This is an optimization exercise on Yosys and OpenROAD, whose aim is small area, not a production implementation.
Where RTL was checked, it was by simulation tests only, not by an equivalence proof against the original.
The series may have gaps, and a smaller design here may also do less where the tests do not look.
No functional check of the RTL was part of run 4.

**Run 1: PDN straps and rails**

Scale bar: 100 um. Pins as bars on the die edge.
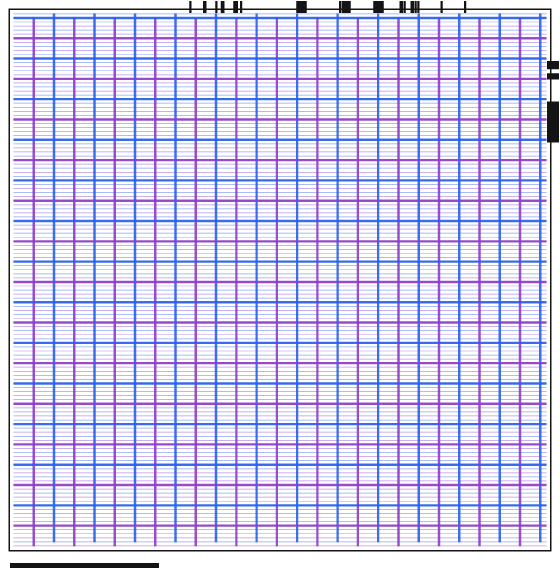
**Run 1: placement by cell class**

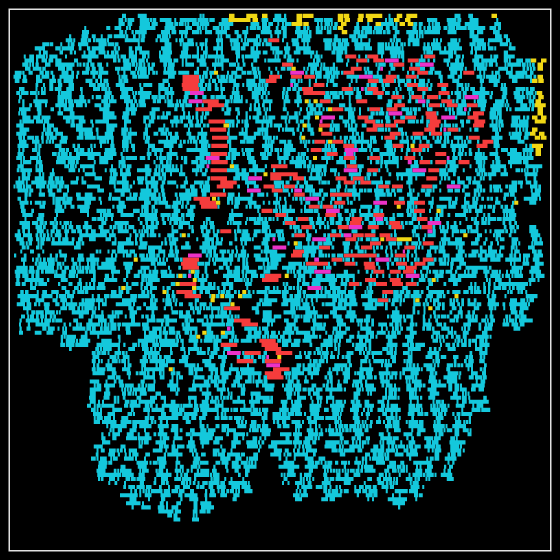
**Run 1: clock wires, drivers and flops**

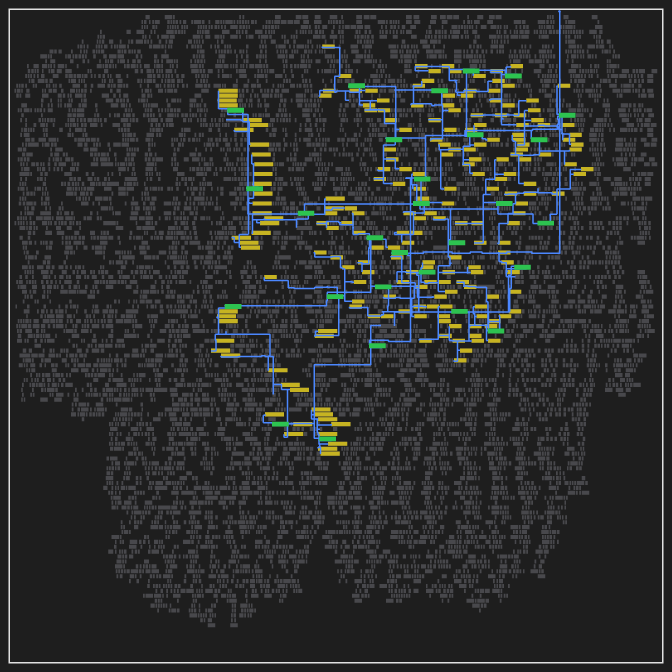
**Run 1: metal layers overlaid**

Scale bar: 100 um. Two of the layers only.
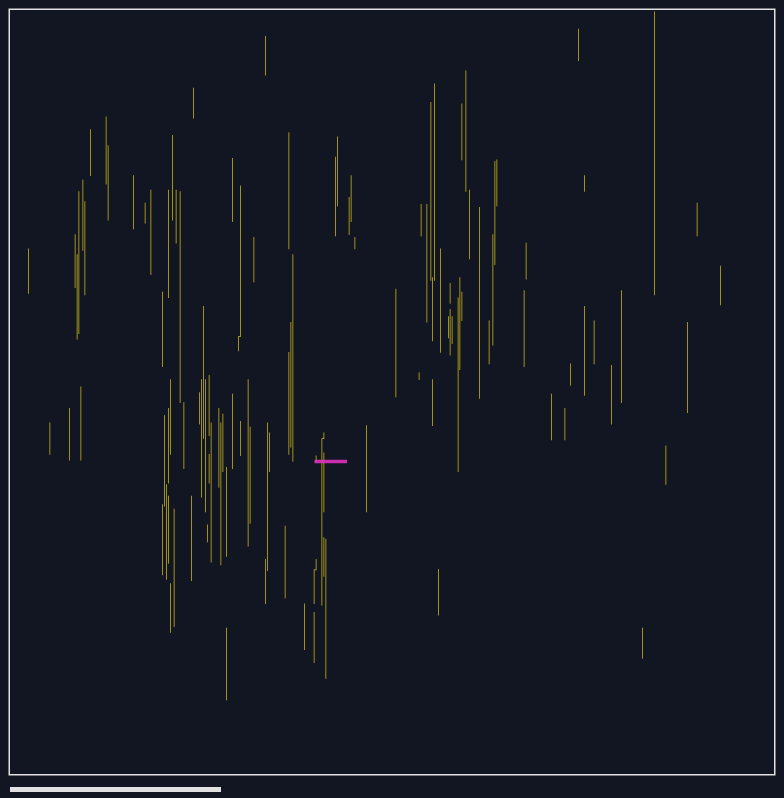
==> design/flow/design.v <==
module alu (input signed [10:0] regA, regB,  
				input [1:0] opcode,
				input clock, computestrobe,
				output reg signed[20:0] result,  
				output reg remain,  
				output reg [20:0] remainder  
				);
	reg [10:0] N, D;
	reg signed [20:0] res_t;
	reg [20:0] rem_t;
	reg signed [22:0] P;
	integer i;
	always @(posedge clock) begin
		if (computestrobe) begin
			res_t = result;
			rem_t = remainder; 
			remain <= 1'b0;
			case(opcode)
			2'b00 : begin 
				res_t = regA + regB;
			end
			2'b01 : begin
				res_t = regA - regB;
			end
			2'b10 : begin
				P = {{11{1'b0}}, regB, 1'b0};
				for (i = 11; i > 0; i = i-1) begin
					case (P [1:0]) 
						2'b01 : P[22:12] = P[22:12] + regA;
						2'b10 : P[22:12] = P[22:12] - regA;
						default: begin end
					endcase
					P = {P[22], P[22:1]};
				end
				res_t = P [21:1];
			end
			2'b11 : begin
				res_t = 21'd0;
				rem_t = 21'd0;
				N = (regA[10] == 1)? -regA: regA;
				D = (regB[10] == 1)? -regB: regB;
				if(D != 11'd0) begin  
					for (i = 10; i >= 0; i = i-1) begin
						rem_t = rem_t << 1;
						rem_t[0] = N[i];
						if (rem_t >= D) begin
							rem_t = rem_t - D;
							res_t[i] = 1'b1;
						end
					end
					if(regA[10] == 1'b1 && rem_t != 21'd0) begin  
						rem_t = D - rem_t;
						res_t = res_t + 1'b1;
					end
					res_t = ((regA[10] == 1)^(regB[10] == 1))? -res_t:res_t;
					remain <= 1'b1;
				end
			end
			default : begin	end
			endcase
			result <= res_t;
			remainder <= rem_t;
		end
	end
endmodule 
module bcdtobin (
	input [31:0] BCD,
	output reg signed [10:0] binout);
	reg signed [10:0] temp;
	always @ (*) begin
		temp = 11'd0;  
		if(BCD[3:0] < 4'b1010) begin  
			temp = temp + BCD[3:0];		
		end else if (BCD[3:0] == 4'b1110) begin  
			temp = -temp;  
		end
		if(BCD[7:4] < 4'b1010) begin  
			temp = temp + (11'd10*BCD[7:4]);		
		end else if (BCD[7:4] == 4'b1110) begin  
			temp = -temp;
		end
		if(BCD[11:8] < 4'b1010) begin  
			temp = temp + (11'd100 * BCD[11:8]);
		end else if (BCD[11:8] == 4'b1110) begin  
			temp = -temp;
		end
		if(BCD[15:12] == 4'b1110) begin  
			temp = -temp;
		end
		binout = temp;
	end
endmodule 
module bintobcd(input signed [20:0] bin,
						output reg [31:0] bcdnum);
		reg [51:0] masterreg;
		reg negative;
		integer i;
		always @(bin) begin
			masterreg = {52{1'b0}};
			negative = (bin[20] == 1)? 1'b1: 1'b0;
			masterreg[19:0] = (negative)? -bin[19:0]: bin[19:0];
			for (i = 0; i < 20; i = i + 1) begin
				if(masterreg[23:20] >= 4'd5 ) begin
				  masterreg[23:20] = masterreg[23:20] + 4'd3;
				end
				if(masterreg[27:24] >= 4'd5 ) begin
				  masterreg[27:24] = masterreg[27:24] + 4'd3;
				end
				if(masterreg[31:28] >= 4'd5 ) begin
				  masterreg[31:28] = masterreg[31:28] + 4'd3;
				end
				if(masterreg[35:32] >= 4'd5 ) begin
				  masterreg[35:32] = masterreg[35:32] + 4'd3;
				end
				if(masterreg[39:36] >= 4'd5 ) begin
				  masterreg[39:36] = masterreg[39:36] + 4'd3;
				end
				if(masterreg[43:40] >= 4'd5 ) begin
				  masterreg[43:40] = masterreg[43:40] + 4'd3;
				end
				if(masterreg[47:44] >= 4'd5 ) begin
				  masterreg[47:44] = masterreg[47:44] + 4'd3;
				end
				masterreg = masterreg << 1;
			end
			masterreg[51:48] = (negative)? 4'b1110 : 4'b1111;
			bcdnum = masterreg[51:20];
		end
	endmodule 
module numlength (input signed [20:0] binary_num,
	output reg [3:0]length);
reg signed [20:0] abs_num;
always @ (*) begin
	abs_num = (binary_num[20] == 1)? -binary_num: binary_num;
	length <= 3'd1;
	if (abs_num > 22'd9) length <= 3'd2;
	if (abs_num > 22'd99) length <= 3'd3;
	if (abs_num > 22'd999) length <= 3'd4;
	if (abs_num > 22'd9999) length <= 3'd5;
	if (abs_num > 22'd99999) length <= 3'd6;
end
endmodule
module resultformatter (input clock, remain,
					input [20:0] ALUresult, ALUremainder,
					output reg [31:0] formattedresult, 
					output reg [31:0] result_formem);
	wire [3:0] length_result, length_remainder;
	reg [31:0] temp_result, temp_result_1, temp_remainder;
	reg [3:0] result_used, result_used_1, remainder_used;
	wire [31:0] result_bcd, remainder_bcd;
	wire result_neg;
	numlength resultlength (.binary_num(ALUresult),
									.length(length_result));
	numlength remainderlength (.binary_num(ALUremainder),
										.length(length_remainder));
	bintobcd result_to_bcd(.bin(ALUresult),
									.bcdnum(result_bcd));
	bintobcd remainder_to_bcd(.bin(ALUremainder),
									.bcdnum(remainder_bcd));
	assign result_neg = ALUresult[20];
	integer i;
	reg [31:0] fr_t, fm_t;
	always @ (posedge clock) begin
		fr_t = formattedresult;
		result_used = 4'd0;
		remainder_used = 4'd0;
		temp_remainder = remainder_bcd;
		temp_result = result_bcd;
		for (i = 0; i < 8; i = i + 1) begin
			fr_t = fr_t >> 4;  
			if (remainder_used < length_remainder && remain) begin  
				fr_t[31:28] = temp_remainder[3:0];  
				temp_remainder = temp_remainder >> 4;  
				remainder_used = remainder_used + 1'd1;  
			end else if (remainder_used == length_remainder && remain) begin
				fr_t[31:28] = 4'b1010;  
				remainder_used = remainder_used + 1'd1;
			end else if (result_used < length_result) begin  
				fr_t[31:28] = temp_result[3:0];  
				temp_result = temp_result >> 4;  
				result_used = result_used + 1'd1;  
			end else if (result_used == length_result && result_neg == 1) begin  
				fr_t[31:28] = 4'b1110;  
				result_used = result_used + 1'd1;
			end else begin
				fr_t[31:28] = 4'b1111;  
			end
		end
		formattedresult <= fr_t;
	end
	always @ (posedge clock) begin
		fm_t = result_formem;
		result_used_1 = 3'd0;
		temp_result_1 = result_bcd;
		for (i = 0; i < 8; i = i + 1) begin
			fm_t = fm_t >> 4;
			if (result_used_1 < length_result && result_used_1 < 3'd3) begin  
				fm_t[31:28] = temp_result_1[3:0];
				temp_result_1 = temp_result_1 >> 4;
				result_used_1 = result_used_1 + 1'd1;
			end else begin
				fm_t[31:28] = 4'b1111;  
			end
		end
		result_formem <= fm_t;
	end
endmodule 
module control (input dig_in,
				input reset_in,
				input ex_in,
				input op_in,
				input bksp_in,
				input MS_in,
				input MR_in,
				input MC_in,
				input sub_in,
				input clock,
				input rst,
				output reg bksp_A,
				output reg bksp_B,
				output reg load_A,
				output reg load_B,
				output reg load_mem,
				output reg clear_mem,
				output reg load_A_mem,
				output reg load_B_mem,
				output reg load_op,
				output reg execute,
				output reg reset_out,
				output reg [1:0] display_select);
	parameter start = 0, op_A = 1, op_A_neg = 2, oprnd = 3, op_B = 4, op_B_neg = 5, result = 6;
	reg[2:0]state;
	always @(posedge clock) begin
		if (rst) state <= start;
		else case(state)
			start: begin
				if (sub_in) state <= op_A_neg;
				if (dig_in || MR_in) state <= op_A;
			end
			op_A: begin
				if(op_in) state <= oprnd;
				if(reset_in) state <= start;
			end
			op_A_neg: begin
				if (sub_in || bksp_in) state <= start;
				if (dig_in || MR_in) state <= op_A;
				if(reset_in) state <= start;
			end
			oprnd: begin
				if (sub_in) state <= op_B_neg;
				if(dig_in) state <= op_B;
				if(reset_in) state <= start;
			end
			op_B: begin
				if(ex_in) state <= result;
				if(reset_in) state <= start;
			end
			op_B_neg: begin
				if (sub_in || bksp_in) state <= oprnd;
				if (dig_in || MR_in) state <= op_B;
				if(reset_in) state <= start;
			end
			result: begin
				if (reset_in) state <= start;
			end
		endcase
	end
	always @(*) begin
		bksp_A <= 0;
		bksp_B <= 0;
		load_A <= 0;
		load_B <= 0;
		load_mem <= (MS_in)? 1'b1:1'b0;
		clear_mem <= (MC_in)? 1'b1:1'b0;
		load_A_mem <= 0;
		load_B_mem <= 0;
		load_op <= 0;
		execute <= 0;
		reset_out <= 0;
		case(state)
			start: begin
				if (MR_in) load_A_mem <=1;
				else if (sub_in || dig_in) load_A <= 1;
				else 	reset_out <= 1;
				display_select <= 2'b00;
			end
			op_A: begin
				if(dig_in) load_A <= 1;
				if(MR_in) load_A_mem <=1;
				if(bksp_in) bksp_A <= 1;
				if (op_in) load_op <= 1;
				display_select = 2'b00;
			end
			op_B: begin
				if(dig_in) load_B <= 1;
				if(MR_in) load_B_mem <=1;
				if(bksp_in) bksp_B <= 1;
				if(ex_in) execute <= 1;
				display_select = 2'b01;
			end
			op_A_neg: begin
				if(dig_in) load_A <= 1;
				if (sub_in || bksp_in) bksp_A <= 1'b1;
				if(MR_in) load_A_mem <=1;
				display_select = 2'b00;
			end
			op_B_neg: begin
				if(dig_in) load_B <= 1;
				if(MR_in) load_B_mem <=1;
				if (sub_in || bksp_in) bksp_B <= 1'b1;
				display_select = 2'b01;
			end
			oprnd: begin
				if (sub_in || dig_in) load_B <= 1'b1;
				display_select = 2'b01;
			end
			result: begin
				display_select = 2'b10;
			end
			default : begin
				display_select <= 2'b00;
			end
		endcase
	end
endmodule
module bcdreg (input clock,
			input rst,
			input [3:0] digit,
			input [31:0] mem,
			input load,
			input bksp,
			input clear,
			input load_mem,
			output reg [31:0] bcdreg
);
	reg [31:0] nxt;
	always @ (posedge clock) begin
			nxt = bcdreg;
			if (rst || clear) begin  
				nxt = {8{4'b1111}};
			end else if (load_mem) begin
				nxt = mem;
			end else if (bksp) begin
				nxt = nxt >> 4;
				nxt[31:28] = 4'b1111;
			end else if (load) begin
				if(nxt[11:8] == 4'b1110) begin 
					nxt[15:0] = nxt[15:0] << 4;
				end else begin
					nxt[11:0] = nxt[11:0] << 4;
				end
				nxt[3:0] = digit;
			end
		bcdreg <= nxt;
	end
endmodule 
module memreg (input clock,
			input rst,
			input [31:0] mem_input,
			input load,
			input clear,
			output reg [31:0] memreg
);
	always @ (posedge clock) begin
			if (rst || clear) begin
				memreg <= {{7{4'b1111}},4'b0000};
			end else if (load) begin
				memreg <= mem_input;
			end 
	end
endmodule 
module memmux (input [1:0] display_select,
					input [31:0] A, B, result,
					output reg [31:0] mem_input);
	always @(*) begin
		case (display_select)
			2'b00 : mem_input = A;
			2'b01 : mem_input = B;
			2'b10 : mem_input = result;
			default : mem_input = A;
		endcase
	end
endmodule 
module displaymux (input [1:0] display_select,
					input [31:0] reg_A, reg_B, reg_result,
					output reg [3:0] hex0_out, hex1_out, hex2_out, hex3_out, hex4_out, hex5_out, hex6_out, hex7_out);
	reg [31:0] selected_reg;
	always @(*) begin
		case (display_select)
			2'b00 : selected_reg = reg_A;
			2'b01 : selected_reg = reg_B;
			2'b10 : selected_reg = reg_result;
			default : selected_reg = reg_A;
		endcase
	 hex0_out = selected_reg[3:0];
	 hex1_out = selected_reg[7:4];
	 hex2_out = selected_reg[11:8];
	 hex3_out = selected_reg[15:12];
	 hex4_out = selected_reg[19:16];
	 hex5_out = selected_reg[23:20];
	 hex6_out = selected_reg[27:24];
	 hex7_out = selected_reg[31:28];
	end
endmodule 
module char_7seg( input [3:0] S,
						output reg [0:6] Display);
	always @(S)
	begin
		case (S)
		4'b0000  : Display <= 7'b0000001;  
		4'b0001  : Display <= 7'b1001111;  
		4'b0010  : Display <= 7'b0010010;  
		4'b0011  : Display <= 7'b0000110;  
		4'b0100  : Display <= 7'b1001100;  
		4'b0101  : Display <= 7'b0100100;  
		4'b0110  : Display <= 7'b0100000;  
		4'b0111  : Display <= 7'b0001111;  
		4'b1000  : Display <= 7'b0000000;  
		4'b1001  : Display <= 7'b0001100;  
		4'b1010  : Display <= 7'b1111010;  
		4'b1110  : Display <= 7'b1111110;  
		default  : Display <= 7'b1111111;  
		endcase
	end
endmodule
module inputhandler (
	input keystrobe,
	input [3:0] keycode,
	output dig_strobe,
	output reset_strobe,
	output ex_strobe,
	output op_strobe,
	output sub_strobe,
	output [3:0] dig_code,
	output [1:0] op_code);
assign dig_strobe = ((keycode < 4'b1010) && keystrobe)? 1'b1:1'b0;
assign reset_strobe = ((keycode == 4'b1010) && keystrobe)? 1'b1:1'b0;
assign ex_strobe = ((keycode == 4'b1011) && keystrobe)? 1'b1:1'b0;
assign op_strobe = ((keycode > 4'b1011) && keystrobe)? 1'b1:1'b0;
assign sub_strobe = ((keycode == 4'b1110) && keystrobe)? 1'b1:1'b0;
assign dig_code = keycode;
assign op_code = ~keycode[1:0];  
endmodule
module opreg (input load,
			input [1:0] op_code,
			input clock,
			output reg [1:0] operator);
	always @ (posedge clock) begin
		if(load)	operator <= op_code;
	end
endmodule 
module posedgetrigger (
		input clock,
		input rst,
		input signal,
		output strobe);
	reg signal_last;
	always @(posedge clock) begin
			if (rst) signal_last <= 1'b0;
			else signal_last <= signal;
	end
	assign strobe = (signal && ~signal_last)? 1'b1:1'b0;
endmodule 
module negedgetrigger (
		input clock,
		input rst,
		input signal,
		output strobe);
	reg signal_last;
	always @(posedge clock) begin
			if (rst) signal_last <= 1'b1;
			else signal_last <= signal;
	end
	assign strobe = (~signal && signal_last)? 1'b1:1'b0;
endmodule 
module PBhandler (
	input [3:0] KEY,
	input clock,
	input rst,
	output bksp_strobe,
	output MS_strobe,
	output MR_strobe,
	output MC_strobe);
negedgetrigger bksp (.clock(clock), .rst(rst), .signal(KEY[0]), .strobe(bksp_strobe));
negedgetrigger MS (.clock(clock), .rst(rst), .signal(KEY[1]), .strobe(MS_strobe));
negedgetrigger MR (.clock(clock), .rst(rst), .signal(KEY[2]), .strobe(MR_strobe));
negedgetrigger MC (.clock(clock), .rst(rst), .signal(KEY[3]), .strobe(MC_strobe));
endmodule
`default_nettype none
module calculator (input CLOCK_50,
							input RESET,
							input KEYPRESSED,
							input [3:0] KEYCODE,
							input [3:0] KEY,
							output [0:6] HEX0, HEX1, HEX2, HEX3, HEX4, HEX5, HEX6, HEX7
							);
		wire clockmain = CLOCK_50;
		wire rst = RESET;
		wire [3:0] keycode = KEYCODE;
		wire keystrobe;
		wire load_A, load_B;
		wire bksp_A, bksp_B;
		posedgetrigger keypressedge (.clock(clockmain), .rst(rst), .signal(KEYPRESSED), .strobe(keystrobe));
		wire dig_strobe, reset_strobe, ex_strobe, op_strobe, sub_strobe;
		wire [3:0] dig_code;
		wire [1:0] op_code;
		inputhandler keypad (
			.keystrobe(keystrobe),
			.keycode(keycode),
			.dig_strobe(dig_strobe),
			.reset_strobe(reset_strobe),
			.ex_strobe(ex_strobe),
			.op_strobe(op_strobe),
			.sub_strobe(sub_strobe),
			.dig_code(dig_code),
			.op_code(op_code)
		);
		wire bksp_strobe, MS_strobe, MR_strobe, MC_strobe;
		PBhandler PB (
			.KEY(KEY),
			.clock(clockmain),
			.rst(rst),
			.bksp_strobe(bksp_strobe),
			.MS_strobe(MS_strobe),
			.MR_strobe(MR_strobe),
			.MC_strobe(MC_strobe)
		);
		wire [1:0] display_select;
		wire load_op, reset_state, execute, load_A_mem, load_B_mem, load_mem, clear_mem;
		control FSM (
			.dig_in(dig_strobe),
			.reset_in(reset_strobe),
			.ex_in(ex_strobe),
			.op_in(op_strobe),
			.bksp_in(bksp_strobe),
			.MS_in(MS_strobe),
			.MR_in(MR_strobe),
			.MC_in(MC_strobe),
			.sub_in(sub_strobe),
			.clock(clockmain),
			.rst(rst),
			.bksp_A(bksp_A),
			.bksp_B(bksp_B),
			.load_A(load_A),
			.load_B(load_B),
			.load_mem(load_mem),
			.clear_mem(clear_mem),
			.load_A_mem(load_A_mem),
			.load_B_mem(load_B_mem),
			.load_op(load_op),
			.reset_out(reset_state),
			.execute(execute),  
			.display_select(display_select)
		);
		wire[31:0] reg_A, reg_B;
		wire [31:0] memory_selected, memory_stored;
		bcdreg operand_A (.clock(clockmain), .rst(rst),
							.digit(dig_code),
							.load(load_A),
							.bksp(bksp_A),
							.clear(reset_state),
							.bcdreg(reg_A),
							.mem(memory_stored),
							.load_mem(load_A_mem)
							);
		bcdreg operand_B (.clock(clockmain), .rst(rst),
							.digit(dig_code),
							.load(load_B),
							.bksp(bksp_B),
							.clear(reset_state),
							.bcdreg(reg_B),
							.mem(memory_stored),
							.load_mem(load_B_mem)
							);
		wire [1:0] operator;
		opreg op (.clock(clockmain),
			.load(load_op),
			.op_code(op_code),
			.operator(operator)
		);
		wire [10:0] reg_A_binary, reg_B_binary;
		wire [31:0] reg_result, reg_memresult;
		wire [20:0] result_bin, remainder_bin; 
		wire remain;
		bcdtobin reg_A_tobinary (.BCD(reg_A), .binout(reg_A_binary));
		bcdtobin reg_B_tobinary (.BCD(reg_B), .binout(reg_B_binary));
		alu alu_1 (.regA(reg_A_binary), 
					.regB(reg_B_binary),
					.opcode(operator),
					.clock(clockmain),
					.computestrobe(execute),
					.result(result_bin),
					.remain(remain),
					.remainder(remainder_bin));
		resultformatter resultformatter_1 (.clock(clockmain),
														.remain(remain),
														.ALUresult(result_bin),
														.ALUremainder(remainder_bin),
														.formattedresult(reg_result),
														.result_formem(reg_memresult));
		memmux memory_select (.display_select(display_select),
									.A(reg_A),
									.B(reg_B),
									.result(reg_memresult),
									.mem_input(memory_selected));
		memreg memory_register (.clock(clockmain), .rst(rst),
										.mem_input(memory_selected),
										.load(load_mem),
										.clear(clear_mem),
										.memreg(memory_stored));
		wire [3:0] hex0char_A, hex1char_A, hex2char_A, bcdneg_A;
		wire [3:0] hex0char_B, hex1char_B, hex2char_B, bcdneg_B;
		wire [3:0] hex0_out, hex1_out, hex2_out, hex3_out, hex4_out, hex5_out, hex6_out, hex7_out;
		displaymux displayMUX (.display_select(display_select),
								.reg_A(reg_A),
								.reg_B(reg_B),
								.reg_result(reg_result),
								.hex0_out(hex0_out), 
								.hex1_out(hex1_out), 
								.hex2_out(hex2_out), 
								.hex3_out(hex3_out), 
								.hex4_out(hex4_out), 
								.hex5_out(hex5_out), 
								.hex6_out(hex6_out), 
								.hex7_out(hex7_out)
								);
		char_7seg H0 (.S(hex0_out), .Display(HEX0));
		char_7seg H1 (.S(hex1_out), .Display(HEX1));
		char_7seg H2 (.S(hex2_out), .Display(HEX2));
		char_7seg H3 (.S(hex3_out), .Display(HEX3));
		char_7seg H4 (.S(hex4_out), .Display(HEX4));
		char_7seg H5 (.S(hex5_out), .Display(HEX5));
		char_7seg H6 (.S(hex6_out), .Display(HEX6));
		char_7seg H7 (.S(hex7_out), .Display(HEX7));
endmodule 
==> design/flow/run.sh <==
#!/bin/bash
# synth_recipe.tcl (not shown) runs the flow's synth.tcl, then flattens the netlist and writes it again
# the make line also repeats each setting of config.mk as NAME=value (left out here)
make -C /OpenROAD-flow-scripts/flow DESIGN_CONFIG=/design/flow/config.mk WORK_HOME=/design/flow/orfs CLKGATE_MAP_FILE= SYNTH_SCRIPT=/design/flow/synth_recipe.tcl finish
==> design/flow/config.mk <==
export PLATFORM = sky130hd
export DESIGN_NAME = calculator
export DESIGN_NICKNAME = calculator
export VERILOG_FILES = /design/flow/design.v
export SDC_FILE = /design/flow/constraint.sdc
export NUM_CORES = 4
export LEC_CHECK = 0
export ABC_AREA = 1
export CAP_MARGIN = 20
export CORE_MARGIN = 2
export CORE_UTILIZATION = 40
export SLEW_MARGIN = 20
==> design/flow/constraint.sdc <==
create_clock -name core_clock -period 50.0 [get_ports {CLOCK_50}]
set_input_delay 10.0000 -clock core_clock [delete_from_list [all_inputs] [get_ports {CLOCK_50}]]
set_output_delay 10.0000 -clock core_clock [all_outputs]
set_load 0.01 [all_outputs]
==> key figures, run 1 <==
Global route
  – First-pass GRT wire length: 258000 um
  – Vias in the first global route: 51306
  – Gr usage total: 23.4%
  – Final global-route overflow total: 0
  – Largest net degree at the start of global routing: 65
  – Initial antenna violation count: 1

Logic synthesis
  – Post-synth EDFFs: 45
  – Ys flop type: dfxtp_1
  – Syn_area_per_cell: 5.78 um2
  – Cell variety after synth: 84
  – Largest cells by area after synthesis: ha_1 16%, nand2_1 15%, inv_1 11%
  – Yosys top cell by area: ha_1
  – Fraction of registers with async set/reset: 0%
  – Synth warn: 14
  – Mapped Area: 0.0512 mm2
  – Syn Inst Count: 8856
  – Top cell type's share of synthesized area: 16.4%
  – Synth top cells by count: 2040 x nand2_1, 1511 x inv_1, 889 x nor2_1, 813 x o21ai_0, 756 x nand3_1
  – Synthesized flop and latch total: 213
  – Most frequent cell after synthesis: nand2_1
  – Register area share after synthesis: 9.21%

Timing
  – Max Clk Rate: 28.0 MHz
  – Slew Limit Fails: 0
  – TNS Setup: 0 ns
  – Slew margin rel.: 21.7%
  – Hold_ws: 0.487 ns
  – Worst Max-Slew Pin Slew: 1.18 ns
  – Final period util: 71.4%
  – Final hold violations: 0
  – Final setup violation count: 0
  – Min Tclk post-route: 35.69 ns
  – RSZ-0062 raised after global routing: false
  – Final setup skew: 0.0334 ns

Critical path
  – Slowest-stage cell, CP: nand3_1
  – Crit Path Category: reg -> reg
  – Worst R2R Start: operand_A.bcdreg[1]$_SDFFE_PP1P_
  – Critical path's top delay family: simple AND/OR/NAND/NOR gates
  – CP most frequent cell: nand2_1
  – Max Fanout on Critical Path: 41
  – CP required: 50.29 ns
  – Worst Setup SP: operand_A.bcdreg[1]$_SDFFE_PP1P_
  – Worst setup EP type: register
  – Worst Path Buf+Inv: 25
  – Critical path arrival: 35.97 ns
  – Max stage delay on crit path: 0.64 ns
  – Startpoint Class: register

Detailed routing
  – Total wire length: 158000 um
  – Routed Antenna Nets: 0
  – Detailed Route Iter0 Violations: 4193
  – Pre-Repair DR Iteration Count: 7
  – WL/cell: 15.0 um
  – Via-to-Cell Ratio: 5.25
  – Via Count: 55074
  – Drt drc: 0

Layout
  – Fraction of layout cells with a size suffix above 1: 4.57%
  – Core Util, Final: 42.7%
  – Antenna cells: 0
  – Cell area after layout: 0.0543 mm2
  – Area delta synth->final: 6.20%
  – Fin nets: 9526

Floorplanning
  – Initial Utilization: 40.2%
  – Die Ht: 362 um
  – Total Die Area: 0.131 mm2
  – Die width: 362 um
  – Num ports: 67
  – # rows: 131
  – Core area: 0.127 mm2

CTS
  – CTS tree: built
  – H-Tree Depth: 1
  – Skew-Pair Late Insertion Delay: 0.61 ns
  – CTS sink cnt: 213
  – Setup repair bufs after CTS: 0
  – Clock buffer depth: 3
  – Number of buffers created by CTS: 28
  – Clk pin slew, worst setup/hold paths: 0.06 ns
  – CTS root buffer: clkbuf_16
  – Post-CTS sizing: 0
  – # hold bufs at CTS: 0

Outcome
  – Outcome: no timing/DRC/antenna violations

Worst hold path
  – Hold Startpoint: memory_register.memreg[16]$_SDFFE_PP1P_
  – Worst Hold Class: reg -> reg

Placed design
  – Hpwl dp: 127000 um
  – Gpl congestion: 0.914
  – Number of buffers added on ports: 66
  – DP Area: 0.0534 mm2

Flow run
  – Max-Cap Viols: 0
Notes on 'PDN straps and rails' above:
| color | net |
|---|---|
| purple | VSS |
| blue | VDD |
met1 rails: 132
rows: 131
met5 straps: 26
signal pins: 67
met4 straps: 26

Notes on 'placement by cell class' above:
| color | class | cells | share of their area |
|---|---|---|---|
| yellow | remaining buffers and delay cells | 114 | 2.0% |
| red | sequential cells | 213 | 9.0% |
| cyan | remaining logic cells | 8456 | 87% |
| magenta | clock drivers and dummy loads | 52 | 1.8% |

Notes on 'clock wires, drivers and flops' above:
[yellow] flip-flops | count: 213
[blue] clock wires | length: 3640 um
[green] clock-net drivers | count: 28
routed clock nets: 29

Notes on 'metal layers overlaid' above:
| color | layer | wire length |
|---|---|---|
| yellow | M4 | 4260 um |
| magenta | M5 | 13.8 um |

[run 1: worst register-to-register path: cells and delay by family (launching register included)]
family | cells | cell delay [ns]
simple gates | 113 | 14.96
flops | 1 | 0.35
compound gates | 58 | 11.48
fa+ha+maj | 15 | 4.47
buf+inv | 25 | 3.74
mux | 1 | 0.38
[run 1: flip-flops by register name (all words and copies together) (netlist names), 2 cells and up]
register	cells
FSM.state	3
alu_1.remainder	21
alu_1.result	21
memory_register.memreg	32
op.operator	2
operand_A.bcdreg	32
operand_B.bcdreg	32
resultformatter_1.formattedresult	32
resultformatter_1.result_formem	32
[run 1: final timing paths]
check / endpoint / slack [ns] / depth (start not counted)
setup / recovery: alu_1.result[18]$_DFFE_PP_ / 14.31 / 212
hold / removal: memory_register.memreg[16]$_SDFFE_PP1P_ / 0.49 / 2
setup reg to reg: alu_1.result[18]$_DFFE_PP_ / 14.31 / 212
hold reg to reg: memory_register.memreg[16]$_SDFFE_PP1P_ / 0.49 / 2
[run 1: cells in the final DEF (no fill, tap or decap), types with 45 or more instances in the layout]
| cell | count |
|---|---|
| dfxtp_1 | 168 |
| nand3_1 | 756 |
| xor2_1 | 247 |
| o211ai_1 | 58 |
| clkdlybuf4s50_1 | 66 |
| edfxtp_1 | 45 |
| o31ai_1 | 59 |
| buf_4 | 47 |
| nand2_1 | 2040 |
| xnor2_1 | 73 |
| inv_1 | 1511 |
| o21ai_0 | 812 |
| a21oi_1 | 384 |
| nor2_1 | 888 |
| o21ai_1 | 86 |
| nor3_1 | 88 |
| nand4_1 | 109 |
| or2_2 | 53 |
| ha_1 | 670 |
| nand2_2 | 63 |
[run 1: cell type report]
type                            instances  area [um2]
Tap cell                             1662        2080
Sequential cell                       213        4710
Timing Repair Buffer                  114        1040
Fill cell                           13597       72900
Inverter                             1572        5930
Clock buffer                           36         823
Multi-Input combinational cell       6884       39600
Clock inverter                         16         118
[run 1: kinds of logic after synthesis]
family	after synthesis	synth area share, %
AOI/OAI and AO/OA	1628	17.8
and+or+nand+nor	4195	36.0
xor gates and xnor gates	321	5.50
DFF	213	9.21
buffers and inverters	1778	13.5
adders and majority gates	702	17.6
muxes	18	0.359
other	1	0.00733
[run 1: per-layer routing]
layer,GRT usage [%],wire length (um),vias to the layer above,share of wire (%)
li1,-,-,28631,-
met1,30.4,71400,24831,45
met2,42.0,74800,1361,47
met3,1.30,7260,249,4.6
met4,6.23,4260,2,2.7
met5,0,13,-,0.0082
[run 1: metrics by stage]
stage                     worst slack, ns  cells
after CTS                           14.35  10497
after global placement              15.51  10444
after floorplan                     19.05   8875
after global routing                 9.87  10497
final                               14.31  10497
after detailed placement            14.52  10445
## Run 2: files that changed since run 1, shown whole
==> design/flow/design.v <==
`default_nettype none
module calculator (input CLOCK_50,
                   input RESET,
                   input KEYPRESSED,
                   input [3:0] KEYCODE,
                   input [3:0] KEY,
                   output [0:6] HEX0, HEX1, HEX2, HEX3, HEX4, HEX5, HEX6, HEX7
                   );
	wire clk = CLOCK_50;
	wire rst = RESET;
	localparam S_START = 3'd0, S_OPA = 3'd1, S_OPAN = 3'd2, S_OPRND = 3'd3,
	           S_OPB = 3'd4, S_OPBN = 3'd5, S_RES = 3'd6;
	localparam P_IDLE = 2'd0, P_COMP = 2'd1, P_FIX = 2'd2, P_EMIT = 2'd3;
	reg        kp_l;
	reg [3:0]  key_l;
	reg [2:0]  state;
	reg [31:0] X;
	reg [12:0] Y;
	reg [15:0] R;
	reg [12:0] mem;
	reg [1:0]  op;
	reg [1:0]  ph;
	reg [2:0]  cnt;
	reg        seen, neg, adj;
	wire ks   = KEYPRESSED & ~kp_l;
	wire [3:0] pb = key_l & ~KEY;
	wire dig  = ks & (KEYCODE < 4'd10);
	wire rin  = ks & (KEYCODE == 4'd10);
	wire exin = ks & (KEYCODE == 4'd11);
	wire opin = ks & (KEYCODE > 4'd11);
	wire sub  = ks & (KEYCODE == 4'd14);
	wire bk = pb[0], ms = pb[1], mr = pb[2], mc = pb[3];
	always @(posedge clk) begin
		kp_l  <= rst ? 1'b0 : KEYPRESSED;
		key_l <= rst ? 4'hF : KEY;
	end
	reg [2:0] nstate;
	always @(*) begin
		nstate = state;
		case (state)
			S_START: begin
				if (sub) nstate = S_OPAN;
				if (dig | mr) nstate = S_OPA;
			end
			S_OPA: begin
				if (opin) nstate = S_OPRND;
				if (rin) nstate = S_START;
			end
			S_OPAN: begin
				if (sub | bk) nstate = S_START;
				if (dig | mr) nstate = S_OPA;
				if (rin) nstate = S_START;
			end
			S_OPRND: begin
				if (sub) nstate = S_OPBN;
				if (dig) nstate = S_OPB;
				if (rin) nstate = S_START;
			end
			S_OPB: begin
				if (exin) nstate = S_RES;
				if (rin) nstate = S_START;
			end
			S_OPBN: begin
				if (sub | bk) nstate = S_OPRND;
				if (dig | mr) nstate = S_OPB;
				if (rin) nstate = S_START;
			end
			S_RES: begin
				if (rin) nstate = S_START;
			end
			default: ;
		endcase
	end
	always @(posedge clk)
		state <= rst ? S_START : nstate;
	wire st_start = state == S_START;
	wire st_opa   = state == S_OPA;
	wire st_opan  = state == S_OPAN;
	wire st_oprnd = state == S_OPRND;
	wire st_opb   = state == S_OPB;
	wire st_opbn  = state == S_OPBN;
	wire st_res   = state == S_RES;
	wire x_mem   = mr & (st_start | st_opa | st_opan | st_opb | st_opbn);
	wire x_bksp  = ((st_opa | st_opb) & bk) | ((st_opan | st_opbn) & (sub | bk));
	wire x_load  = (st_start & (sub | dig) & ~mr) | ((st_opa | st_opb | st_opan | st_opbn) & dig)
	             | (st_oprnd & (sub | dig));
	wire x_clear = st_start & ~mr & ~sub & ~dig;
	wire load_op = st_opa & opin;
	wire execute = st_opb & exin;
	reg [15:0] xop;
	always @(*) begin
		xop = X[15:0];
		if (x_mem)
			xop = {3'b111, ~mem[12], mem[11:0]};
		else if (x_bksp)
			xop = {4'hF, X[15:4]};
		else if (x_load) begin
			if (X[11:8] == 4'hE) xop = {X[11:0], KEYCODE};
			else                 xop = {X[15:12], X[7:0], KEYCODE};
		end
	end
	function [3:0] cln;         
		input [3:0] d;
		cln = (d[3] & d[2]) ? 4'd0 : d;
	endfunction
	function [3:0] n9;          
		input [3:0] d;
		n9 = 4'd9 - d;
	endfunction
	function [4:0] bcdadd;      
		input [3:0] a, b;
		input c;
		reg [4:0] s;
		begin
			s = a + b + c;
			if (s > 5'd9) bcdadd = {1'b1, s[3:0] + 4'd6};
			else          bcdadd = {1'b0, s[3:0]};
		end
	endfunction
	function [3:0] inc10;
		input [3:0] d;
		inc10 = (d == 4'd9) ? 4'd0 : d + 4'd1;
	endfunction
	wire [3:0] L0 = Y[3:0], L1 = Y[7:4], L2 = Y[11:8];
	wire [11:0] M = {cln(X[11:8]), cln(X[7:4]), cln(X[3:0])};
	wire sa = Y[12] | (L2 == 4'hE) | (L1 == 4'hE) | (L0 == 4'hE);
	wire sb = (X[15:12] == 4'hE) | (X[11:8] == 4'hE) | (X[7:4] == 4'hE) | (X[3:0] == 4'hE);
	wire bzero = (M == 12'd0);
	wire [1:0] eop = execute ? (op[1] ? {1'b1, op[0] & ~bzero} : {1'b0, sa ^ sb ^ op[0]}) : op;
	wire comp  = execute | (ph == P_COMP);
	wire fix   = (ph == P_FIX);
	wire mulm  = (eop == 2'b10);
	wire divm  = (eop == 2'b11);
	wire effsub = ~eop[1] & eop[0];
	wire subm = fix | divm | effsub;
	wire cin  = ~fix & (divm | effsub);
	wire [15:0] Mop = subm ? {4'd9, n9(M[11:8]), n9(M[7:4]), n9(M[3:0])} : {4'd0, M};
	wire [4:0] a0 = bcdadd(R[3:0],   Mop[3:0],   cin);
	wire [4:0] a1 = bcdadd(R[7:4],   Mop[7:4],   a0[4]);
	wire [4:0] a2 = bcdadd(R[11:8],  Mop[11:8],  a1[4]);
	wire [4:0] a3 = bcdadd(R[15:12], Mop[15:12], a2[4]);
	wire [15:0] sum = {a3[3:0], a2[3:0], a1[3:0], a0[3:0]};
	wire cout = a3[4];
	wire [11:0] Yinc = {(L0 == 4'd9 && L1 == 4'd9) ? L2 + 4'd1 : L2,
	                    (L0 == 4'd9) ? inc10(L1) : L1,
	                    inc10(L0)};
	reg [15:0] nR;
	reg [12:0] nY;
	reg [1:0]  nph, nop;
	reg [2:0]  ncnt;
	reg        nseen, nneg, nadj;
	reg        blank, emit;
	reg [3:0]  ch;
	reg [3:0]  d, t, wb;
	reg        divop, partq, rr, last, emitd;
	always @(*) begin
		nR = R; nY = Y; nph = ph; nop = op; ncnt = cnt;
		nseen = seen; nneg = neg; nadj = adj;
		blank = 1'b0; emit = 1'b0; ch = 4'hF;
		d = 4'd0; t = 4'd0; wb = 4'hF;
		divop = 1'b0; partq = 1'b0; rr = 1'b0; last = 1'b0; emitd = 1'b0;
		if (load_op) begin
			nY  = {~xop[12], xop[11:0]};
			nop = ~KEYCODE[1:0];
		end
		if (execute) begin
			nop  = eop;
			nph  = P_COMP;
			nneg = op[1] ? (sa ^ sb) : sa;
			nadj = divm & sa;
		end
		if (comp) begin
			if (mulm) begin
				if (cln(L0) != 4'd0) begin
					nR = sum;
					nY[3:0] = L0 - 4'd1;
				end else begin
					nR = {adj ? 4'd9 : 4'd0, R[15:4]};
					nY[11:0] = {R[3:0], Y[11:4]};
					ncnt = cnt + 3'd1;
					if (cnt == 3'd2) begin
						nph = P_EMIT; ncnt = 3'd0; blank = 1'b1; nseen = 1'b0;
					end
				end
			end else if (divm & cout) begin
				nR = sum;
				nY[11:0] = Yinc;
			end else if (cnt != 3'd3) begin
				nR = {R[11:0], cln(L2)};
				nY[11:0] = {Y[7:0], R[15:12]};
				ncnt = cnt + 3'd1;
			end else if (divm) begin
				blank = 1'b1; ncnt = 3'd0; nseen = 1'b0;
				if (adj & (R[11:0] != 12'd0)) begin
					nR = sum;
					nY[11:0] = Yinc;
					nph = P_FIX;
				end else begin
					nadj = 1'b0;
					nph = P_EMIT;
				end
			end else begin
				nR = sum; blank = 1'b1; ncnt = 3'd0; nop = 2'b10;
				if (effsub & ~cout) begin
					nadj = 1'b1; nneg = ~neg; nph = P_FIX;
				end
			end
		end
		if (fix) begin
			nR = sum;
			nph = (op == 2'b11) ? P_EMIT : P_COMP;
		end
		if (ph == P_EMIT) begin
			divop = (op == 2'b11);
			d     = divop ? L2 : R[15:12];
			partq = divop & (cnt < 3'd3);
			rr    = divop & (cnt == 3'd3);
			t     = (adj & ~partq) ? n9(d) : d;
			last  = (divop & (cnt == 3'd2)) | (cnt == 3'd6);
			if (neg & ~seen & (t != 4'd0) & ~rr) begin
				emit = 1'b1; ch = 4'hE; nneg = 1'b0;
			end else begin
				emitd = seen | (t != 4'd0) | last;
				if (rr) begin
					emit = 1'b1; ch = 4'hA; nseen = 1'b0; nneg = 1'b0;
				end else begin
					emit = emitd; ch = t; nseen = seen | emitd;
				end
				wb = emitd ? t : 4'hF;
				nR = {R[11:0], (cnt < 3'd3) ? (divop ? wb : L2) : 4'd0};
				nY[11:0] = {Y[7:0], divop ? R[15:12] : wb};
				ncnt = cnt + 3'd1;
				if (cnt == 3'd6) begin
					nph = P_IDLE; ncnt = 3'd0; nadj = 1'b0;
				end
			end
		end
		if (rst) begin
			nph = P_EMIT; ncnt = 3'd0;    
		end
	end
	always @(posedge clk) begin
		R <= nR; Y <= nY; ph <= nph; op <= nop; cnt <= ncnt;
		seen <= nseen; neg <= nneg; adj <= nadj;
		if (rst | x_clear | load_op | blank) X <= 32'hFFFFFFFF;
		else if (emit)     X <= {X[27:0], ch};
		else if (~execute) X[15:0] <= xop;
		if (rst | mc) mem <= 13'h0FF0;
		else if (ms)  mem <= st_res ? {1'b0, Y[11:0]} : {~X[12], X[11:0]};
	end
	function [0:6] seg;
		input [3:0] s;
		begin
			seg[0] = (s[2] & ~s[1] & ~s[0]) | (s[3] & s[1]) | (~s[3] & ~s[2] & ~s[1] & s[0]);
			seg[1] = (s[2] & ~s[1] & s[0]) | (s[2] & s[1] & ~s[0]) | (s[3] & s[1]);
			seg[2] = (~s[2] & s[1] & ~s[0]) | (s[3] & s[1]);
			seg[3] = (~s[2] & ~s[1] & s[0]) | (s[2] & ~s[1] & ~s[0]) | (s[2] & s[1] & s[0]) | (s[3] & s[1]);
			seg[4] = s[0] | (s[2] & ~s[1]) | (s[3] & s[2]);
			seg[5] = (s[1] & s[0]) | (~s[2] & s[1]) | (s[3] & s[1]) | (~s[3] & ~s[2] & s[0]);
			seg[6] = (s[2] & s[1] & s[0]) | (~s[3] & ~s[2] & ~s[1]);
		end
	endfunction
	assign HEX0 = seg(X[3:0]);
	assign HEX1 = seg(X[7:4]);
	assign HEX2 = seg(X[11:8]);
	assign HEX3 = seg(X[15:12]);
	assign HEX4 = seg(X[19:16]);
	assign HEX5 = seg(X[23:20]);
	assign HEX6 = seg(X[27:24]);
	assign HEX7 = seg(X[31:28]);
endmodule
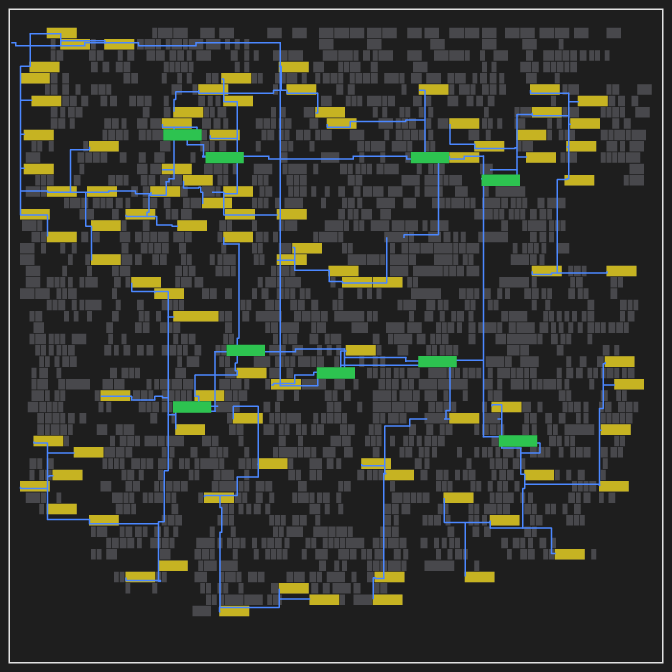
**Above:** run 2 (clock wires, drivers and flops).
[blue] clock wires | length: 1660 um
[green] clock-net drivers | count: 9
[yellow] flip-flops | count: 92
flops lie: all over the die
routed clock nets: 10

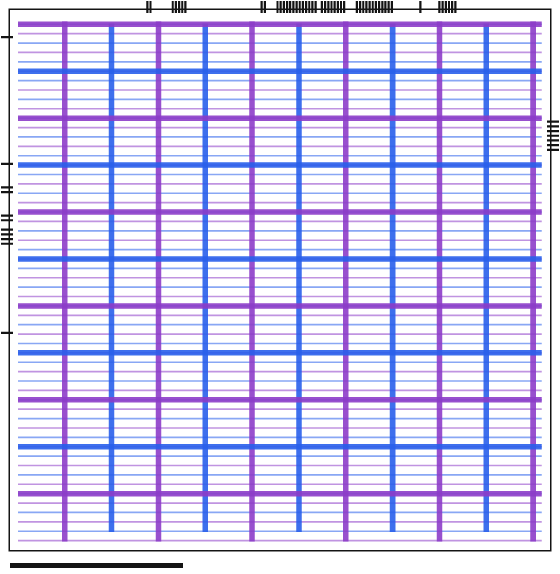
**Above:** run 2 (PDN straps and rails).
Scale bar: 50 um. Pins as bars on the die edge.
| color | net |
|---|---|
| blue | VDD |
| purple | VSS |
signal pins: 67
met5 straps: 11

==> key figures, run 2 <==
Timing
  – Slew Limit Fails: 0 (unchanged)
  – Final hold violations: 0 (unchanged)
  – Worst Max-Slew Pin Slew: 1.05 ns (-0.123 ns)
  – Max Clk Rate: 49.3 MHz (+76%)
  – RSZ-0062 raised after global routing: false
  – Slew margin rel.: 29.8% (+8.1 points)
  – Hold_ws: 0.462 ns (-0.0242 ns)
  – Final setup skew: 0.0139 ns (-0.0194 ns)
  – Final setup violation count: 0 (unchanged)
  – Final period util: 40.5% (-31 points)

Floorplanning
  – Total Die Area: 0.0245 mm2 (-81%)
  – Core area: 0.0227 mm2 (-82%)
  – Die width: 156 um (-57%)
  – Die Ht: 156 um (-57%)
  – Initial Utilization: 40.9% (+0.72 points)
  – # rows: 55 (-58%)
  – Num ports: 67 (unchanged)

Placed design
  – DP Area: 0.0100 mm2 (-81%)
  – Number of buffers added on ports: 66 (unchanged)
  – Hpwl dp: 24100 um (-81%)
  – Inst Count DP: 1850 (-82%)
  – Gpl congestion: 0.920 (+0.61%)

Detailed routing
  – Drt drc: 0 (unchanged)
  – Pre-Repair DR Iteration Count: 5 (-2)
  – Routed Antenna Nets: 0 (unchanged)
  – Met1 Wirelength: 14300 um (-80%)
  – WL met3: 2370 um (-67%)
  – Top layer reached by signal wires: met4
  – Total wire length: 32800 um (-79%)
  – Detailed Route Iter0 Violations: 1097 (-74%)
  – Via Count: 10533 (-81%)
  – Via-to-Cell Ratio: 5.64 (+7.5%)
  – WL/cell: 17.6 um (+17%)
  – Metal2 WL: 15000 um (-80%)

Critical path
  – Worst Setup SP: KEYPRESSED
  – Critical path arrival: 20.47 ns (-15.50 ns)
  – R2R depth: 50 (-76%)
  – Worst R2R Start: Y[0]$_DFF_P_
  – Max Fanout on Critical Path: 32 (-22%)
  – CP most frequent cell: nand2_1
  – Crit Path Category: in -> reg
  – CP required: 50.20 ns (-0.09 ns)
  – Slowest-stage cell, CP: nor2_4
  – Max stage delay on crit path: 0.62 ns (-0.02 ns)
  – Worst setup EP type: register
  – CP endpoint: X[22]$_SDFFE_PP1P_
  – FF-to-FF End: X[22]$_SDFFE_PP1P_
  – FF-to-FF setup slack: 38.65 ns (+24.34 ns)
  – Startpoint Class: primary input

Logic synthesis
  – Cell variety after synth: 52 (-38%)
  – Adder-cell share of the synthesized area: 7.43% (-10 points)
  – Main combinational cell family by area after synthesis: simple AND/OR/NAND/NOR gates
  – Register area share after synthesis: 19.9% (+11 points)
  – Post-synth EDFFs: 1 (-98%)
  – Largest cells by area after synthesis: dfxtp_1 20%, nand2_1 15%, o21ai_0 9.5%
  – Synth warn: 1 (-13)
  – Ys flop type: dfxtp_1
  – Syn Inst Count: 1562 (-82%)
  – Mapped Area: 0.00930 mm2 (-82%)
  – Synth top cells by count: 377 x nand2_1, 207 x inv_1, 177 x o21ai_0, 125 x nor2_1, 118 x a21oi_1
  – Compound-Gate Fraction of Synth Area: 25.6% (+7.8 points)
  – Top cell type's share of synthesized area: 19.6% (+3.2 points)
  – Yosys top cell by area: dfxtp_1
  – Proportion of synthesized area in mux cells: 0% (-0.36 points)
  – Most frequent cell after synthesis: nand2_1
  – Syn_area_per_cell: 5.95 um2 (+3.0%)
  – Synthesized flop and latch total: 92 (-57%)
  – Fraction of registers with async set/reset: 0% (unchanged)
  – Simple-Gate Fraction of Synth Area: 31.9% (-4.1 points)
  – Xor/xnor cell area share of the yosys netlist: 2.73% (-2.8 points)

CTS
  – Clock buffer depth: 2 (-1)
  – CTS root buffer: clkbuf_16
  – # hold bufs at CTS: 0 (unchanged)
  – Setup repair bufs after CTS: 0 (unchanged)
  – CTS sink cnt: 92 (-57%)
  – Skew-Pair Late Insertion Delay: 0.38 ns (-0.23 ns)
  – Post-CTS sizing: 0 (unchanged)
  – H-Tree Depth: 3 (+2)
  – CTS tree: built
  – Clk pin slew, worst setup/hold paths: 0.07 ns (about the same)
  – Number of buffers created by CTS: 9 (-68%)

Global route
  – First-pass GRT wire length: 51800 um (-80%)
  – Vias in the first global route: 9576 (-81%)
  – Initial antenna violation count: 0 (-1)
  – Final global-route overflow total: 0 (unchanged)
  – Largest net degree at the start of global routing: 52 (-20%)
  – Gr usage total: 27.0% (+3.6 points)

Layout
  – Most frequent cells in the layout: 377 x nand2_1, 207 x inv_1, 177 x o21ai_0
  – Max FFs per register: 32
  – Cell area after layout: 0.0104 mm2 (-81%)
  – Commonest non-fill, non-tap cell in the layout: nand2_1
  – FILL cells: 2425 (-82%)
  – Fraction of layout cells with a size suffix above 1: 4.11% (-0.46 points)
  – Area delta synth->final: 11.4%
  – Fin nets: 1639 (-83%)
  – Largest registers: X x32, R x16
  – Antenna cells: 0 (unchanged)
  – Top reg by flops: X

Flow run
  – Max-Cap Viols: 0 (unchanged)

Outcome
  – Outcome: no timing/DRC/antenna violations

Worst hold path
  – Worst Hold Class: reg -> reg
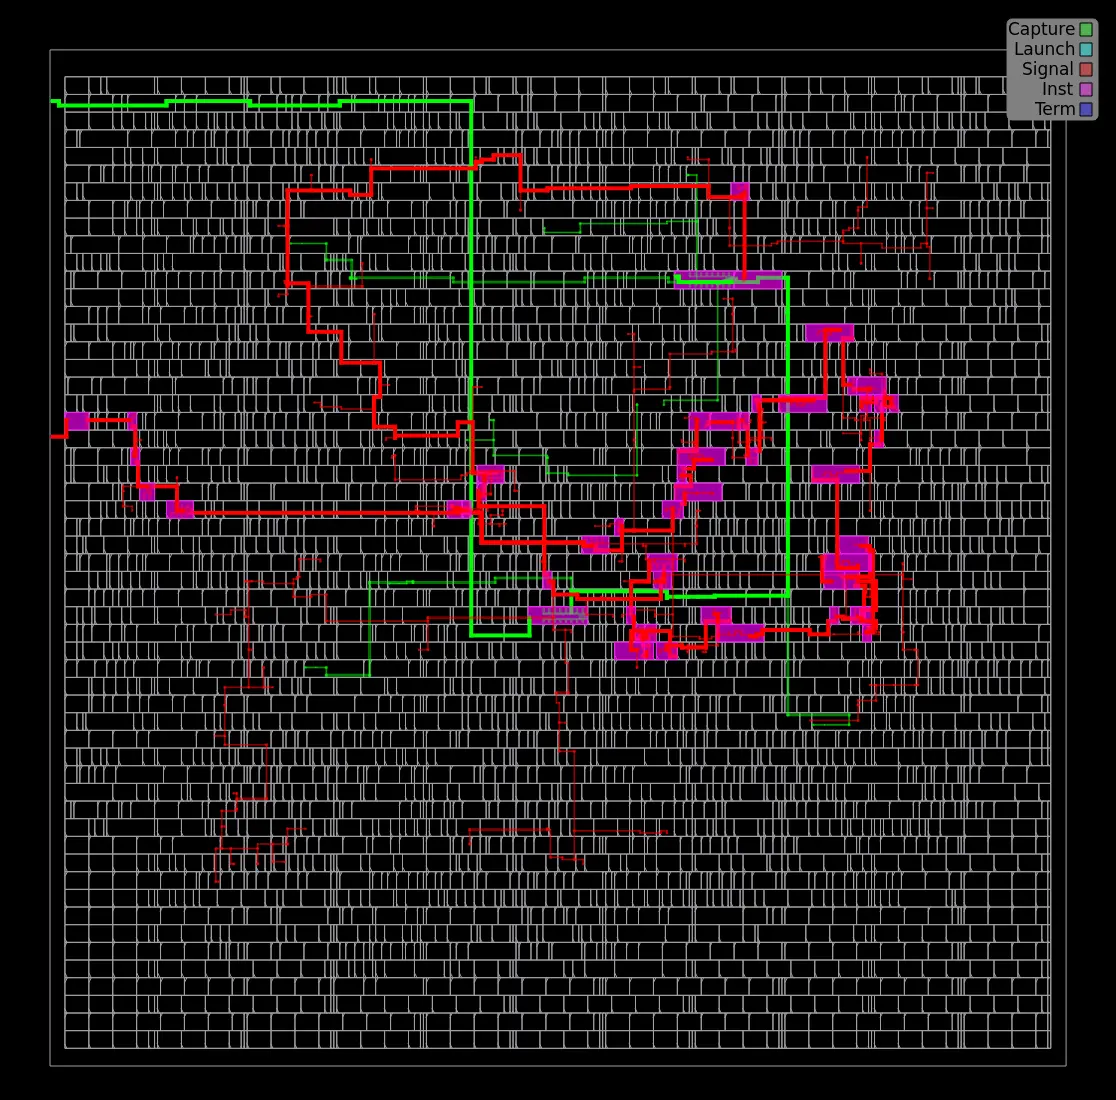
**Above:** run 2 (path with the least slack).
min Tclk post-route: 20.27 ns
TNS Setup: 0 ns
final non-filler cell total: 1867
Final Worst Setup Slack: 29.73 ns
Core Util, Final: 45.6%

## run 2: kinds of logic after synthesis
family / count (synthesis)
buffers and inverters: 292
adders and majority gates: 51
xor gates and xnor gates: 29
AOI/OAI and AO/OA: 420
DFF: 92
and+or+nand+nor: 678
## run 2: layout make-up
class	count	area (um2)	area share [%]
sequential	92	1850	17.9
timing repair buffer	71	696	6.71
clock buffer	9	225	2.17
tap	285	357	3.44
inverter	225	847	8.18
clock inverter	7	86.3	0.833
multi-input combinational	1178	6300	60.8
## run 2: metrics by stage
| step | setup WS [ns] | util (%) |
|---|---|---|
| after floorplan | 31.72 | - |
| after global placement | 29.89 | 44.2 |
| after detailed placement | 29.48 | 44.2 |
| after CTS | 29.85 | 45.6 |
| after global routing | 28.78 | 45.6 |
| final | 29.73 | 45.6 |
## run 2: worst min-delay path by stage
| stage | startpoint | end | cells past startpoint |
|---|---|---|---|
| floorplan | neg$_DFF_P_ | neg$_DFF_P_ | 1 |
| global placement | neg$_DFF_P_ | neg$_DFF_P_ | 1 |
| detailed placement | neg$_DFF_P_ | neg$_DFF_P_ | 1 |
| CTS | neg$_DFF_P_ | neg$_DFF_P_ | 1 |
| global route | neg$_DFF_P_ | neg$_DFF_P_ | 1 |
| finish | neg$_DFF_P_ | neg$_DFF_P_ | 1 |
## run 2: routing by layer
layer	GRT usage, %	up-vias
met5	0	-
met4	10.9	0
met3	4.29	75
met2	44.2	449
met1	35.6	4795
li1	-	5214
## run 2: critical path, delay by kind of cell
| family | cells | cell delay (ns) |
|---|---|---|
| compound gates | 5 | 0.56 |
| fa+ha+maj | 12 | 3.93 |
| buf+inv | 7 | 1.29 |
| simple gates | 21 | 3.43 |
| xor+xnor | 4 | 1.22 |
## Run 3: files that changed since run 2, shown whole
==> design/flow/design.v <==
`default_nettype none
module calculator (input CLOCK_50,
                   input RESET,
                   input KEYPRESSED,
                   input [3:0] KEYCODE,
                   input [3:0] KEY,
                   output [0:6] HEX0, HEX1, HEX2, HEX3, HEX4, HEX5, HEX6, HEX7
                   );
	wire clk = CLOCK_50;
	wire rst = RESET;
	localparam S_START = 3'd0, S_OPA = 3'd1, S_OPAN = 3'd2, S_OPRND = 3'd3,
	           S_OPB = 3'd4, S_OPBN = 3'd5, S_RES = 3'd6;
	localparam P_IDLE = 2'd0, P_COMP = 2'd1, P_FIX = 2'd2, P_EMIT = 2'd3;
	reg        kp_l;
	reg [3:0]  key_l;
	reg [2:0]  state;
	reg [31:0] X;
	reg [12:0] Y;
	reg [15:0] R;
	reg [3:0]  K;
	reg [12:0] mem;
	reg [1:0]  op;
	reg [1:0]  ph;
	reg [2:0]  cnt;
	reg        seen, neg, adj;
	wire ks   = KEYPRESSED & ~kp_l;
	wire [3:0] pb = key_l & ~KEY;
	wire dig  = ks & (KEYCODE < 4'd10);
	wire rin  = ks & (KEYCODE == 4'd10);
	wire exin = ks & (KEYCODE == 4'd11);
	wire opin = ks & (KEYCODE > 4'd11);
	wire sub  = ks & (KEYCODE == 4'd14);
	wire bk = pb[0], ms = pb[1], mr = pb[2], mc = pb[3];
	always @(posedge clk) begin
		kp_l  <= rst ? 1'b0 : KEYPRESSED;
		key_l <= rst ? 4'hF : KEY;
	end
	reg [2:0] nstate;
	always @(*) begin
		nstate = state;
		case (state)
			S_START: begin
				if (sub) nstate = S_OPAN;
				if (dig | mr) nstate = S_OPA;
			end
			S_OPA: begin
				if (opin) nstate = S_OPRND;
				if (rin) nstate = S_START;
			end
			S_OPAN: begin
				if (sub | bk) nstate = S_START;
				if (dig | mr) nstate = S_OPA;
				if (rin) nstate = S_START;
			end
			S_OPRND: begin
				if (sub) nstate = S_OPBN;
				if (dig) nstate = S_OPB;
				if (rin) nstate = S_START;
			end
			S_OPB: begin
				if (exin) nstate = S_RES;
				if (rin) nstate = S_START;
			end
			S_OPBN: begin
				if (sub | bk) nstate = S_OPRND;
				if (dig | mr) nstate = S_OPB;
				if (rin) nstate = S_START;
			end
			S_RES: begin
				if (rin) nstate = S_START;
			end
			default: ;
		endcase
	end
	always @(posedge clk)
		state <= rst ? S_START : nstate;
	wire st_start = state == S_START;
	wire st_opa   = state == S_OPA;
	wire st_opan  = state == S_OPAN;
	wire st_oprnd = state == S_OPRND;
	wire st_opb   = state == S_OPB;
	wire st_opbn  = state == S_OPBN;
	wire st_res   = state == S_RES;
	wire x_mem   = mr & (st_start | st_opa | st_opan | st_opb | st_opbn);
	wire x_bksp  = ((st_opa | st_opb) & bk) | ((st_opan | st_opbn) & (sub | bk));
	wire x_load  = (st_start & (sub | dig) & ~mr) | ((st_opa | st_opb | st_opan | st_opbn) & dig)
	             | (st_oprnd & (sub | dig));
	wire x_clear = st_start & ~mr & ~sub & ~dig;
	wire load_op = st_opa & opin;
	wire execute = st_opb & exin;
	function [3:0] cln;         
		input [3:0] d;
		cln = (d[3] & d[2]) ? 4'd0 : d;
	endfunction
	function [3:0] n9;          
		input [3:0] d;
		n9 = 4'd9 - d;
	endfunction
	function [4:0] bcdadd;      
		input [3:0] a, b;
		input c;
		reg [4:0] s;
		begin
			s = a + b + c;
			if (s > 5'd9) bcdadd = {1'b1, s[3:0] + 4'd6};
			else          bcdadd = {1'b0, s[3:0]};
		end
	endfunction
	function [3:0] inc10;
		input [3:0] d;
		inc10 = (d == 4'd9) ? 4'd0 : d + 4'd1;
	endfunction
	wire [3:0] L0 = Y[3:0], L1 = Y[7:4], L2 = Y[11:8];
	wire [11:0] M = {cln(X[11:8]), cln(X[7:4]), cln(X[3:0])};
	wire sa = Y[12] | (L2 == 4'hE) | (L1 == 4'hE) | (L0 == 4'hE);
	wire sb = (X[15:12] == 4'hE) | (X[11:8] == 4'hE) | (X[7:4] == 4'hE) | (X[3:0] == 4'hE);
	wire bzero = (M == 12'd0);
	wire [1:0] eop = execute ? (op[1] ? {1'b1, op[0] & ~bzero} : {1'b0, sa ^ sb ^ op[0]}) : op;
	wire comp  = execute | (ph == P_COMP);
	wire fix   = (ph == P_FIX);
	wire mulm  = (eop == 2'b10);
	wire divm  = (eop == 2'b11);
	wire effsub = ~eop[1] & eop[0];
	wire subm = fix | divm | effsub;
	wire cin  = ~fix & (divm | effsub);
	wire [15:0] Mop = subm ? {4'd9, n9(M[11:8]), n9(M[7:4]), n9(M[3:0])} : {4'd0, M};
	wire [4:0] a0 = bcdadd(R[3:0],   Mop[3:0],   cin);
	wire [4:0] a1 = bcdadd(R[7:4],   Mop[7:4],   a0[4]);
	wire [4:0] a2 = bcdadd(R[11:8],  Mop[11:8],  a1[4]);
	wire [4:0] a3 = bcdadd(R[15:12], Mop[15:12], a2[4]);
	wire [15:0] sum = {a3[3:0], a2[3:0], a1[3:0], a0[3:0]};
	wire cout = a3[4];
	wire [11:0] Yinc = {(L0 == 4'd9 && L1 == 4'd9) ? L2 + 4'd1 : L2,
	                    (L0 == 4'd9) ? inc10(L1) : L1,
	                    inc10(L0)};
	wire emph = (ph == P_EMIT);
	wire c0 = (cnt == 3'd0), c3 = (cnt == 3'd3), c6 = (cnt == 3'd6);
	wire Knz = (K != 4'd0);
	wire rnz = (R[11:0] != 12'd0);
	wire mul_add = comp & mulm & Knz & ~c0;
	wire div_add = comp & divm & cout;
	wire rot_c   = comp & ~mul_add & ~div_add & ~c3;
	wire fin     = comp & ~mul_add & ~div_add & c3;
	wire fin_adj = fin & divm & adj & rnz;
	wire fin_as  = fin & ~eop[1];
	wire as_neg  = fin_as & effsub & ~cout;
	wire divop = (op == 2'b11);
	wire rr    = emph & divop & c3;                       
	wire [3:0] t = (adj & (cnt[2] | c3)) ? n9(L2) : L2;
	wire tz    = (t == 4'd0);
	wire last  = (divop & (cnt == 3'd2)) | c6;
	wire ehold = emph & neg & ~seen & ~tz & ~rr;    
	wire erot  = emph & ~ehold;
	wire emitd = seen | ~tz | last;
	wire emit  = ehold | (erot & (rr | emitd));
	wire [3:0] ch = ehold ? 4'hE : rr ? 4'hA : t;
	wire [3:0] wb = emitd ? t : 4'hF;
	wire rot   = rot_c | erot;
	wire sumR  = mul_add | div_add | fin_adj | fin_as | fix;
	wire incY  = (mul_add & cout) | div_add | fin_adj;
	wire [3:0] r0src = comp ? (mulm ? 4'd0 : cln(L2)) : (cnt[2] | c3) ? 4'd0 : wb;
	always @(posedge clk) begin
		R <= ({16{sumR}} & sum) | ({16{rot}} & {R[11:0], r0src}) | ({16{~sumR & ~rot}} & R);
		if (rot_c)        K <= cln(L2);
		else if (mul_add) K <= K - 4'd1;
		if (rst)                      ph <= P_EMIT;    
		else if (execute)             ph <= P_COMP;
		else if (fin_adj | as_neg)    ph <= P_FIX;
		else if (fin | fix)           ph <= P_EMIT;
		else if (erot & c6)           ph <= P_IDLE;
		if (rst | fin | (erot & c6))  cnt <= 3'd0;
		else if (rot)                 cnt <= cnt + 3'd1;
		if (fin | rr)                 seen <= 1'b0;
		else if (erot)                seen <= seen | emitd;
		if (rst)                      neg <= 1'b0;
		else if (execute)             neg <= op[1] ? (sa ^ sb) : sa;
		else if (as_neg)              neg <= ~neg;
		else if (ehold | rr)          neg <= 1'b0;
		if (execute)                  adj <= divm & sa;
		else if (fin & divm)          adj <= adj & rnz;
		else if (as_neg)              adj <= 1'b1;
		else if (erot & c6)           adj <= 1'b0;
		if (load_op)                  op <= ~KEYCODE[1:0];
		else if (execute)             op <= eop;
	end
	wire ldm  = x_mem & ~execute;
	wire shr  = x_bksp & ~x_mem & ~execute;
	wire shl  = x_load & ~x_mem & ~x_bksp;
	wire clrX = rst | x_clear | load_op | fin;
	wire x2e  = (X[11:8] == 4'hE);
	wire shlo = shl | emit;                         
	wire sh3  = (shl & x2e) | emit;                 
	wire hold_lo = ~ldm & ~shr & ~shlo;
	wire hold_3  = ~ldm & ~shr & ~sh3;
	wire [3:0] ins = emit ? ch : KEYCODE;
	wire [15:0] xpre =
		  ({16{ldm}} & {3'b111, ~mem[12], mem[11:0]})
		| ({16{shr}} & {4'hF, X[15:4]})
		| ({{4{sh3}}, {12{shlo}}} & {X[11:0], ins})
		| ({{4{hold_3}}, {12{hold_lo}}} & X[15:0]);
	always @(posedge clk) begin
		if (clrX) X <= 32'hFFFFFFFF;
		else begin
			if (emit) X[31:16] <= X[27:12];
			X[15:0] <= xpre;
		end
		if (load_op)    Y <= {~xpre[12], xpre[11:0]};
		else if (incY)  Y[11:0] <= Yinc;
		else if (rot)   Y[11:0] <= {Y[7:0], R[15:12]};
		if (rst | mc) mem <= 13'h0FF0;
		else if (ms)  mem <= st_res ? {1'b0, divop ? Y[11:0] : fixE} : {~X[12], X[11:0]};
	end
	wire [11:0] fixE = {X[11:9], X[8] | (X[11] & X[10] & X[9]),
	                    X[7:5],  X[4] | (X[7] & X[6] & X[5]),
	                    X[3:1],  X[0] | (X[3] & X[2] & X[1])};
	function [0:6] seg;
		input [3:0] s;
		begin
			seg[0] = (s[2] & ~s[1] & ~s[0]) | (s[3] & s[1]) | (~s[3] & ~s[2] & ~s[1] & s[0]);
			seg[1] = (s[2] & ~s[1] & s[0]) | (s[2] & s[1] & ~s[0]) | (s[3] & s[1]);
			seg[2] = (~s[2] & s[1] & ~s[0]) | (s[3] & s[1]);
			seg[3] = (~s[2] & ~s[1] & s[0]) | (s[2] & ~s[1] & ~s[0]) | (s[2] & s[1] & s[0]) | (s[3] & s[1]);
			seg[4] = s[0] | (s[2] & ~s[1]) | (s[3] & s[2]);
			seg[5] = (s[1] & s[0]) | (~s[2] & s[1]) | (s[3] & s[1]) | (~s[3] & ~s[2] & s[0]);
			seg[6] = (s[2] & s[1] & s[0]) | (~s[3] & ~s[2] & ~s[1]);
		end
	endfunction
	assign HEX0 = seg(X[3:0]);
	assign HEX1 = seg(X[7:4]);
	assign HEX2 = seg(X[11:8]);
	assign HEX3 = seg(X[15:12]);
	assign HEX4 = seg(X[19:16]);
	assign HEX5 = seg(X[23:20]);
	assign HEX6 = seg(X[27:24]);
	assign HEX7 = seg(X[31:28]);
endmodule
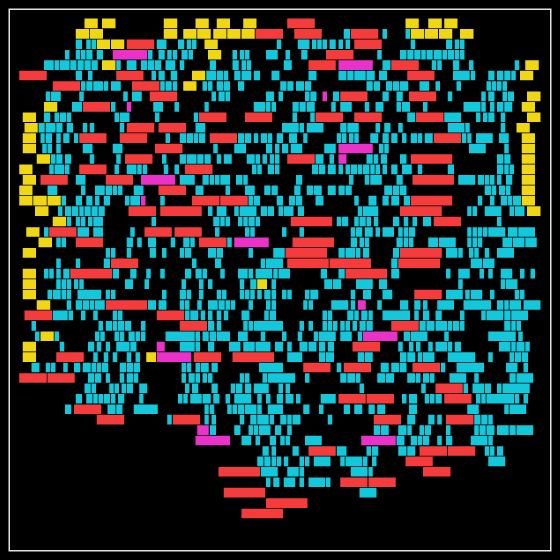
**Above:** run 3 (placement by cell class).
| color | class | cells | share of their area |
|---|---|---|---|
| red | sequential cells | 96 | 26% |
| cyan | remaining logic cells | 969 | 63% |
| magenta | clock drivers and dummy loads | 16 | 3.2% |
| yellow | remaining buffers and delay cells | 68 | 8.2% |

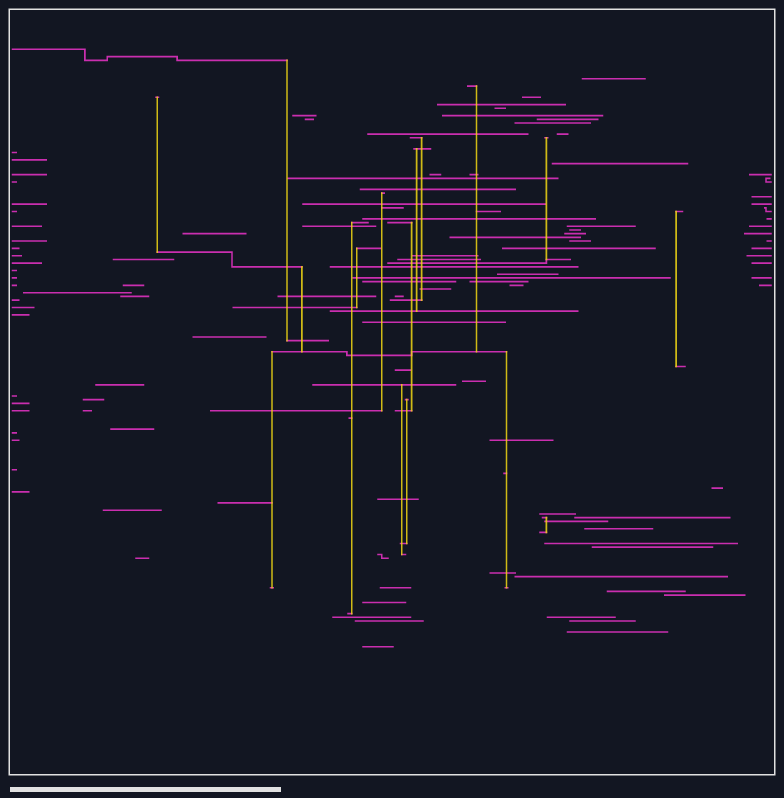
**Above:** run 3 (metal layers overlaid).
Scale bar: 50 um. Two of the layers only.
| color | layer | wire length |
|---|---|---|
| yellow | M4 | 561 um |
| magenta | M3 | 1500 um |

==> key figures, run 3 <==
Outcome
  – Outcome: no timing/DRC/antenna violations

Global route
  – Vias in the first global route: 6956 (-27%)
  – Gr usage total: 22.5% (-4.5 points)
  – Initial antenna violation count: 2 (+2)
  – Largest net degree at the start of global routing: 36 (-31%)
  – Final global-route overflow total: 0 (unchanged)
  – First-pass GRT wire length: 35600 um (-31%)

Detailed routing
  – Pre-Repair DR Iteration Count: 5 (unchanged)
  – WL/cell: 15.8 um (-10%)
  – Via Count: 7509 (-29%)
  – Via-to-Cell Ratio: 5.42 (-3.9%)
  – Total wire length: 21900 um (-33%)
  – Drt drc: 0 (unchanged)
  – Routed Antenna Nets: 0 (unchanged)
  – Detailed Route Iter0 Violations: 650 (-41%)

Placed design
  – Number of buffers added on ports: 66 (unchanged)
  – Gpl congestion: 0.910 (-1.1%)
  – Hpwl dp: 16900 um (-30%)
  – DP Worst Slack: 31.00 ns (+1.52 ns)

Timing
  – Final period util: 37.4% (-3.1 points)
  – RSZ-0062 raised after global routing: false
  – Worst Max-Slew Pin Slew: 0.876 ns (-0.176 ns)
  – Final hold violations: 0 (unchanged)
  – Final setup violation count: 0 (unchanged)
  – Max Clk Rate: 53.5 MHz (+8.4%)
  – Slew Limit Fails: 0 (unchanged)
  – Slew margin rel.: 41.3% (+11 points)
  – TNS Setup: 0 ns (unchanged)
  – Final setup skew: 0.00704 ns (-0.00691 ns)

Floorplanning
  – Die Ht: 141 um (-10%)
  – Num ports: 67 (unchanged)
  – Initial Utilization: 40.5% (-0.48 points)
  – Die width: 141 um (-10%)
  – Core area: 0.0185 mm2 (-18%)
  – # rows: 50 (-9.1%)
  – Total Die Area: 0.0198 mm2 (-19%)

Critical path
  – Crit Path Category: in -> reg
  – Max stage delay on crit path: 0.52 ns (-0.10 ns)
  – FF-to-FF End: Y[10]$_DFFE_PP_
  – CP most frequent cell: nand2_1
  – Startpoint Class: primary input
  – Worst setup EP type: register
  – FF-to-FF setup slack: 40.42 ns (+1.77 ns)
  – Worst R2R Start: X[6]$_SDFF_PP1_
  – Slowest-stage cell, CP: clkdlybuf4s50_1
  – R2R depth: 44 (-12%)
  – Max Fanout on Critical Path: 22 (-31%)
  – CP endpoint: Y[10]$_DFFE_PP_
  – Critical path arrival: 18.82 ns (-1.65 ns)
  – Worst Setup SP: KEYCODE[1]
  – CP required: 50.12 ns (-0.08 ns)

CTS
  – CTS tree: built
  – Number of buffers created by CTS: 9 (unchanged)
  – # hold bufs at CTS: 0 (unchanged)
  – H-Tree Depth: 3 (unchanged)
  – CTS root buffer: clkbuf_16
  – Skew-Pair Late Insertion Delay: 0.36 ns (-0.02 ns)
  – CTS sink cnt: 96 (+4.3%)
  – Post-CTS sizing: 0 (unchanged)
  – Clk pin slew, worst setup/hold paths: 0.06 ns (about the same)
  – Setup repair bufs after CTS: 0 (unchanged)
  – Clock buffer depth: 2 (unchanged)

Layout
  – Commonest non-fill, non-tap cell in the layout: nand2_1
  – Largest registers: X x32, R x16
  – Area delta synth->final: 13.9%
  – Max FFs per register: 32 (unchanged)
  – Fin nets: 1201 (-27%)
  – Most frequent cells in the layout: 243 x nand2_1, 159 x inv_1, 116 x nand3_1
  – Fraction of layout cells with a size suffix above 1: 4.96% (+0.85 points)
  – Top reg by flops: X

Logic synthesis
  – Register area share after synthesis: 28.3% (+8.4 points)
  – Synth warn: 1 (unchanged)
  – Synth top cells by count: 243 x nand2_1, 159 x inv_1, 116 x nand3_1, 76 x dfxtp_1, 75 x o21ai_0
  – Synthesized flop and latch total: 96 (+4.3%)
  – Largest cells by area after synthesis: dfxtp_1 20%, nand2_1 12%, edfxtp_1 8.0%
  – Syn_area_per_cell: 6.83 um2 (+15%)
  – Yosys top cell by area: dfxtp_1
  – Fraction of registers with async set/reset: 0% (unchanged)
  – Cell variety after synth: 50 (-3.8%)
  – Syn Inst Count: 1097 (-30%)
  – Ys flop type: dfxtp_1
  – Most frequent cell after synthesis: nand2_1
  – Top cell type's share of synthesized area: 20.3% (+0.71 points)
  – Post-synth EDFFs: 20 (+19)
  – Mapped Area: 0.00749 mm2 (-19%)

Flow run
  – Max-Cap Viols: 0 (unchanged)

Worst hold path
  – Worst Hold Class: reg -> reg
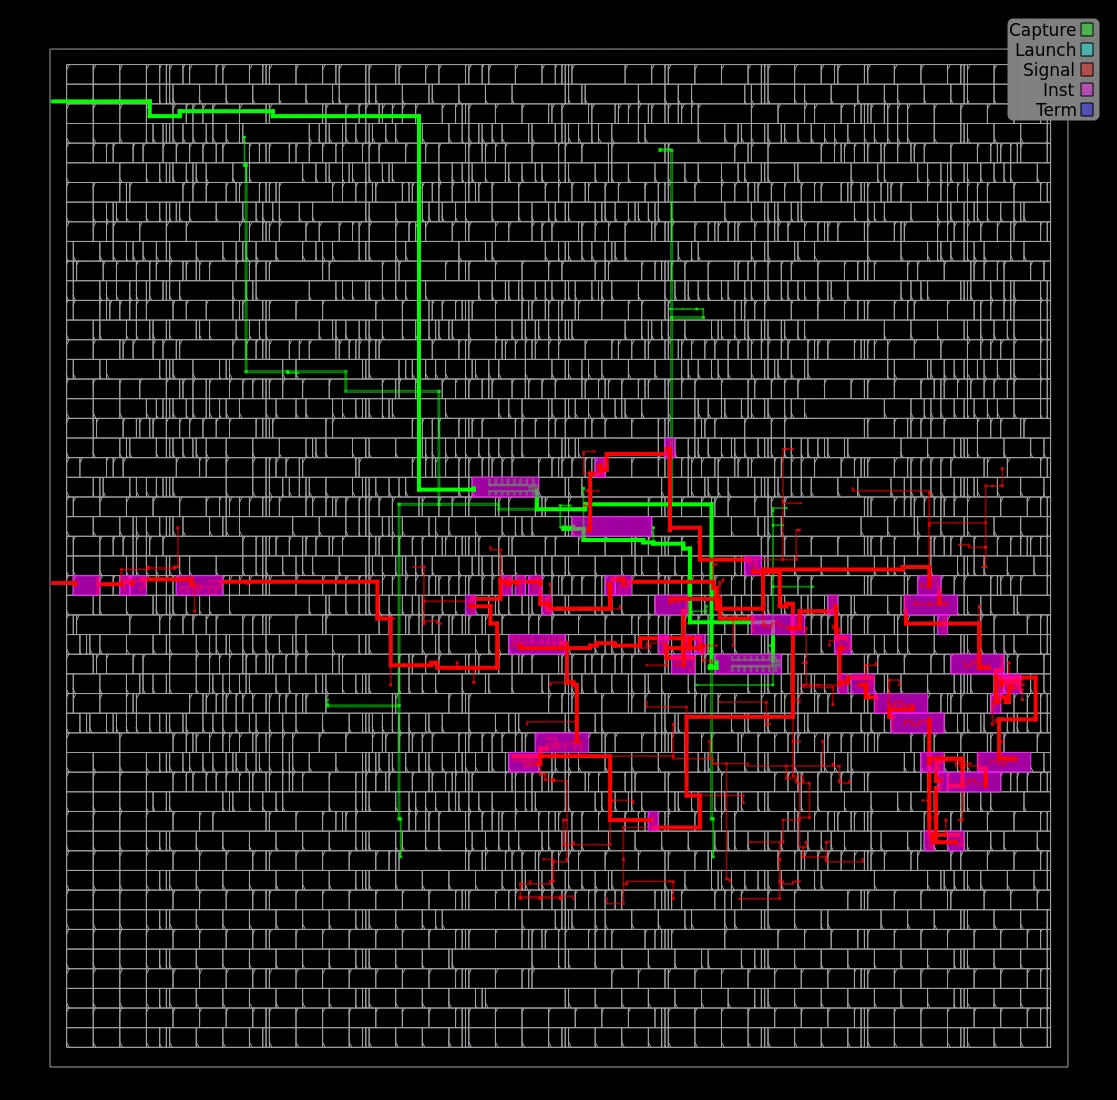
**Above:** run 3 (path with the least slack).
min Tclk post-route: 18.70 ns
final non-filler cell total: 1385
Final Worst Setup Slack: 31.30 ns
Core Util, Final: 46.1%

## run 3: through the flow
| stage | cell area, um2 | hold slack [ns] | cells |
|---|---|---|---|
| 2_1_floorplan | 7490 | 0.451 | 1097 |
| 4_1_cts | 8520 | 0.493 | 1383 |
| 5_1_grt | 8530 | 0.512 | 1383 |
| 6_report | 8540 | 0.488 | 1385 |
| 3_3_place_gp | 8260 | 0.479 | 1367 |
| 3_5_place_dp | 8260 | 0.479 | 1367 |
## run 3: worst min-delay path by stage
stage	from	to	slack (ns)	cells after the start
2_1_floorplan	mem[4]$_SDFFE_PP1P_	mem[4]$_SDFFE_PP1P_	0.45	2
5_1_grt	cnt[0]$_SDFFE_PP0N_	cnt[0]$_SDFFE_PP0N_	0.51	2
6_report	mem[8]$_SDFFE_PP1P_	mem[8]$_SDFFE_PP1P_	0.49	2
4_1_cts	mem[8]$_SDFFE_PP1P_	mem[8]$_SDFFE_PP1P_	0.49	2
3_5_place_dp	mem[8]$_SDFFE_PP1P_	mem[8]$_SDFFE_PP1P_	0.48	2
3_3_place_gp	mem[8]$_SDFFE_PP1P_	mem[8]$_SDFFE_PP1P_	0.48	2
## run 3: final cells by class
class / count / area (um2)
multi-input combinational: 799 / 4530
antenna: 2 / 5.00
timing repair buffer: 68 / 676
clock inverter: 4 / 27.5
inverter: 170 / 643
clock buffer: 12 / 236
sequential: 96 / 2120
tap: 234 / 293
fill: 1970 / 9980
## run 3: logic make-up (layout without fill, tap and decap cells)
kind of cell,after synthesis,count (layout),share of synthesized area [%]
AO/OA/AOI/OAI,203,203,16.1
XOR/XNOR,27,27,3.16
adder cells (fa/ha/maj),46,46,8.38
buffers and inverters,202,254,11.3
flip-flops,96,96,28.3
other,0,2,0
AND/OR/NAND/NOR,523,523,32.8
## run 3: routing by layer
| layer | up-vias | global-route usage (%) | part of all wire, % |
|---|---|---|---|
| li1 | 3782 | - | - |
| met1 | 3454 | 31.3 | 46 |
| met2 | 234 | 34.4 | 44 |
| met3 | 39 | 4.14 | 6.8 |
| met4 | 0 | 9.00 | 2.6 |
| met5 | - | 0 | 0 |
## run 3: worst max-delay path, delay by kind of cell
kind,cells,cell delay (ns)
adder cells (fa/ha/maj),8,3.23
AND/OR/NAND/NOR,25,3.53
buffers and inverters,6,1.32
XOR/XNOR,4,0.69
==> inputs of run 4 (changes only) <==
--- a/design/flow/design.v
+++ b/design/flow/design.v
@@ -208,11 +208,14 @@
 		else if (incY)  Y[11:0] <= Yinc;
 		else if (rot)   Y[11:0] <= {Y[7:0], R[15:12]};
 		if (rst | mc) mem <= 13'h0FF0;
-		else if (ms)  mem <= st_res ? {1'b0, divop ? Y[11:0] : fixE} : {~X[12], X[11:0]};
-	end
-	wire [11:0] fixE = {X[11:9], X[8] | (X[11] & X[10] & X[9]),
-	                    X[7:5],  X[4] | (X[7] & X[6] & X[5]),
-	                    X[3:1],  X[0] | (X[3] & X[2] & X[1])};
+		else if (ms)  mem <= memd;
+	end
+	wire mres = st_res & ~divop;
+	wire mdiv = st_res & divop;
+	wire [11:0] mx = {X[11:9], X[8] | (mres & X[11] & X[10] & X[9]),
+	                  X[7:5],  X[4] | (mres & X[7] & X[6] & X[5]),
+	                  X[3:1],  X[0] | (mres & X[3] & X[2] & X[1])};
+	wire [12:0] memd = {~X[12] & ~st_res, ({12{mdiv}} & Y[11:0]) | ({12{~mdiv}} & mx)};
 	function [0:6] seg;
 		input [3:0] s;
 		begin
==> design/flow/flow/run.sh (new file) <==
#!/bin/bash
# The standard layout (standard.sh), with two changes:
#  - synthesis maps the logic with an area-oriented ABC script (flow/abc_area.script)
#    instead of ORFS's; everything else in synthesis is unchanged, so the registers are
#    the standard synthesis's;
#  - the ports are buffered with the smallest buffer cell (buf_1).
set -euo pipefail
here=$(pwd)
rm -rf "$here/orfs_scripts"
cp -r "$FLOW_HOME/scripts" "$here/orfs_scripts"
cp "$here/flow/abc_area.script" "$here/orfs_scripts/abc_area.script"
export SCRIPTS_DIR="$here/orfs_scripts"
export BUFFER_PORTS_ARGS="-buffer_cell sky130_fd_sc_hd__buf_1"
bash standard.sh > "$here/standard_flow.log" 2>&1
==> design/flow/flow/abc_area.script (new file) <==
strash
&get -n
&deepsyn -T 60
&put
dch -f
amap
topo
==> design/flow/standard.sh (new file) <==
#!/bin/bash
# synth_recipe.tcl (not shown) runs the flow's synth.tcl, then flattens the netlist and writes it again
# the make line also repeats each setting of config.mk as NAME=value (left out here)
make -C /OpenROAD-flow-scripts/flow DESIGN_CONFIG=/design/flow/config.mk WORK_HOME=/design/flow/orfs CLKGATE_MAP_FILE= SYNTH_SCRIPT=/design/flow/synth_recipe.tcl "${@:-finish}"
--- a/design/flow/config.mk
+++ b/design/flow/config.mk
@@ -9,4 +9,5 @@
 export CAP_MARGIN = 20
 export CORE_MARGIN = 2
 export CORE_UTILIZATION = 40
+export CTS_BUF_LIST = sky130_fd_sc_hd__clkbuf_8
 export SLEW_MARGIN = 20
removed: design/flow/run.sh
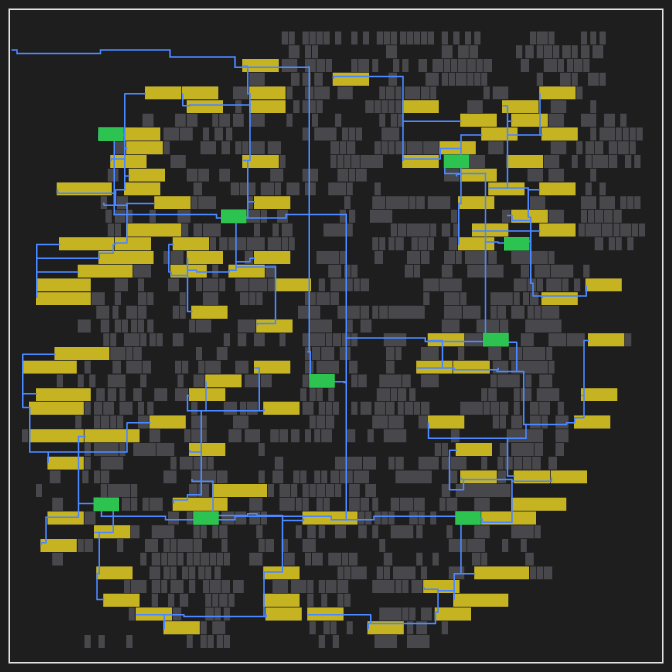
**Above:** run 4 (clock wires, drivers and flops).
[blue] clock wires | length: 1320 um
[green] clock-net drivers | count: 9
[yellow] flip-flops | count: 96
routed clock nets: 10

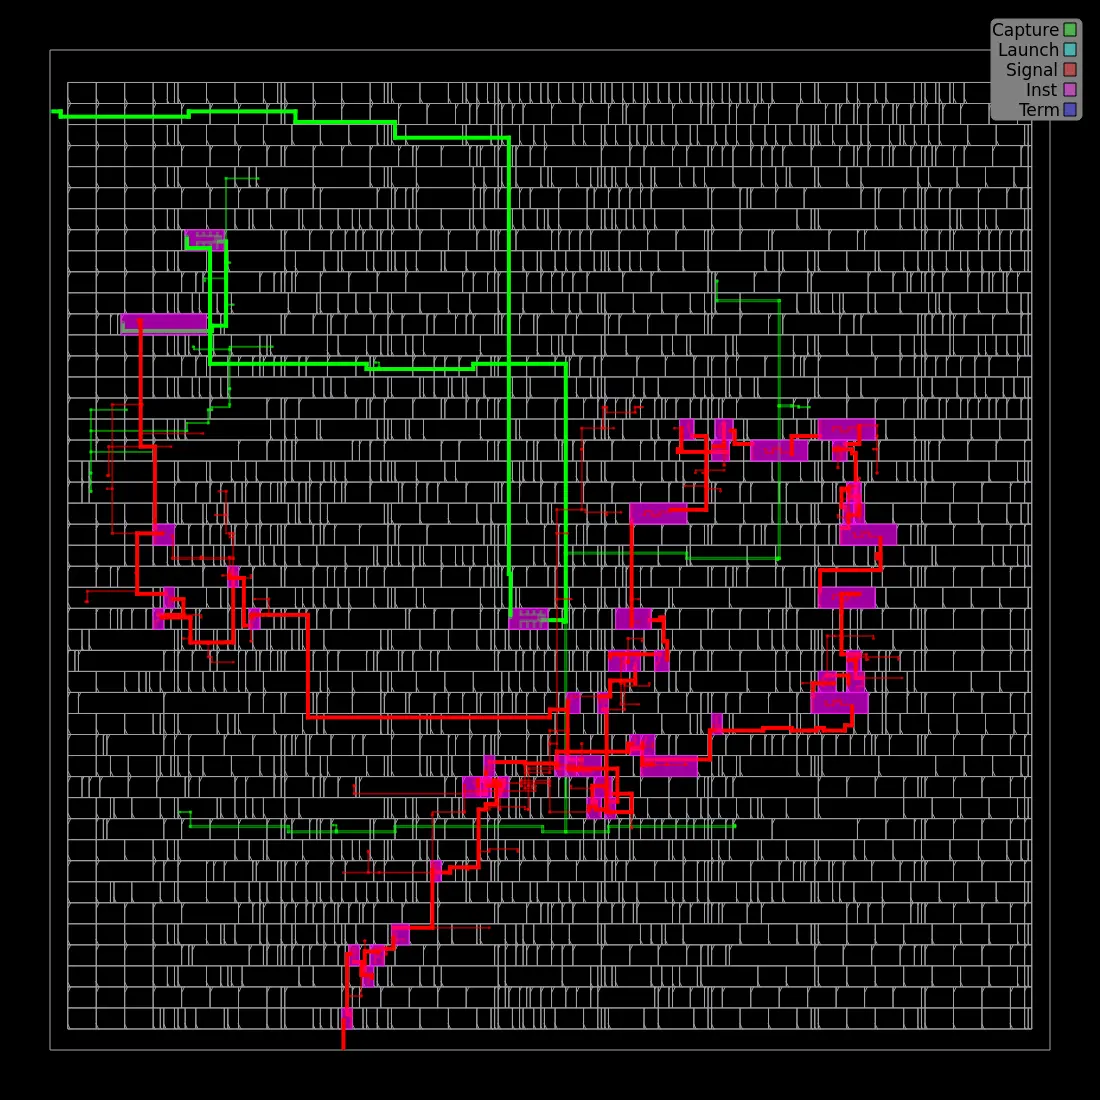
**Above:** run 4 (path with the least slack).
Core Util, Final: 46.3%
Final Worst Setup Slack: 28.07 ns
final non-filler cell total: 1117
min Tclk post-route: 21.93 ns

==> key figures, run 4 <==
Global route
  – Initial antenna violation count: 0 (-2)
  – First-pass GRT wire length: 30000 um (-16%)
  – Largest net degree at the start of global routing: 18 (-50%)
  – Final global-route overflow total: 0 (unchanged)
  – Vias in the first global route: 5784 (-17%)
  – Gr usage total: 23.2% (+0.74 points)

Critical path
  – Critical path arrival: 22.07 ns (+3.25 ns)
  – Startpoint Class: primary input
  – CP most frequent cell: nor2_1
  – Max Fanout on Critical Path: 11 (-50%)
  – Slowest-stage cell, CP: a2111oi_0
  – CP required: 50.14 ns (+0.02 ns)
  – Max stage delay on crit path: 0.79 ns (+0.27 ns)
  – Crit Path Category: in -> reg
  – Worst setup EP type: register

Placed design
  – DP Worst Slack: 27.88 ns (-3.12 ns)
  – Gpl congestion: 0.945 (+3.9%)
  – Hpwl dp: 14800 um (-12%)
  – Number of buffers added on ports: 66 (unchanged)

Timing
  – TNS Setup: 0 ns (unchanged)
  – Final hold violations: 0 (unchanged)
  – Hold_ws: 0.469 ns (-0.0190 ns)
  – Final period util: 43.9% (+6.4 points)
  – Slew margin rel.: 31.7% (-9.6 points)
  – Worst Max-Slew Pin Slew: 0.998 ns (+0.123 ns)
  – Max Clk Rate: 45.6 MHz (-15%)
  – RSZ-0062 raised after global routing: false
  – Slew Limit Fails: 0 (unchanged)
  – Final setup skew: 0.0161 ns (+0.00909 ns)
  – Final setup violation count: 0 (unchanged)

Floorplanning
  – Num ports: 67 (unchanged)
  – Die width: 129 um (-8.2%)
  – Initial Utilization: 41.2% (+0.71 points)
  – Total Die Area: 0.0167 mm2 (-16%)
  – Core area: 0.0153 mm2 (-18%)
  – # rows: 45 (-10%)
  – Die Ht: 129 um (-8.2%)

CTS
  – Number of buffers created by CTS: 9 (unchanged)
  – CTS tree: built
  – CTS sink cnt: 96 (unchanged)
  – Skew-Pair Late Insertion Delay: 0.40 ns (+0.04 ns)
  – Post-CTS sizing: 0 (unchanged)
  – Clk pin slew, worst setup/hold paths: 0.09 ns (+0.03 ns)
  – Setup repair bufs after CTS: 0 (unchanged)
  – Clock buffer depth: 2 (unchanged)
  – H-Tree Depth: 3 (unchanged)
  – CTS root buffer: clkbuf_8
  – # hold bufs at CTS: 0 (unchanged)

Layout
  – Top reg by flops: X
  – Max FFs per register: 32 (unchanged)
  – Fin nets: 956 (-20%)
  – Most frequent cells in the layout: 156 x nor2_1, 127 x clkinv_1, 76 x dfxtp_1
  – Largest registers: X x32, R x16
  – Area delta synth->final: 12.4%
  – Commonest non-fill, non-tap cell in the layout: nor2_1
  – Antenna cells: 0 (-2)
  – FILL cells: 1534 (-22%)
  – Fraction of layout cells with a size suffix above 1: 2.65% (-2.3 points)

Logic synthesis
  – Post-synth EDFFs: 20 (unchanged)
  – Synth top cells by count: 156 x nor2_1, 127 x clkinv_1, 76 x dfxtp_1, 54 x o21ai_0, 52 x a21oi_1
  – Ys flop type: dfxtp_1
  – Syn Inst Count: 818 (-25%)
  – Yosys top cell by area: dfxtp_1
  – Register area share after synthesis: 33.8% (+5.5 points)
  – Mapped Area: 0.00628 mm2 (-16%)
  – Cell variety after synth: 44 (-12%)
  – Largest cells by area after synthesis: dfxtp_1 24%, edfxtp_1 9.6%, nor2_1 9.3%
  – Synth warn: 1 (unchanged)
  – Fraction of registers with async set/reset: 0% (unchanged)
  – Top cell type's share of synthesized area: 24.2% (+3.9 points)
  – Synthesized flop and latch total: 96 (unchanged)
  – Most frequent cell after synthesis: nor2_1
  – Syn_area_per_cell: 7.68 um2 (+12%)

Detailed routing
  – WL/cell: 16.9 um (+6.9%)
  – Routed Antenna Nets: 0 (unchanged)
  – Drt drc: 0 (unchanged)
  – Detailed Route Iter0 Violations: 595 (-8.5%)
  – Via Count: 6366 (-15%)
  – Via-to-Cell Ratio: 5.70 (+5.1%)
  – Pre-Repair DR Iteration Count: 6 (+1)
  – Total wire length: 18900 um (-14%)

Outcome
  – Outcome: no timing/DRC/antenna violations

Flow run
  – Max-Cap Viols: 0 (unchanged)

Worst hold path
  – Worst Hold Class: reg -> reg
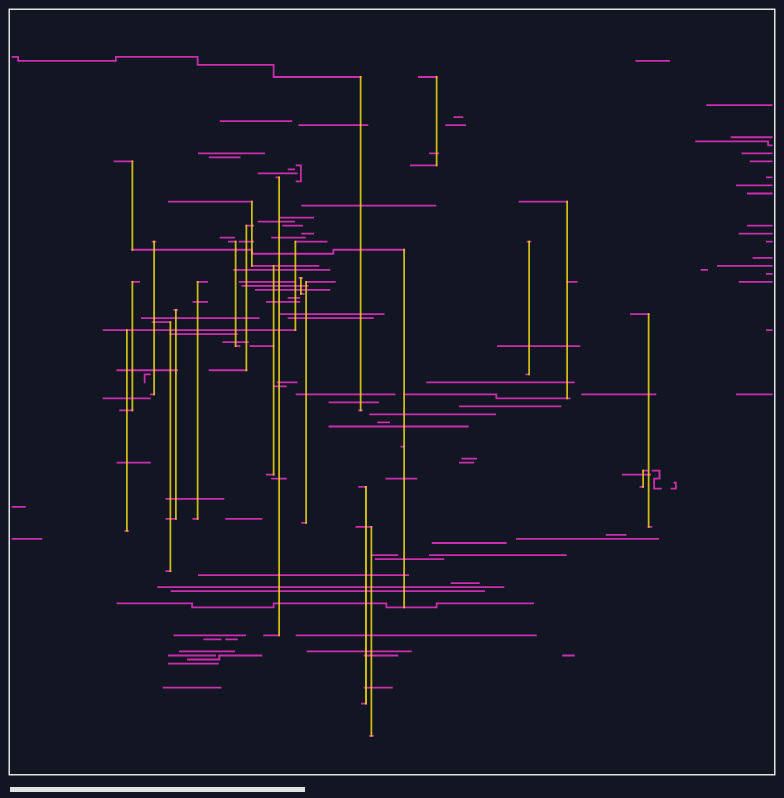
**Above:** run 4 (metal layers overlaid).
Scale bar: 50 um. Two of the layers only.
| color | layer | wire length |
|---|---|---|
| magenta | M3 | 1250 um |
| yellow | M4 | 737 um |

==> run 4: changes by cell type after synthesis, moves of 26 or more <==
cell	before	now
or2_0	0	26
nand3_1	116	10
inv_1	159	0
nor2_1	72	156
nand4_1	38	3
o211ai_1	30	2
clkinv_1	3	127
nand2_1	243	39
==> run 4: layout make-up <==
type / count / area (um2) / share of cell area, %
Multi-Input combinational cell: 594 / 3690 / 52.3
Sequential cell: 96 / 2120 / 30.0
Inverter: 127 / 477 / 6.75
Timing Repair Buffer: 73 / 300 / 4.25
Tap cell: 211 / 264 / 3.74
Clock buffer: 11 / 151 / 2.14
Clock inverter: 5 / 56.3 / 0.797
==> run 4: final timing paths <==
path	start	endpoint	slack, ns	cells past startpoint
setup / recovery	KEYPRESSED	Y[8]$_DFFE_PP_	28.07	47
hold / removal	mem[12]$_SDFFE_PP0P_	mem[12]$_SDFFE_PP0P_	0.47	2
setup reg to reg	Y[8]$_DFFE_PP_	Y[8]$_DFFE_PP_	36.91	47
hold reg to reg	mem[12]$_SDFFE_PP0P_	mem[12]$_SDFFE_PP0P_	0.47	2
==> run 4: routing by layer <==
layer	share of wire [%]	vias up	global-route usage (%)
met2	44	241	36.2
met4	3.9	0	10.2
met3	6.6	53	5.28
met5	0	-	0
met1	45	2927	30.8
li1	-	3145	-
==> run 4: through the flow <==
step           instance area (um2)  std cells
3_5_place_dp                  6860       1101
5_1_grt                       7060       1117
4_1_cts                       7060       1117
2_1_floorplan                 6280        818
3_3_place_gp                  6860       1101
6_report                      7060       1117
==> run 4: kinds of logic (layout without fill, tap and decap cells) <==
family | count (synthesis) | after routing | synth area share [%]
AND/OR/NAND/NOR | 294 | 294 | 21.0
AO/OA/AOI/OAI | 256 | 256 | 28.0
buffers and inverters | 128 | 216 | 7.65
flip-flops | 96 | 96 | 33.8
adder cells (fa/ha/maj) | 44 | 44 | 9.60
==> run 4: worst max-delay path, delay by kind of cell <==
kind | cells | cell delay (ns)
AND/OR/NAND/NOR | 18 | 4.18
AO/OA/AOI/OAI | 14 | 3.48
adder cells (fa/ha/maj) | 8 | 3.04
buffers and inverters | 7 | 1.34
==> inputs of run 5 (changes only) <==
--- a/design/flow/design.v
+++ b/design/flow/design.v
@@ -22,7 +22,7 @@
 	reg [1:0]  op;
 	reg [1:0]  ph;
 	reg [2:0]  cnt;
-	reg        seen, neg, adj;
+	reg        neg, adj;
 	wire ks   = KEYPRESSED & ~kp_l;
 	wire [3:0] pb = key_l & ~KEY;
 	wire dig  = ks & (KEYCODE < 4'd10);
@@ -134,6 +134,7 @@
 	                    (L0 == 4'd9) ? inc10(L1) : L1,
 	                    inc10(L0)};
 	wire emph = (ph == P_EMIT);
+	wire seen = ~X[3] | (~X[2] & ~X[1]);
 	wire c0 = (cnt == 3'd0), c3 = (cnt == 3'd3), c6 = (cnt == 3'd6);
 	wire Knz = (K != 4'd0);
 	wire rnz = (R[11:0] != 12'd0);
@@ -170,8 +171,6 @@
 		else if (erot & c6)           ph <= P_IDLE;
 		if (rst | fin | (erot & c6))  cnt <= 3'd0;
 		else if (rot)                 cnt <= cnt + 3'd1;
-		if (fin | rr)                 seen <= 1'b0;
-		else if (erot)                seen <= seen | emitd;
 		if (rst)                      neg <= 1'b0;
 		else if (execute)             neg <= op[1] ? (sa ^ sb) : sa;
 		else if (as_neg)              neg <= ~neg;
==> design/flow/flow/abc_area.script (replaced) <==
strash
dch -f
amap
&get -n
&deepsyn -T 60
&put
dch -f
amap
topo
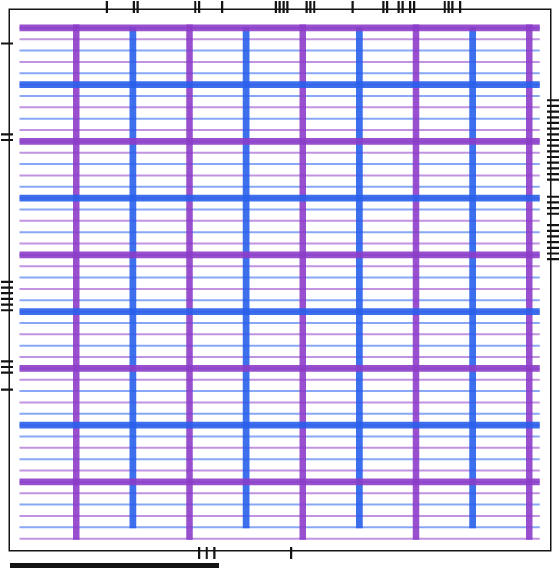
**Above:** run 5 (PDN straps and rails).
Scale bar: 50 um. Pins as bars on the die edge.
| color | net |
|---|---|
| purple | VSS |
| blue | VDD |
met1 rails: 46
met4 straps: 9
signal pins: 67
met5 straps: 9
rows: 45

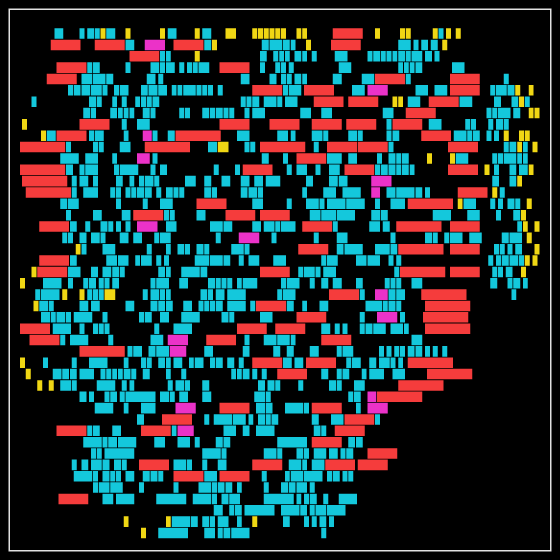
**Above:** run 5 (placement by cell class).
| color | class | cells | share of their area |
|---|---|---|---|
| magenta | clock drivers and dummy loads | 16 | 2.7% |
| cyan | remaining logic cells | 742 | 62% |
| yellow | remaining buffers and delay cells | 69 | 4.0% |
| red | sequential cells | 95 | 31% |

==> key figures, run 5 <==
Layout
  – Max FFs per register: 32 (unchanged)
  – Core Util, Final: 45.9% (-0.39 points)
  – Final non-filler cell total: 1133 (+1.4%)
  – Top reg by flops: X
  – Antenna cells: 0 (unchanged)
  – Most frequent cells in the layout: 152 x nor2_1, 136 x clkinv_1, 83 x o21ai_0
  – Commonest non-fill, non-tap cell in the layout: nor2_1
  – Fin nets: 972 (+1.7%)
  – Area delta synth->final: 11.3%
  – Cell area after layout: 0.00700 mm2 (-0.85%)
  – Largest registers: X x32, R x16

Detailed routing
  – Via-to-Cell Ratio: 5.60 (-1.7%)
  – Detailed Route Iter0 Violations: 555 (-6.7%)
  – Routed Antenna Nets: 0 (unchanged)
  – Drt drc: 0 (unchanged)
  – WL/cell: 17.2 um (+1.9%)
  – Pre-Repair DR Iteration Count: 5 (-1)
  – Total wire length: 19500 um (+3.4%)
  – Via Count: 6345 (-0.33%)

Logic synthesis
  – Synthesized flop and latch total: 95 (-1.0%)
  – Xor/xnor cell area share of the yosys netlist: 0% (unchanged)
  – Syn_area_per_cell: 7.51 um2 (-2.3%)
  – Most frequent cell after synthesis: nor2_1
  – Register area share after synthesis: 33.4% (-0.37 points)
  – Fraction of registers with async set/reset: 0% (unchanged)
  – Cell variety after synth: 44 (unchanged)
  – Ys flop type: dfxtp_1
  – Synth top cells by count: 152 x nor2_1, 136 x clkinv_1, 83 x o21ai_0, 75 x dfxtp_1, 57 x nand2_1
  – Yosys top cell by area: dfxtp_1
  – Mapped Area: 0.00629 mm2 (+0.14%)
  – Top cell type's share of synthesized area: 23.9% (-0.35 points)
  – Syn Inst Count: 838 (+2.4%)
  – Adder-cell share of the synthesized area: 9.59% (-0.013 points)
  – Proportion of synthesized area in mux cells: 0% (unchanged)

Critical path
  – R2R depth: 43 (-8.5%)
  – Worst setup EP type: register
  – CP endpoint: R[0]$_DFF_P_
  – CP most frequent cell: nor2_1
  – Worst Path Buf+Inv: 6 (-1)
  – Crit Path Category: in -> reg
  – WP depth: 45 (-4.3%)
  – Worst R2R Start: X[2]$_SDFF_PP1_
  – Slowest-stage cell, CP: a221oi_1
  – FF-to-FF End: R[0]$_DFF_P_
  – Critical path arrival: 22.06 ns (about the same)
  – CP required: 50.29 ns (+0.15 ns)
  – FF-to-FF setup slack: 37.12 ns (+0.21 ns)
  – Worst Setup SP: KEYPRESSED
  – Startpoint Class: primary input

Timing
  – Final setup violation count: 0 (unchanged)
  – Final hold violations: 0 (unchanged)
  – Slew margin rel.: 27.4% (-4.3 points)
  – Final Worst Setup Slack: 28.23 ns (+0.155 ns)
  – Final period util: 43.5% (-0.31 points)
  – Final setup skew: 0.00820 ns (-0.00793 ns)
  – TNS Setup: 0 ns (unchanged)
  – Slew Limit Fails: 0 (unchanged)
  – Hold_ws: 0.486 ns (+0.0172 ns)
  – Min Tclk post-route: 21.77 ns (-0.155 ns)

Global route
  – Gr usage total: 23.7% (+0.46 points)
  – Vias in the first global route: 5682 (-1.8%)
  – Final global-route overflow total: 0 (unchanged)
  – First-pass GRT wire length: 30600 um (+2.0%)
  – Initial antenna violation count: 1 (+1)
  – Largest net degree at the start of global routing: 19 (+1)

CTS
  – Clk pin slew, worst setup/hold paths: 0.10 ns (about the same)
  – CTS sink cnt: 95 (-1.0%)
  – CTS root buffer: clkbuf_8
  – Skew-Pair Late Insertion Delay: 0.39 ns (about the same)
  – H-Tree Depth: 3 (unchanged)
  – Setup repair bufs after CTS: 0 (unchanged)
  – # hold bufs at CTS: 0 (unchanged)

Placed design
  – Gpl congestion: 0.974 (+3.1%)
  – DP Area: 0.00682 mm2 (-0.51%)
  – Number of buffers added on ports: 66 (unchanged)
  – Inst Count DP: 1117 (+1.5%)
  – Hpwl dp: 15500 um (+4.7%)
  – DP Worst Slack: 28.07 ns (+0.189 ns)

Outcome
  – Outcome: no timing/DRC/antenna violations

Floorplanning
  – Core area: 0.0153 mm2 (unchanged)
  – Num ports: 67 (unchanged)
  – Total Die Area: 0.0167 mm2 (+0.14%)
  – Die width: 129 um (about the same)

Worst hold path
  – Worst Hold Class: reg -> reg
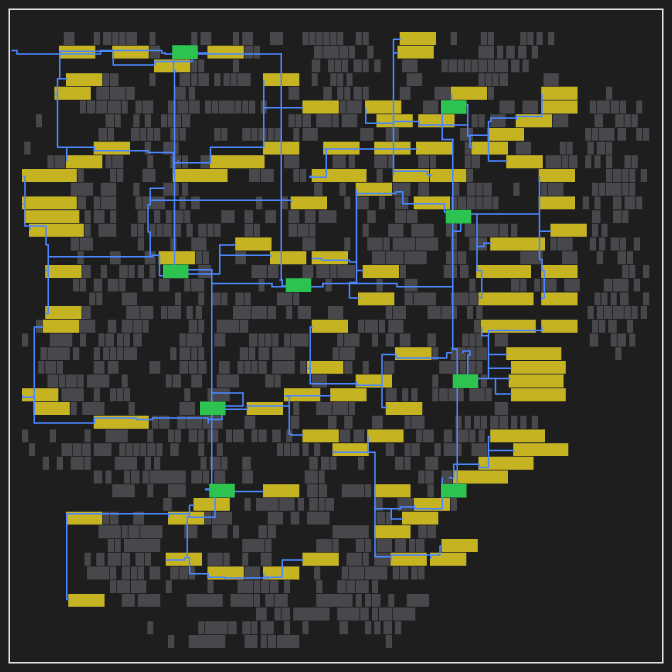
**Above:** run 5 (clock wires, drivers and flops).
[green] clock-net drivers | count: 9
[blue] clock wires | length: 1310 um
[yellow] flip-flops | count: 95
flops lie: all over the die
routed clock nets: 10

-- run 5: layout make-up --
cell class | count | area, um2
clock inverter | 7 | 58.8
timing repair buffer | 69 | 270
inverter | 136 | 510
fill | 1602 | 8250
multi-input combinational | 606 | 3670
tap | 211 | 264
sequential | 95 | 2100
clock buffer | 9 | 124
-- run 5: tightest hold or removal path: cells and delay by family, from the launching register on --
family           cells  cell delay, ns
AO/OA/AOI/OAI        1            0.06
AND/OR/NAND/NOR      1            0.05
flip-flops           1            0.34
-- run 5: worst min-delay path by stage --
stage / from / endpoint / slack [ns]
4_1_cts: mem[12]$_SDFFE_PP0P_ / mem[12]$_SDFFE_PP0P_ / 0.48
6_report: mem[3]$_SDFFE_PP0P_ / mem[3]$_SDFFE_PP0P_ / 0.49
2_1_floorplan: mem[2]$_SDFFE_PP0P_ / mem[2]$_SDFFE_PP0P_ / 0.43
3_3_place_gp: mem[12]$_SDFFE_PP0P_ / mem[12]$_SDFFE_PP0P_ / 0.46
5_1_grt: mem[12]$_SDFFE_PP0P_ / mem[12]$_SDFFE_PP0P_ / 0.51
3_5_place_dp: mem[2]$_SDFFE_PP0P_ / mem[2]$_SDFFE_PP0P_ / 0.46
-- run 5: logic make-up after synthesis --
kind of cell | Yosys count
simple gates | 287
compound gates | 275
flops | 95
buf+inv | 137
fa+ha+maj | 44
-- run 5: layer usage --
layer | global-route usage, % | up-vias | share of wire [%]
met3 | 3.59 | 33 | 7.4
met5 | 0 | - | 0.067
met4 | 7.84 | 2 | 1.9
li1 | - | 3186 | -
met2 | 36.8 | 247 | 44
met1 | 33.7 | 2877 | 46
==> inputs of run 6 (changes only) <==
==> design/flow/flow/run.sh (replaced) <==
#!/bin/bash
# The standard layout (standard.sh), with two changes:
#  - synthesis maps the logic with an area-oriented ABC script (flow/abc_area.script)
#    instead of ORFS's; everything else in synthesis is unchanged, so the registers are
#    the standard synthesis's;
#  - synthesis leaves adders to ABC instead of mapping them to half/full adder cells
#    first (ADDER_MAP_FILE empty);
#  - the ports are buffered with the smallest buffer cell (buf_1).
set -euo pipefail
here=$(pwd)
rm -rf "$here/orfs_scripts"
cp -r "$FLOW_HOME/scripts" "$here/orfs_scripts"
cp "$here/flow/abc_area.script" "$here/orfs_scripts/abc_area.script"
export SCRIPTS_DIR="$here/orfs_scripts"
export ADDER_MAP_FILE=
export BUFFER_PORTS_ARGS="-buffer_cell sky130_fd_sc_hd__buf_1"
bash standard.sh > "$here/standard_flow.log" 2>&1
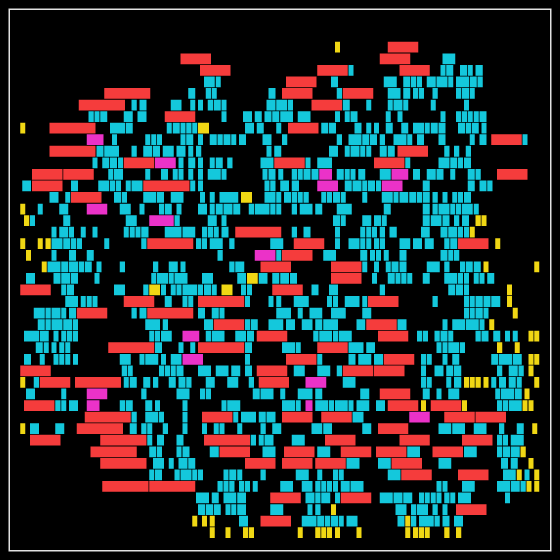
**Above:** run 6 (placement by cell class).
| color | class | cells | share of their area |
|---|---|---|---|
| red | sequential cells | 95 | 32% |
| magenta | clock drivers and dummy loads | 16 | 3.0% |
| yellow | remaining buffers and delay cells | 71 | 4.4% |
| cyan | remaining logic cells | 773 | 61% |

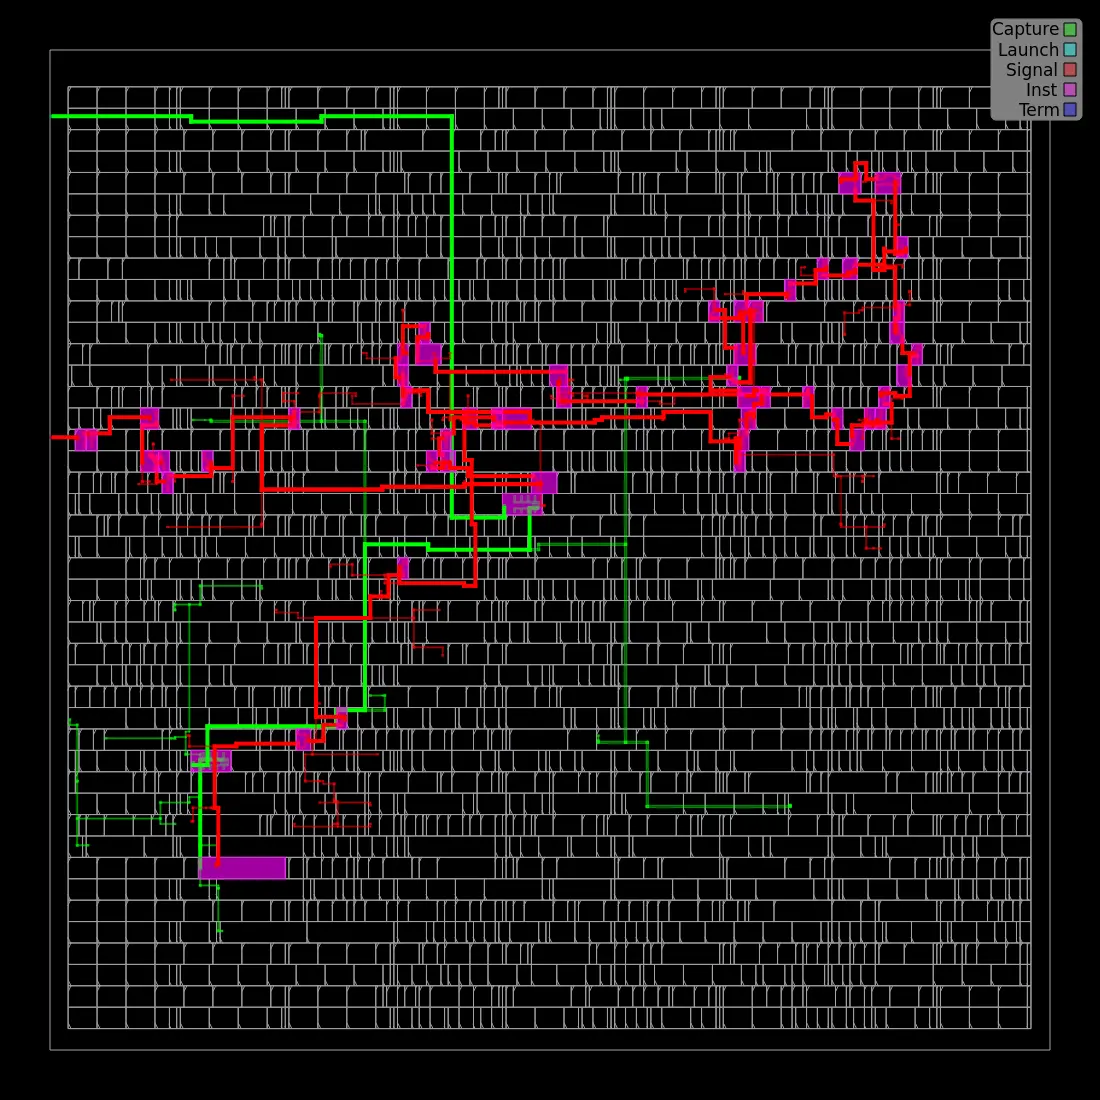
**Above:** run 6 (path with the least slack).
min Tclk post-route: 19.73 ns
Final Worst Setup Slack: 30.27 ns
final non-filler cell total: 1139
Core Util, Final: 46.3%

==> key figures, run 6 <==
Outcome
  – Outcome: no timing/DRC/antenna violations

Critical path
  – Worst setup EP type: register
  – Worst R2R Start: Y[10]$_DFFE_PP_
  – CP required: 50.04 ns (-0.25 ns)
  – Slowest-stage cell, CP: nor2_1
  – Critical path arrival: 19.77 ns (-2.29 ns)
  – Worst Setup SP: KEYPRESSED
  – Max stage delay on crit path: 0.65 ns
  – Max Fanout on Critical Path: 13
  – Startpoint Class: primary input
  – Crit Path Category: in -> reg
  – CP most frequent cell: nor2_1

Placed design
  – Inst Count DP: 1123 (+0.54%)
  – Gpl congestion: 0.906 (-7.0%)
  – DP Worst Slack: 29.99 ns (+1.93 ns)
  – Hpwl dp: 15100 um (-2.7%)
  – Number of buffers added on ports: 66 (unchanged)

Floorplanning
  – Initial Utilization: 41.4%
  – Total Die Area: 0.0161 mm2 (-3.6%)
  – Num ports: 67 (unchanged)
  – Core area: 0.0146 mm2 (-4.0%)
  – Die width: 127 um (-1.8%)
  – Die Ht: 127 um
  – # rows: 44

CTS
  – CTS root buffer: clkbuf_8
  – H-Tree Depth: 3 (unchanged)
  – Post-CTS sizing: 0
  – Clock buffer depth: 2
  – Skew-Pair Late Insertion Delay: 0.40 ns (about the same)
  – Number of buffers created by CTS: 9
  – CTS sink cnt: 95 (unchanged)
  – CTS tree: built
  – Setup repair bufs after CTS: 0 (unchanged)
  – # hold bufs at CTS: 0 (unchanged)
  – Clk pin slew, worst setup/hold paths: 0.10 ns (about the same)

Timing
  – Final period util: 39.5% (-4.1 points)
  – Final hold violations: 0 (unchanged)
  – Slew margin rel.: 23.6% (-3.8 points)
  – Final setup violation count: 0 (unchanged)
  – TNS Setup: 0 ns (unchanged)
  – Final setup skew: 0.0138 ns (+0.00563 ns)
  – RSZ-0062 raised after global routing: false
  – Max Clk Rate: 50.7 MHz
  – Worst Max-Slew Pin Slew: 1.14 ns
  – Slew Limit Fails: 0 (unchanged)

Detailed routing
  – Via-to-Cell Ratio: 5.90 (+5.4%)
  – Via Count: 6720 (+5.9%)
  – Routed Antenna Nets: 0 (unchanged)
  – Detailed Route Iter0 Violations: 633 (+14%)
  – Drt drc: 0 (unchanged)
  – Pre-Repair DR Iteration Count: 7 (+2)
  – WL/cell: 17.0 um (-1.3%)
  – Total wire length: 19400 um (-0.78%)

Layout
  – Most frequent cells in the layout: 191 x nor2_1, 130 x clkinv_1, 76 x o21ai_0
  – Top reg by flops: X
  – Antenna cells: 0 (unchanged)
  – Fin nets: 961 (-1.1%)
  – Area delta synth->final: 11.8%
  – Max FFs per register: 32 (unchanged)
  – Commonest non-fill, non-tap cell in the layout: nor2_1
  – Fraction of layout cells with a size suffix above 1: 2.30%
  – Largest registers: X x32, R x16

Logic synthesis
  – Ys flop type: dfxtp_1
  – Top cell type's share of synthesized area: 24.8% (+0.91 points)
  – Cell variety after synth: 45 (+2.3%)
  – Post-synth EDFFs: 20
  – Synth top cells by count: 191 x nor2_1, 130 x clkinv_1, 76 x o21ai_0, 75 x dfxtp_1, 65 x nand2_1
  – Synthesized flop and latch total: 95 (unchanged)
  – Most frequent cell after synthesis: nor2_1
  – Register area share after synthesis: 34.7% (+1.3 points)
  – Fraction of registers with async set/reset: 0% (unchanged)
  – Largest cells by area after synthesis: dfxtp_1 25%, nor2_1 12%, edfxtp_1 9.9%
  – Mapped Area: 0.00606 mm2 (-3.7%)
  – Syn Inst Count: 869 (+3.7%)
  – Synth warn: 1
  – Syn_area_per_cell: 6.97 um2 (-7.1%)
  – Yosys top cell by area: dfxtp_1

Worst hold path
  – Worst Hold Class: reg -> reg
  – Hold Startpoint: mem[12]$_SDFFE_PP0P_

Global route
  – Initial antenna violation count: 0 (-1)
  – Final global-route overflow total: 0 (unchanged)
  – Gr usage total: 24.4% (+0.74 points)
  – Vias in the first global route: 5851 (+3.0%)
  – Largest net degree at the start of global routing: 20 (+1)
  – First-pass GRT wire length: 31300 um (+2.2%)

Flow run
  – Max-Cap Viols: 0
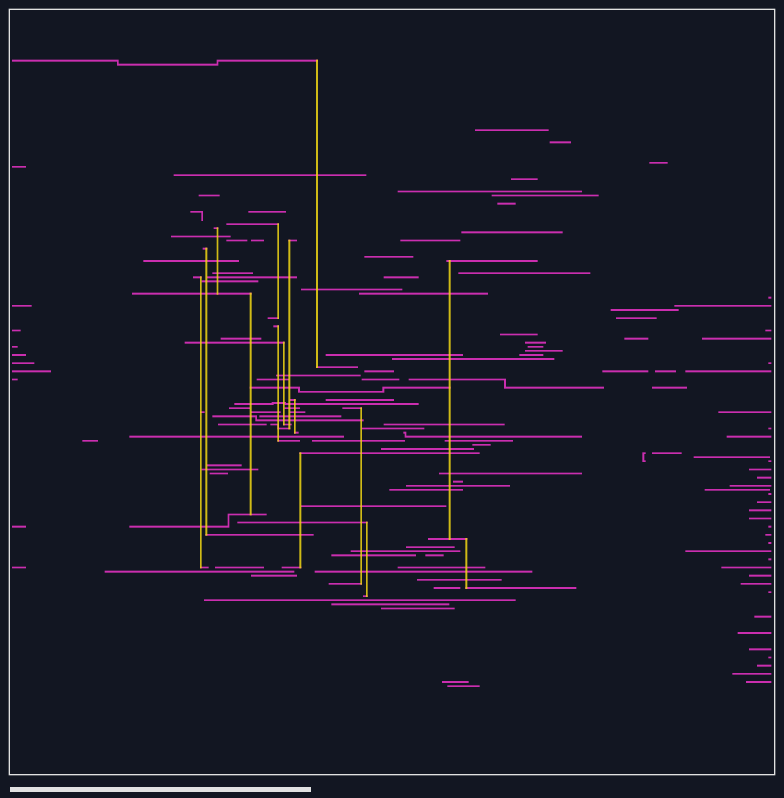
**Above:** run 6 (metal layers overlaid).
Scale bar: 50 um. Two of the layers only.
| color | layer | wire length |
|---|---|---|
| magenta | M3 | 1530 um |
| yellow | M4 | 394 um |

[run 6: cell count changes in the layout (fill, tap and decap cells not counted), sizes merged, moves of 6 or more]
cell and change:
a31o +6, o21a -7, a222oi +6, nor2 +39, ha -37, o221ai -7
nor3 +25, a21oi +6, fa -7, nand2 +8, o21ai -7
[run 6: area by class of cell]
type	instances	area, um2
fill	1545	7870
multi-input combinational	643	3470
sequential	95	2100
inverter	130	488
timing repair buffer	71	285
tap	184	230
clock buffer	9	124
clock inverter	7	72.6
[run 6: final timing paths]
path / end / slack (ns) / cells after the start
worst min register to register: mem[12]$_SDFFE_PP0P_ / 0.48 / 2
worst max register to register: Y[10]$_DFFE_PP_ / 39.39 / 49
worst max-delay path: Y[10]$_DFFE_PP_ / 30.27 / 52
worst min-delay path: mem[12]$_SDFFE_PP0P_ / 0.48 / 2
[run 6: routing by layer]
| layer | GRT usage, % | part of all wire, % |
|---|---|---|
| met5 | 0 | 0 |
| met4 | 6.98 | 2.0 |
| met3 | 4.65 | 7.9 |
| met2 | 36.9 | 43 |
| met1 | 35.5 | 47 |
[run 6: cell families (layout without fill, tap and decap cells)]
group                  count (synthesis)  after routing  share of synthesized area (%)
AOI/OAI and AO/OA                    281            281                           31.4
and+or+nand+nor                      362            362                           25.8
DFF                                   95             95                           34.7
buffers and inverters                131            217                           8.11
[run 6: through the flow]
step           hold WS, ns  instance area, um2
6_report             0.476                6770
5_1_grt              0.488                6770
4_1_cts              0.476                6770
3_5_place_dp         0.453                6580
3_3_place_gp         0.451                6580
2_1_floorplan        0.431                6060
[run 6: critical path: cells and delay by family]
kind | cells | cell delay [ns]
simple gates | 29 | 5.18
compound gates | 15 | 3.33
buf+inv | 8 | 1.22

## Gallery

PDN straps and rails.
Scale bar: 50 um. Pins as bars on the die edge.
picture 1
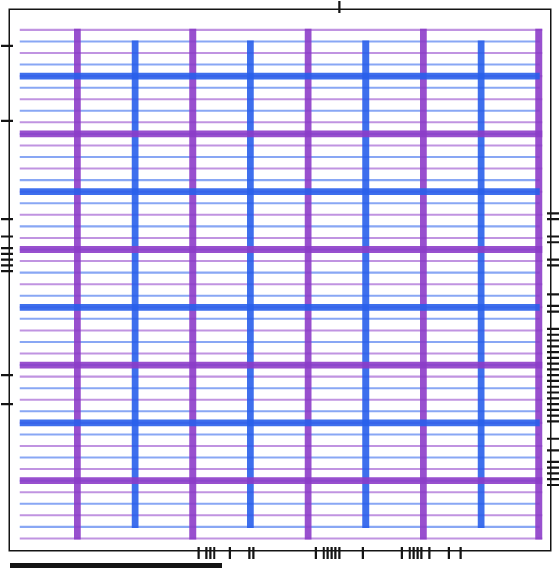
picture 2
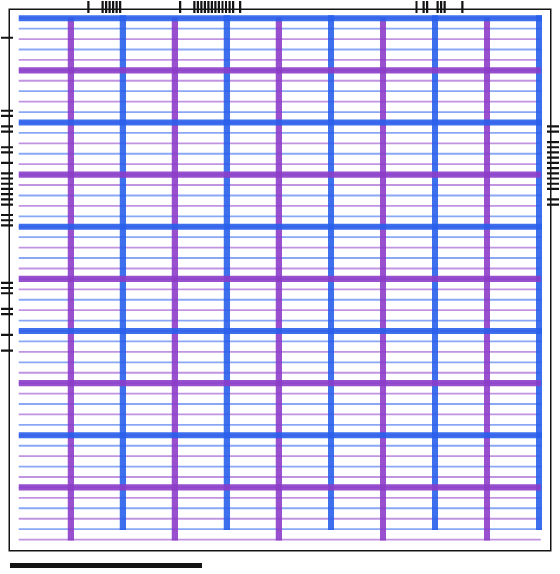
picture 3
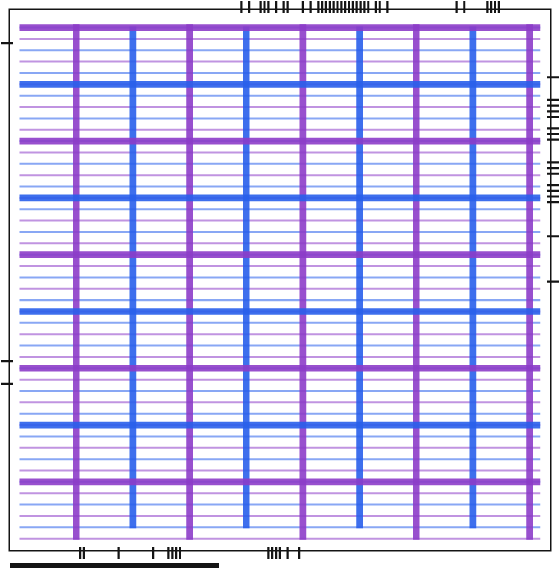
- run 6 = picture 1
- run 3 = picture 2
- run 4 = picture 3
The one with the largest die is picture 2.

port drivers added, routing unchanged:
How much do the figures lean on ideal ports? The routed layouts below were timed once more, with nothing changed but the port constraints. Step 1 (the two cells are an assumption about what drives the block):
set clk [get_ports {CLOCK_50}]
set_driving_cell -lib_cell sky130_fd_sc_hd__clkbuf_16 $clk
set_driving_cell -lib_cell sky130_fd_sc_hd__buf_2 [delete_from_list [all_inputs] $clk]
Step 2 also shifts input and output timing later by t, the mid clock arrival at the registers, as if the neighbouring blocks saw the same clock. Slacks: no drivers / after step 1 / after step 2; pairs: no drivers / after step 1.
| run | t, ns | slack for setup (ns) | worst setup path at the end | latest minus earliest clock arrival (ns) | worst data-port slew with drivers (ns) |
|---|---|---|---|---|---|
| run 1 | 0.659 | 14.312 / 14.312 / 14.312 | register to register | 0.033 / 0.033 | 0.07 |
| run 2 | 0.421 | 29.729 / 29.758 / 29.336 | input to register | 0.015 / 0.015 | 0.04 |
| run 3 | 0.403 | 31.296 / 31.317 / 30.914 | input to register | 0.007 / 0.007 | 0.03 |
| run 4 | 0.428 | 28.075 / 28.092 / 27.664 | input to register | 0.016 / 0.017 | 0.03 |
| run 5 | 0.423 | 28.230 / 28.240 / 27.817 | input to register | 0.008 / 0.008 | 0.04 |
| run 6 | 0.423 | 30.270 / 30.283 / 29.860 | input to register | 0.013 / 0.014 | 0.03 |
After both steps setup and hold are still met in every run listed. The setup slack of run 5, which loses most, moves by +0.010 ns with the drivers and by -0.413 ns with both steps.
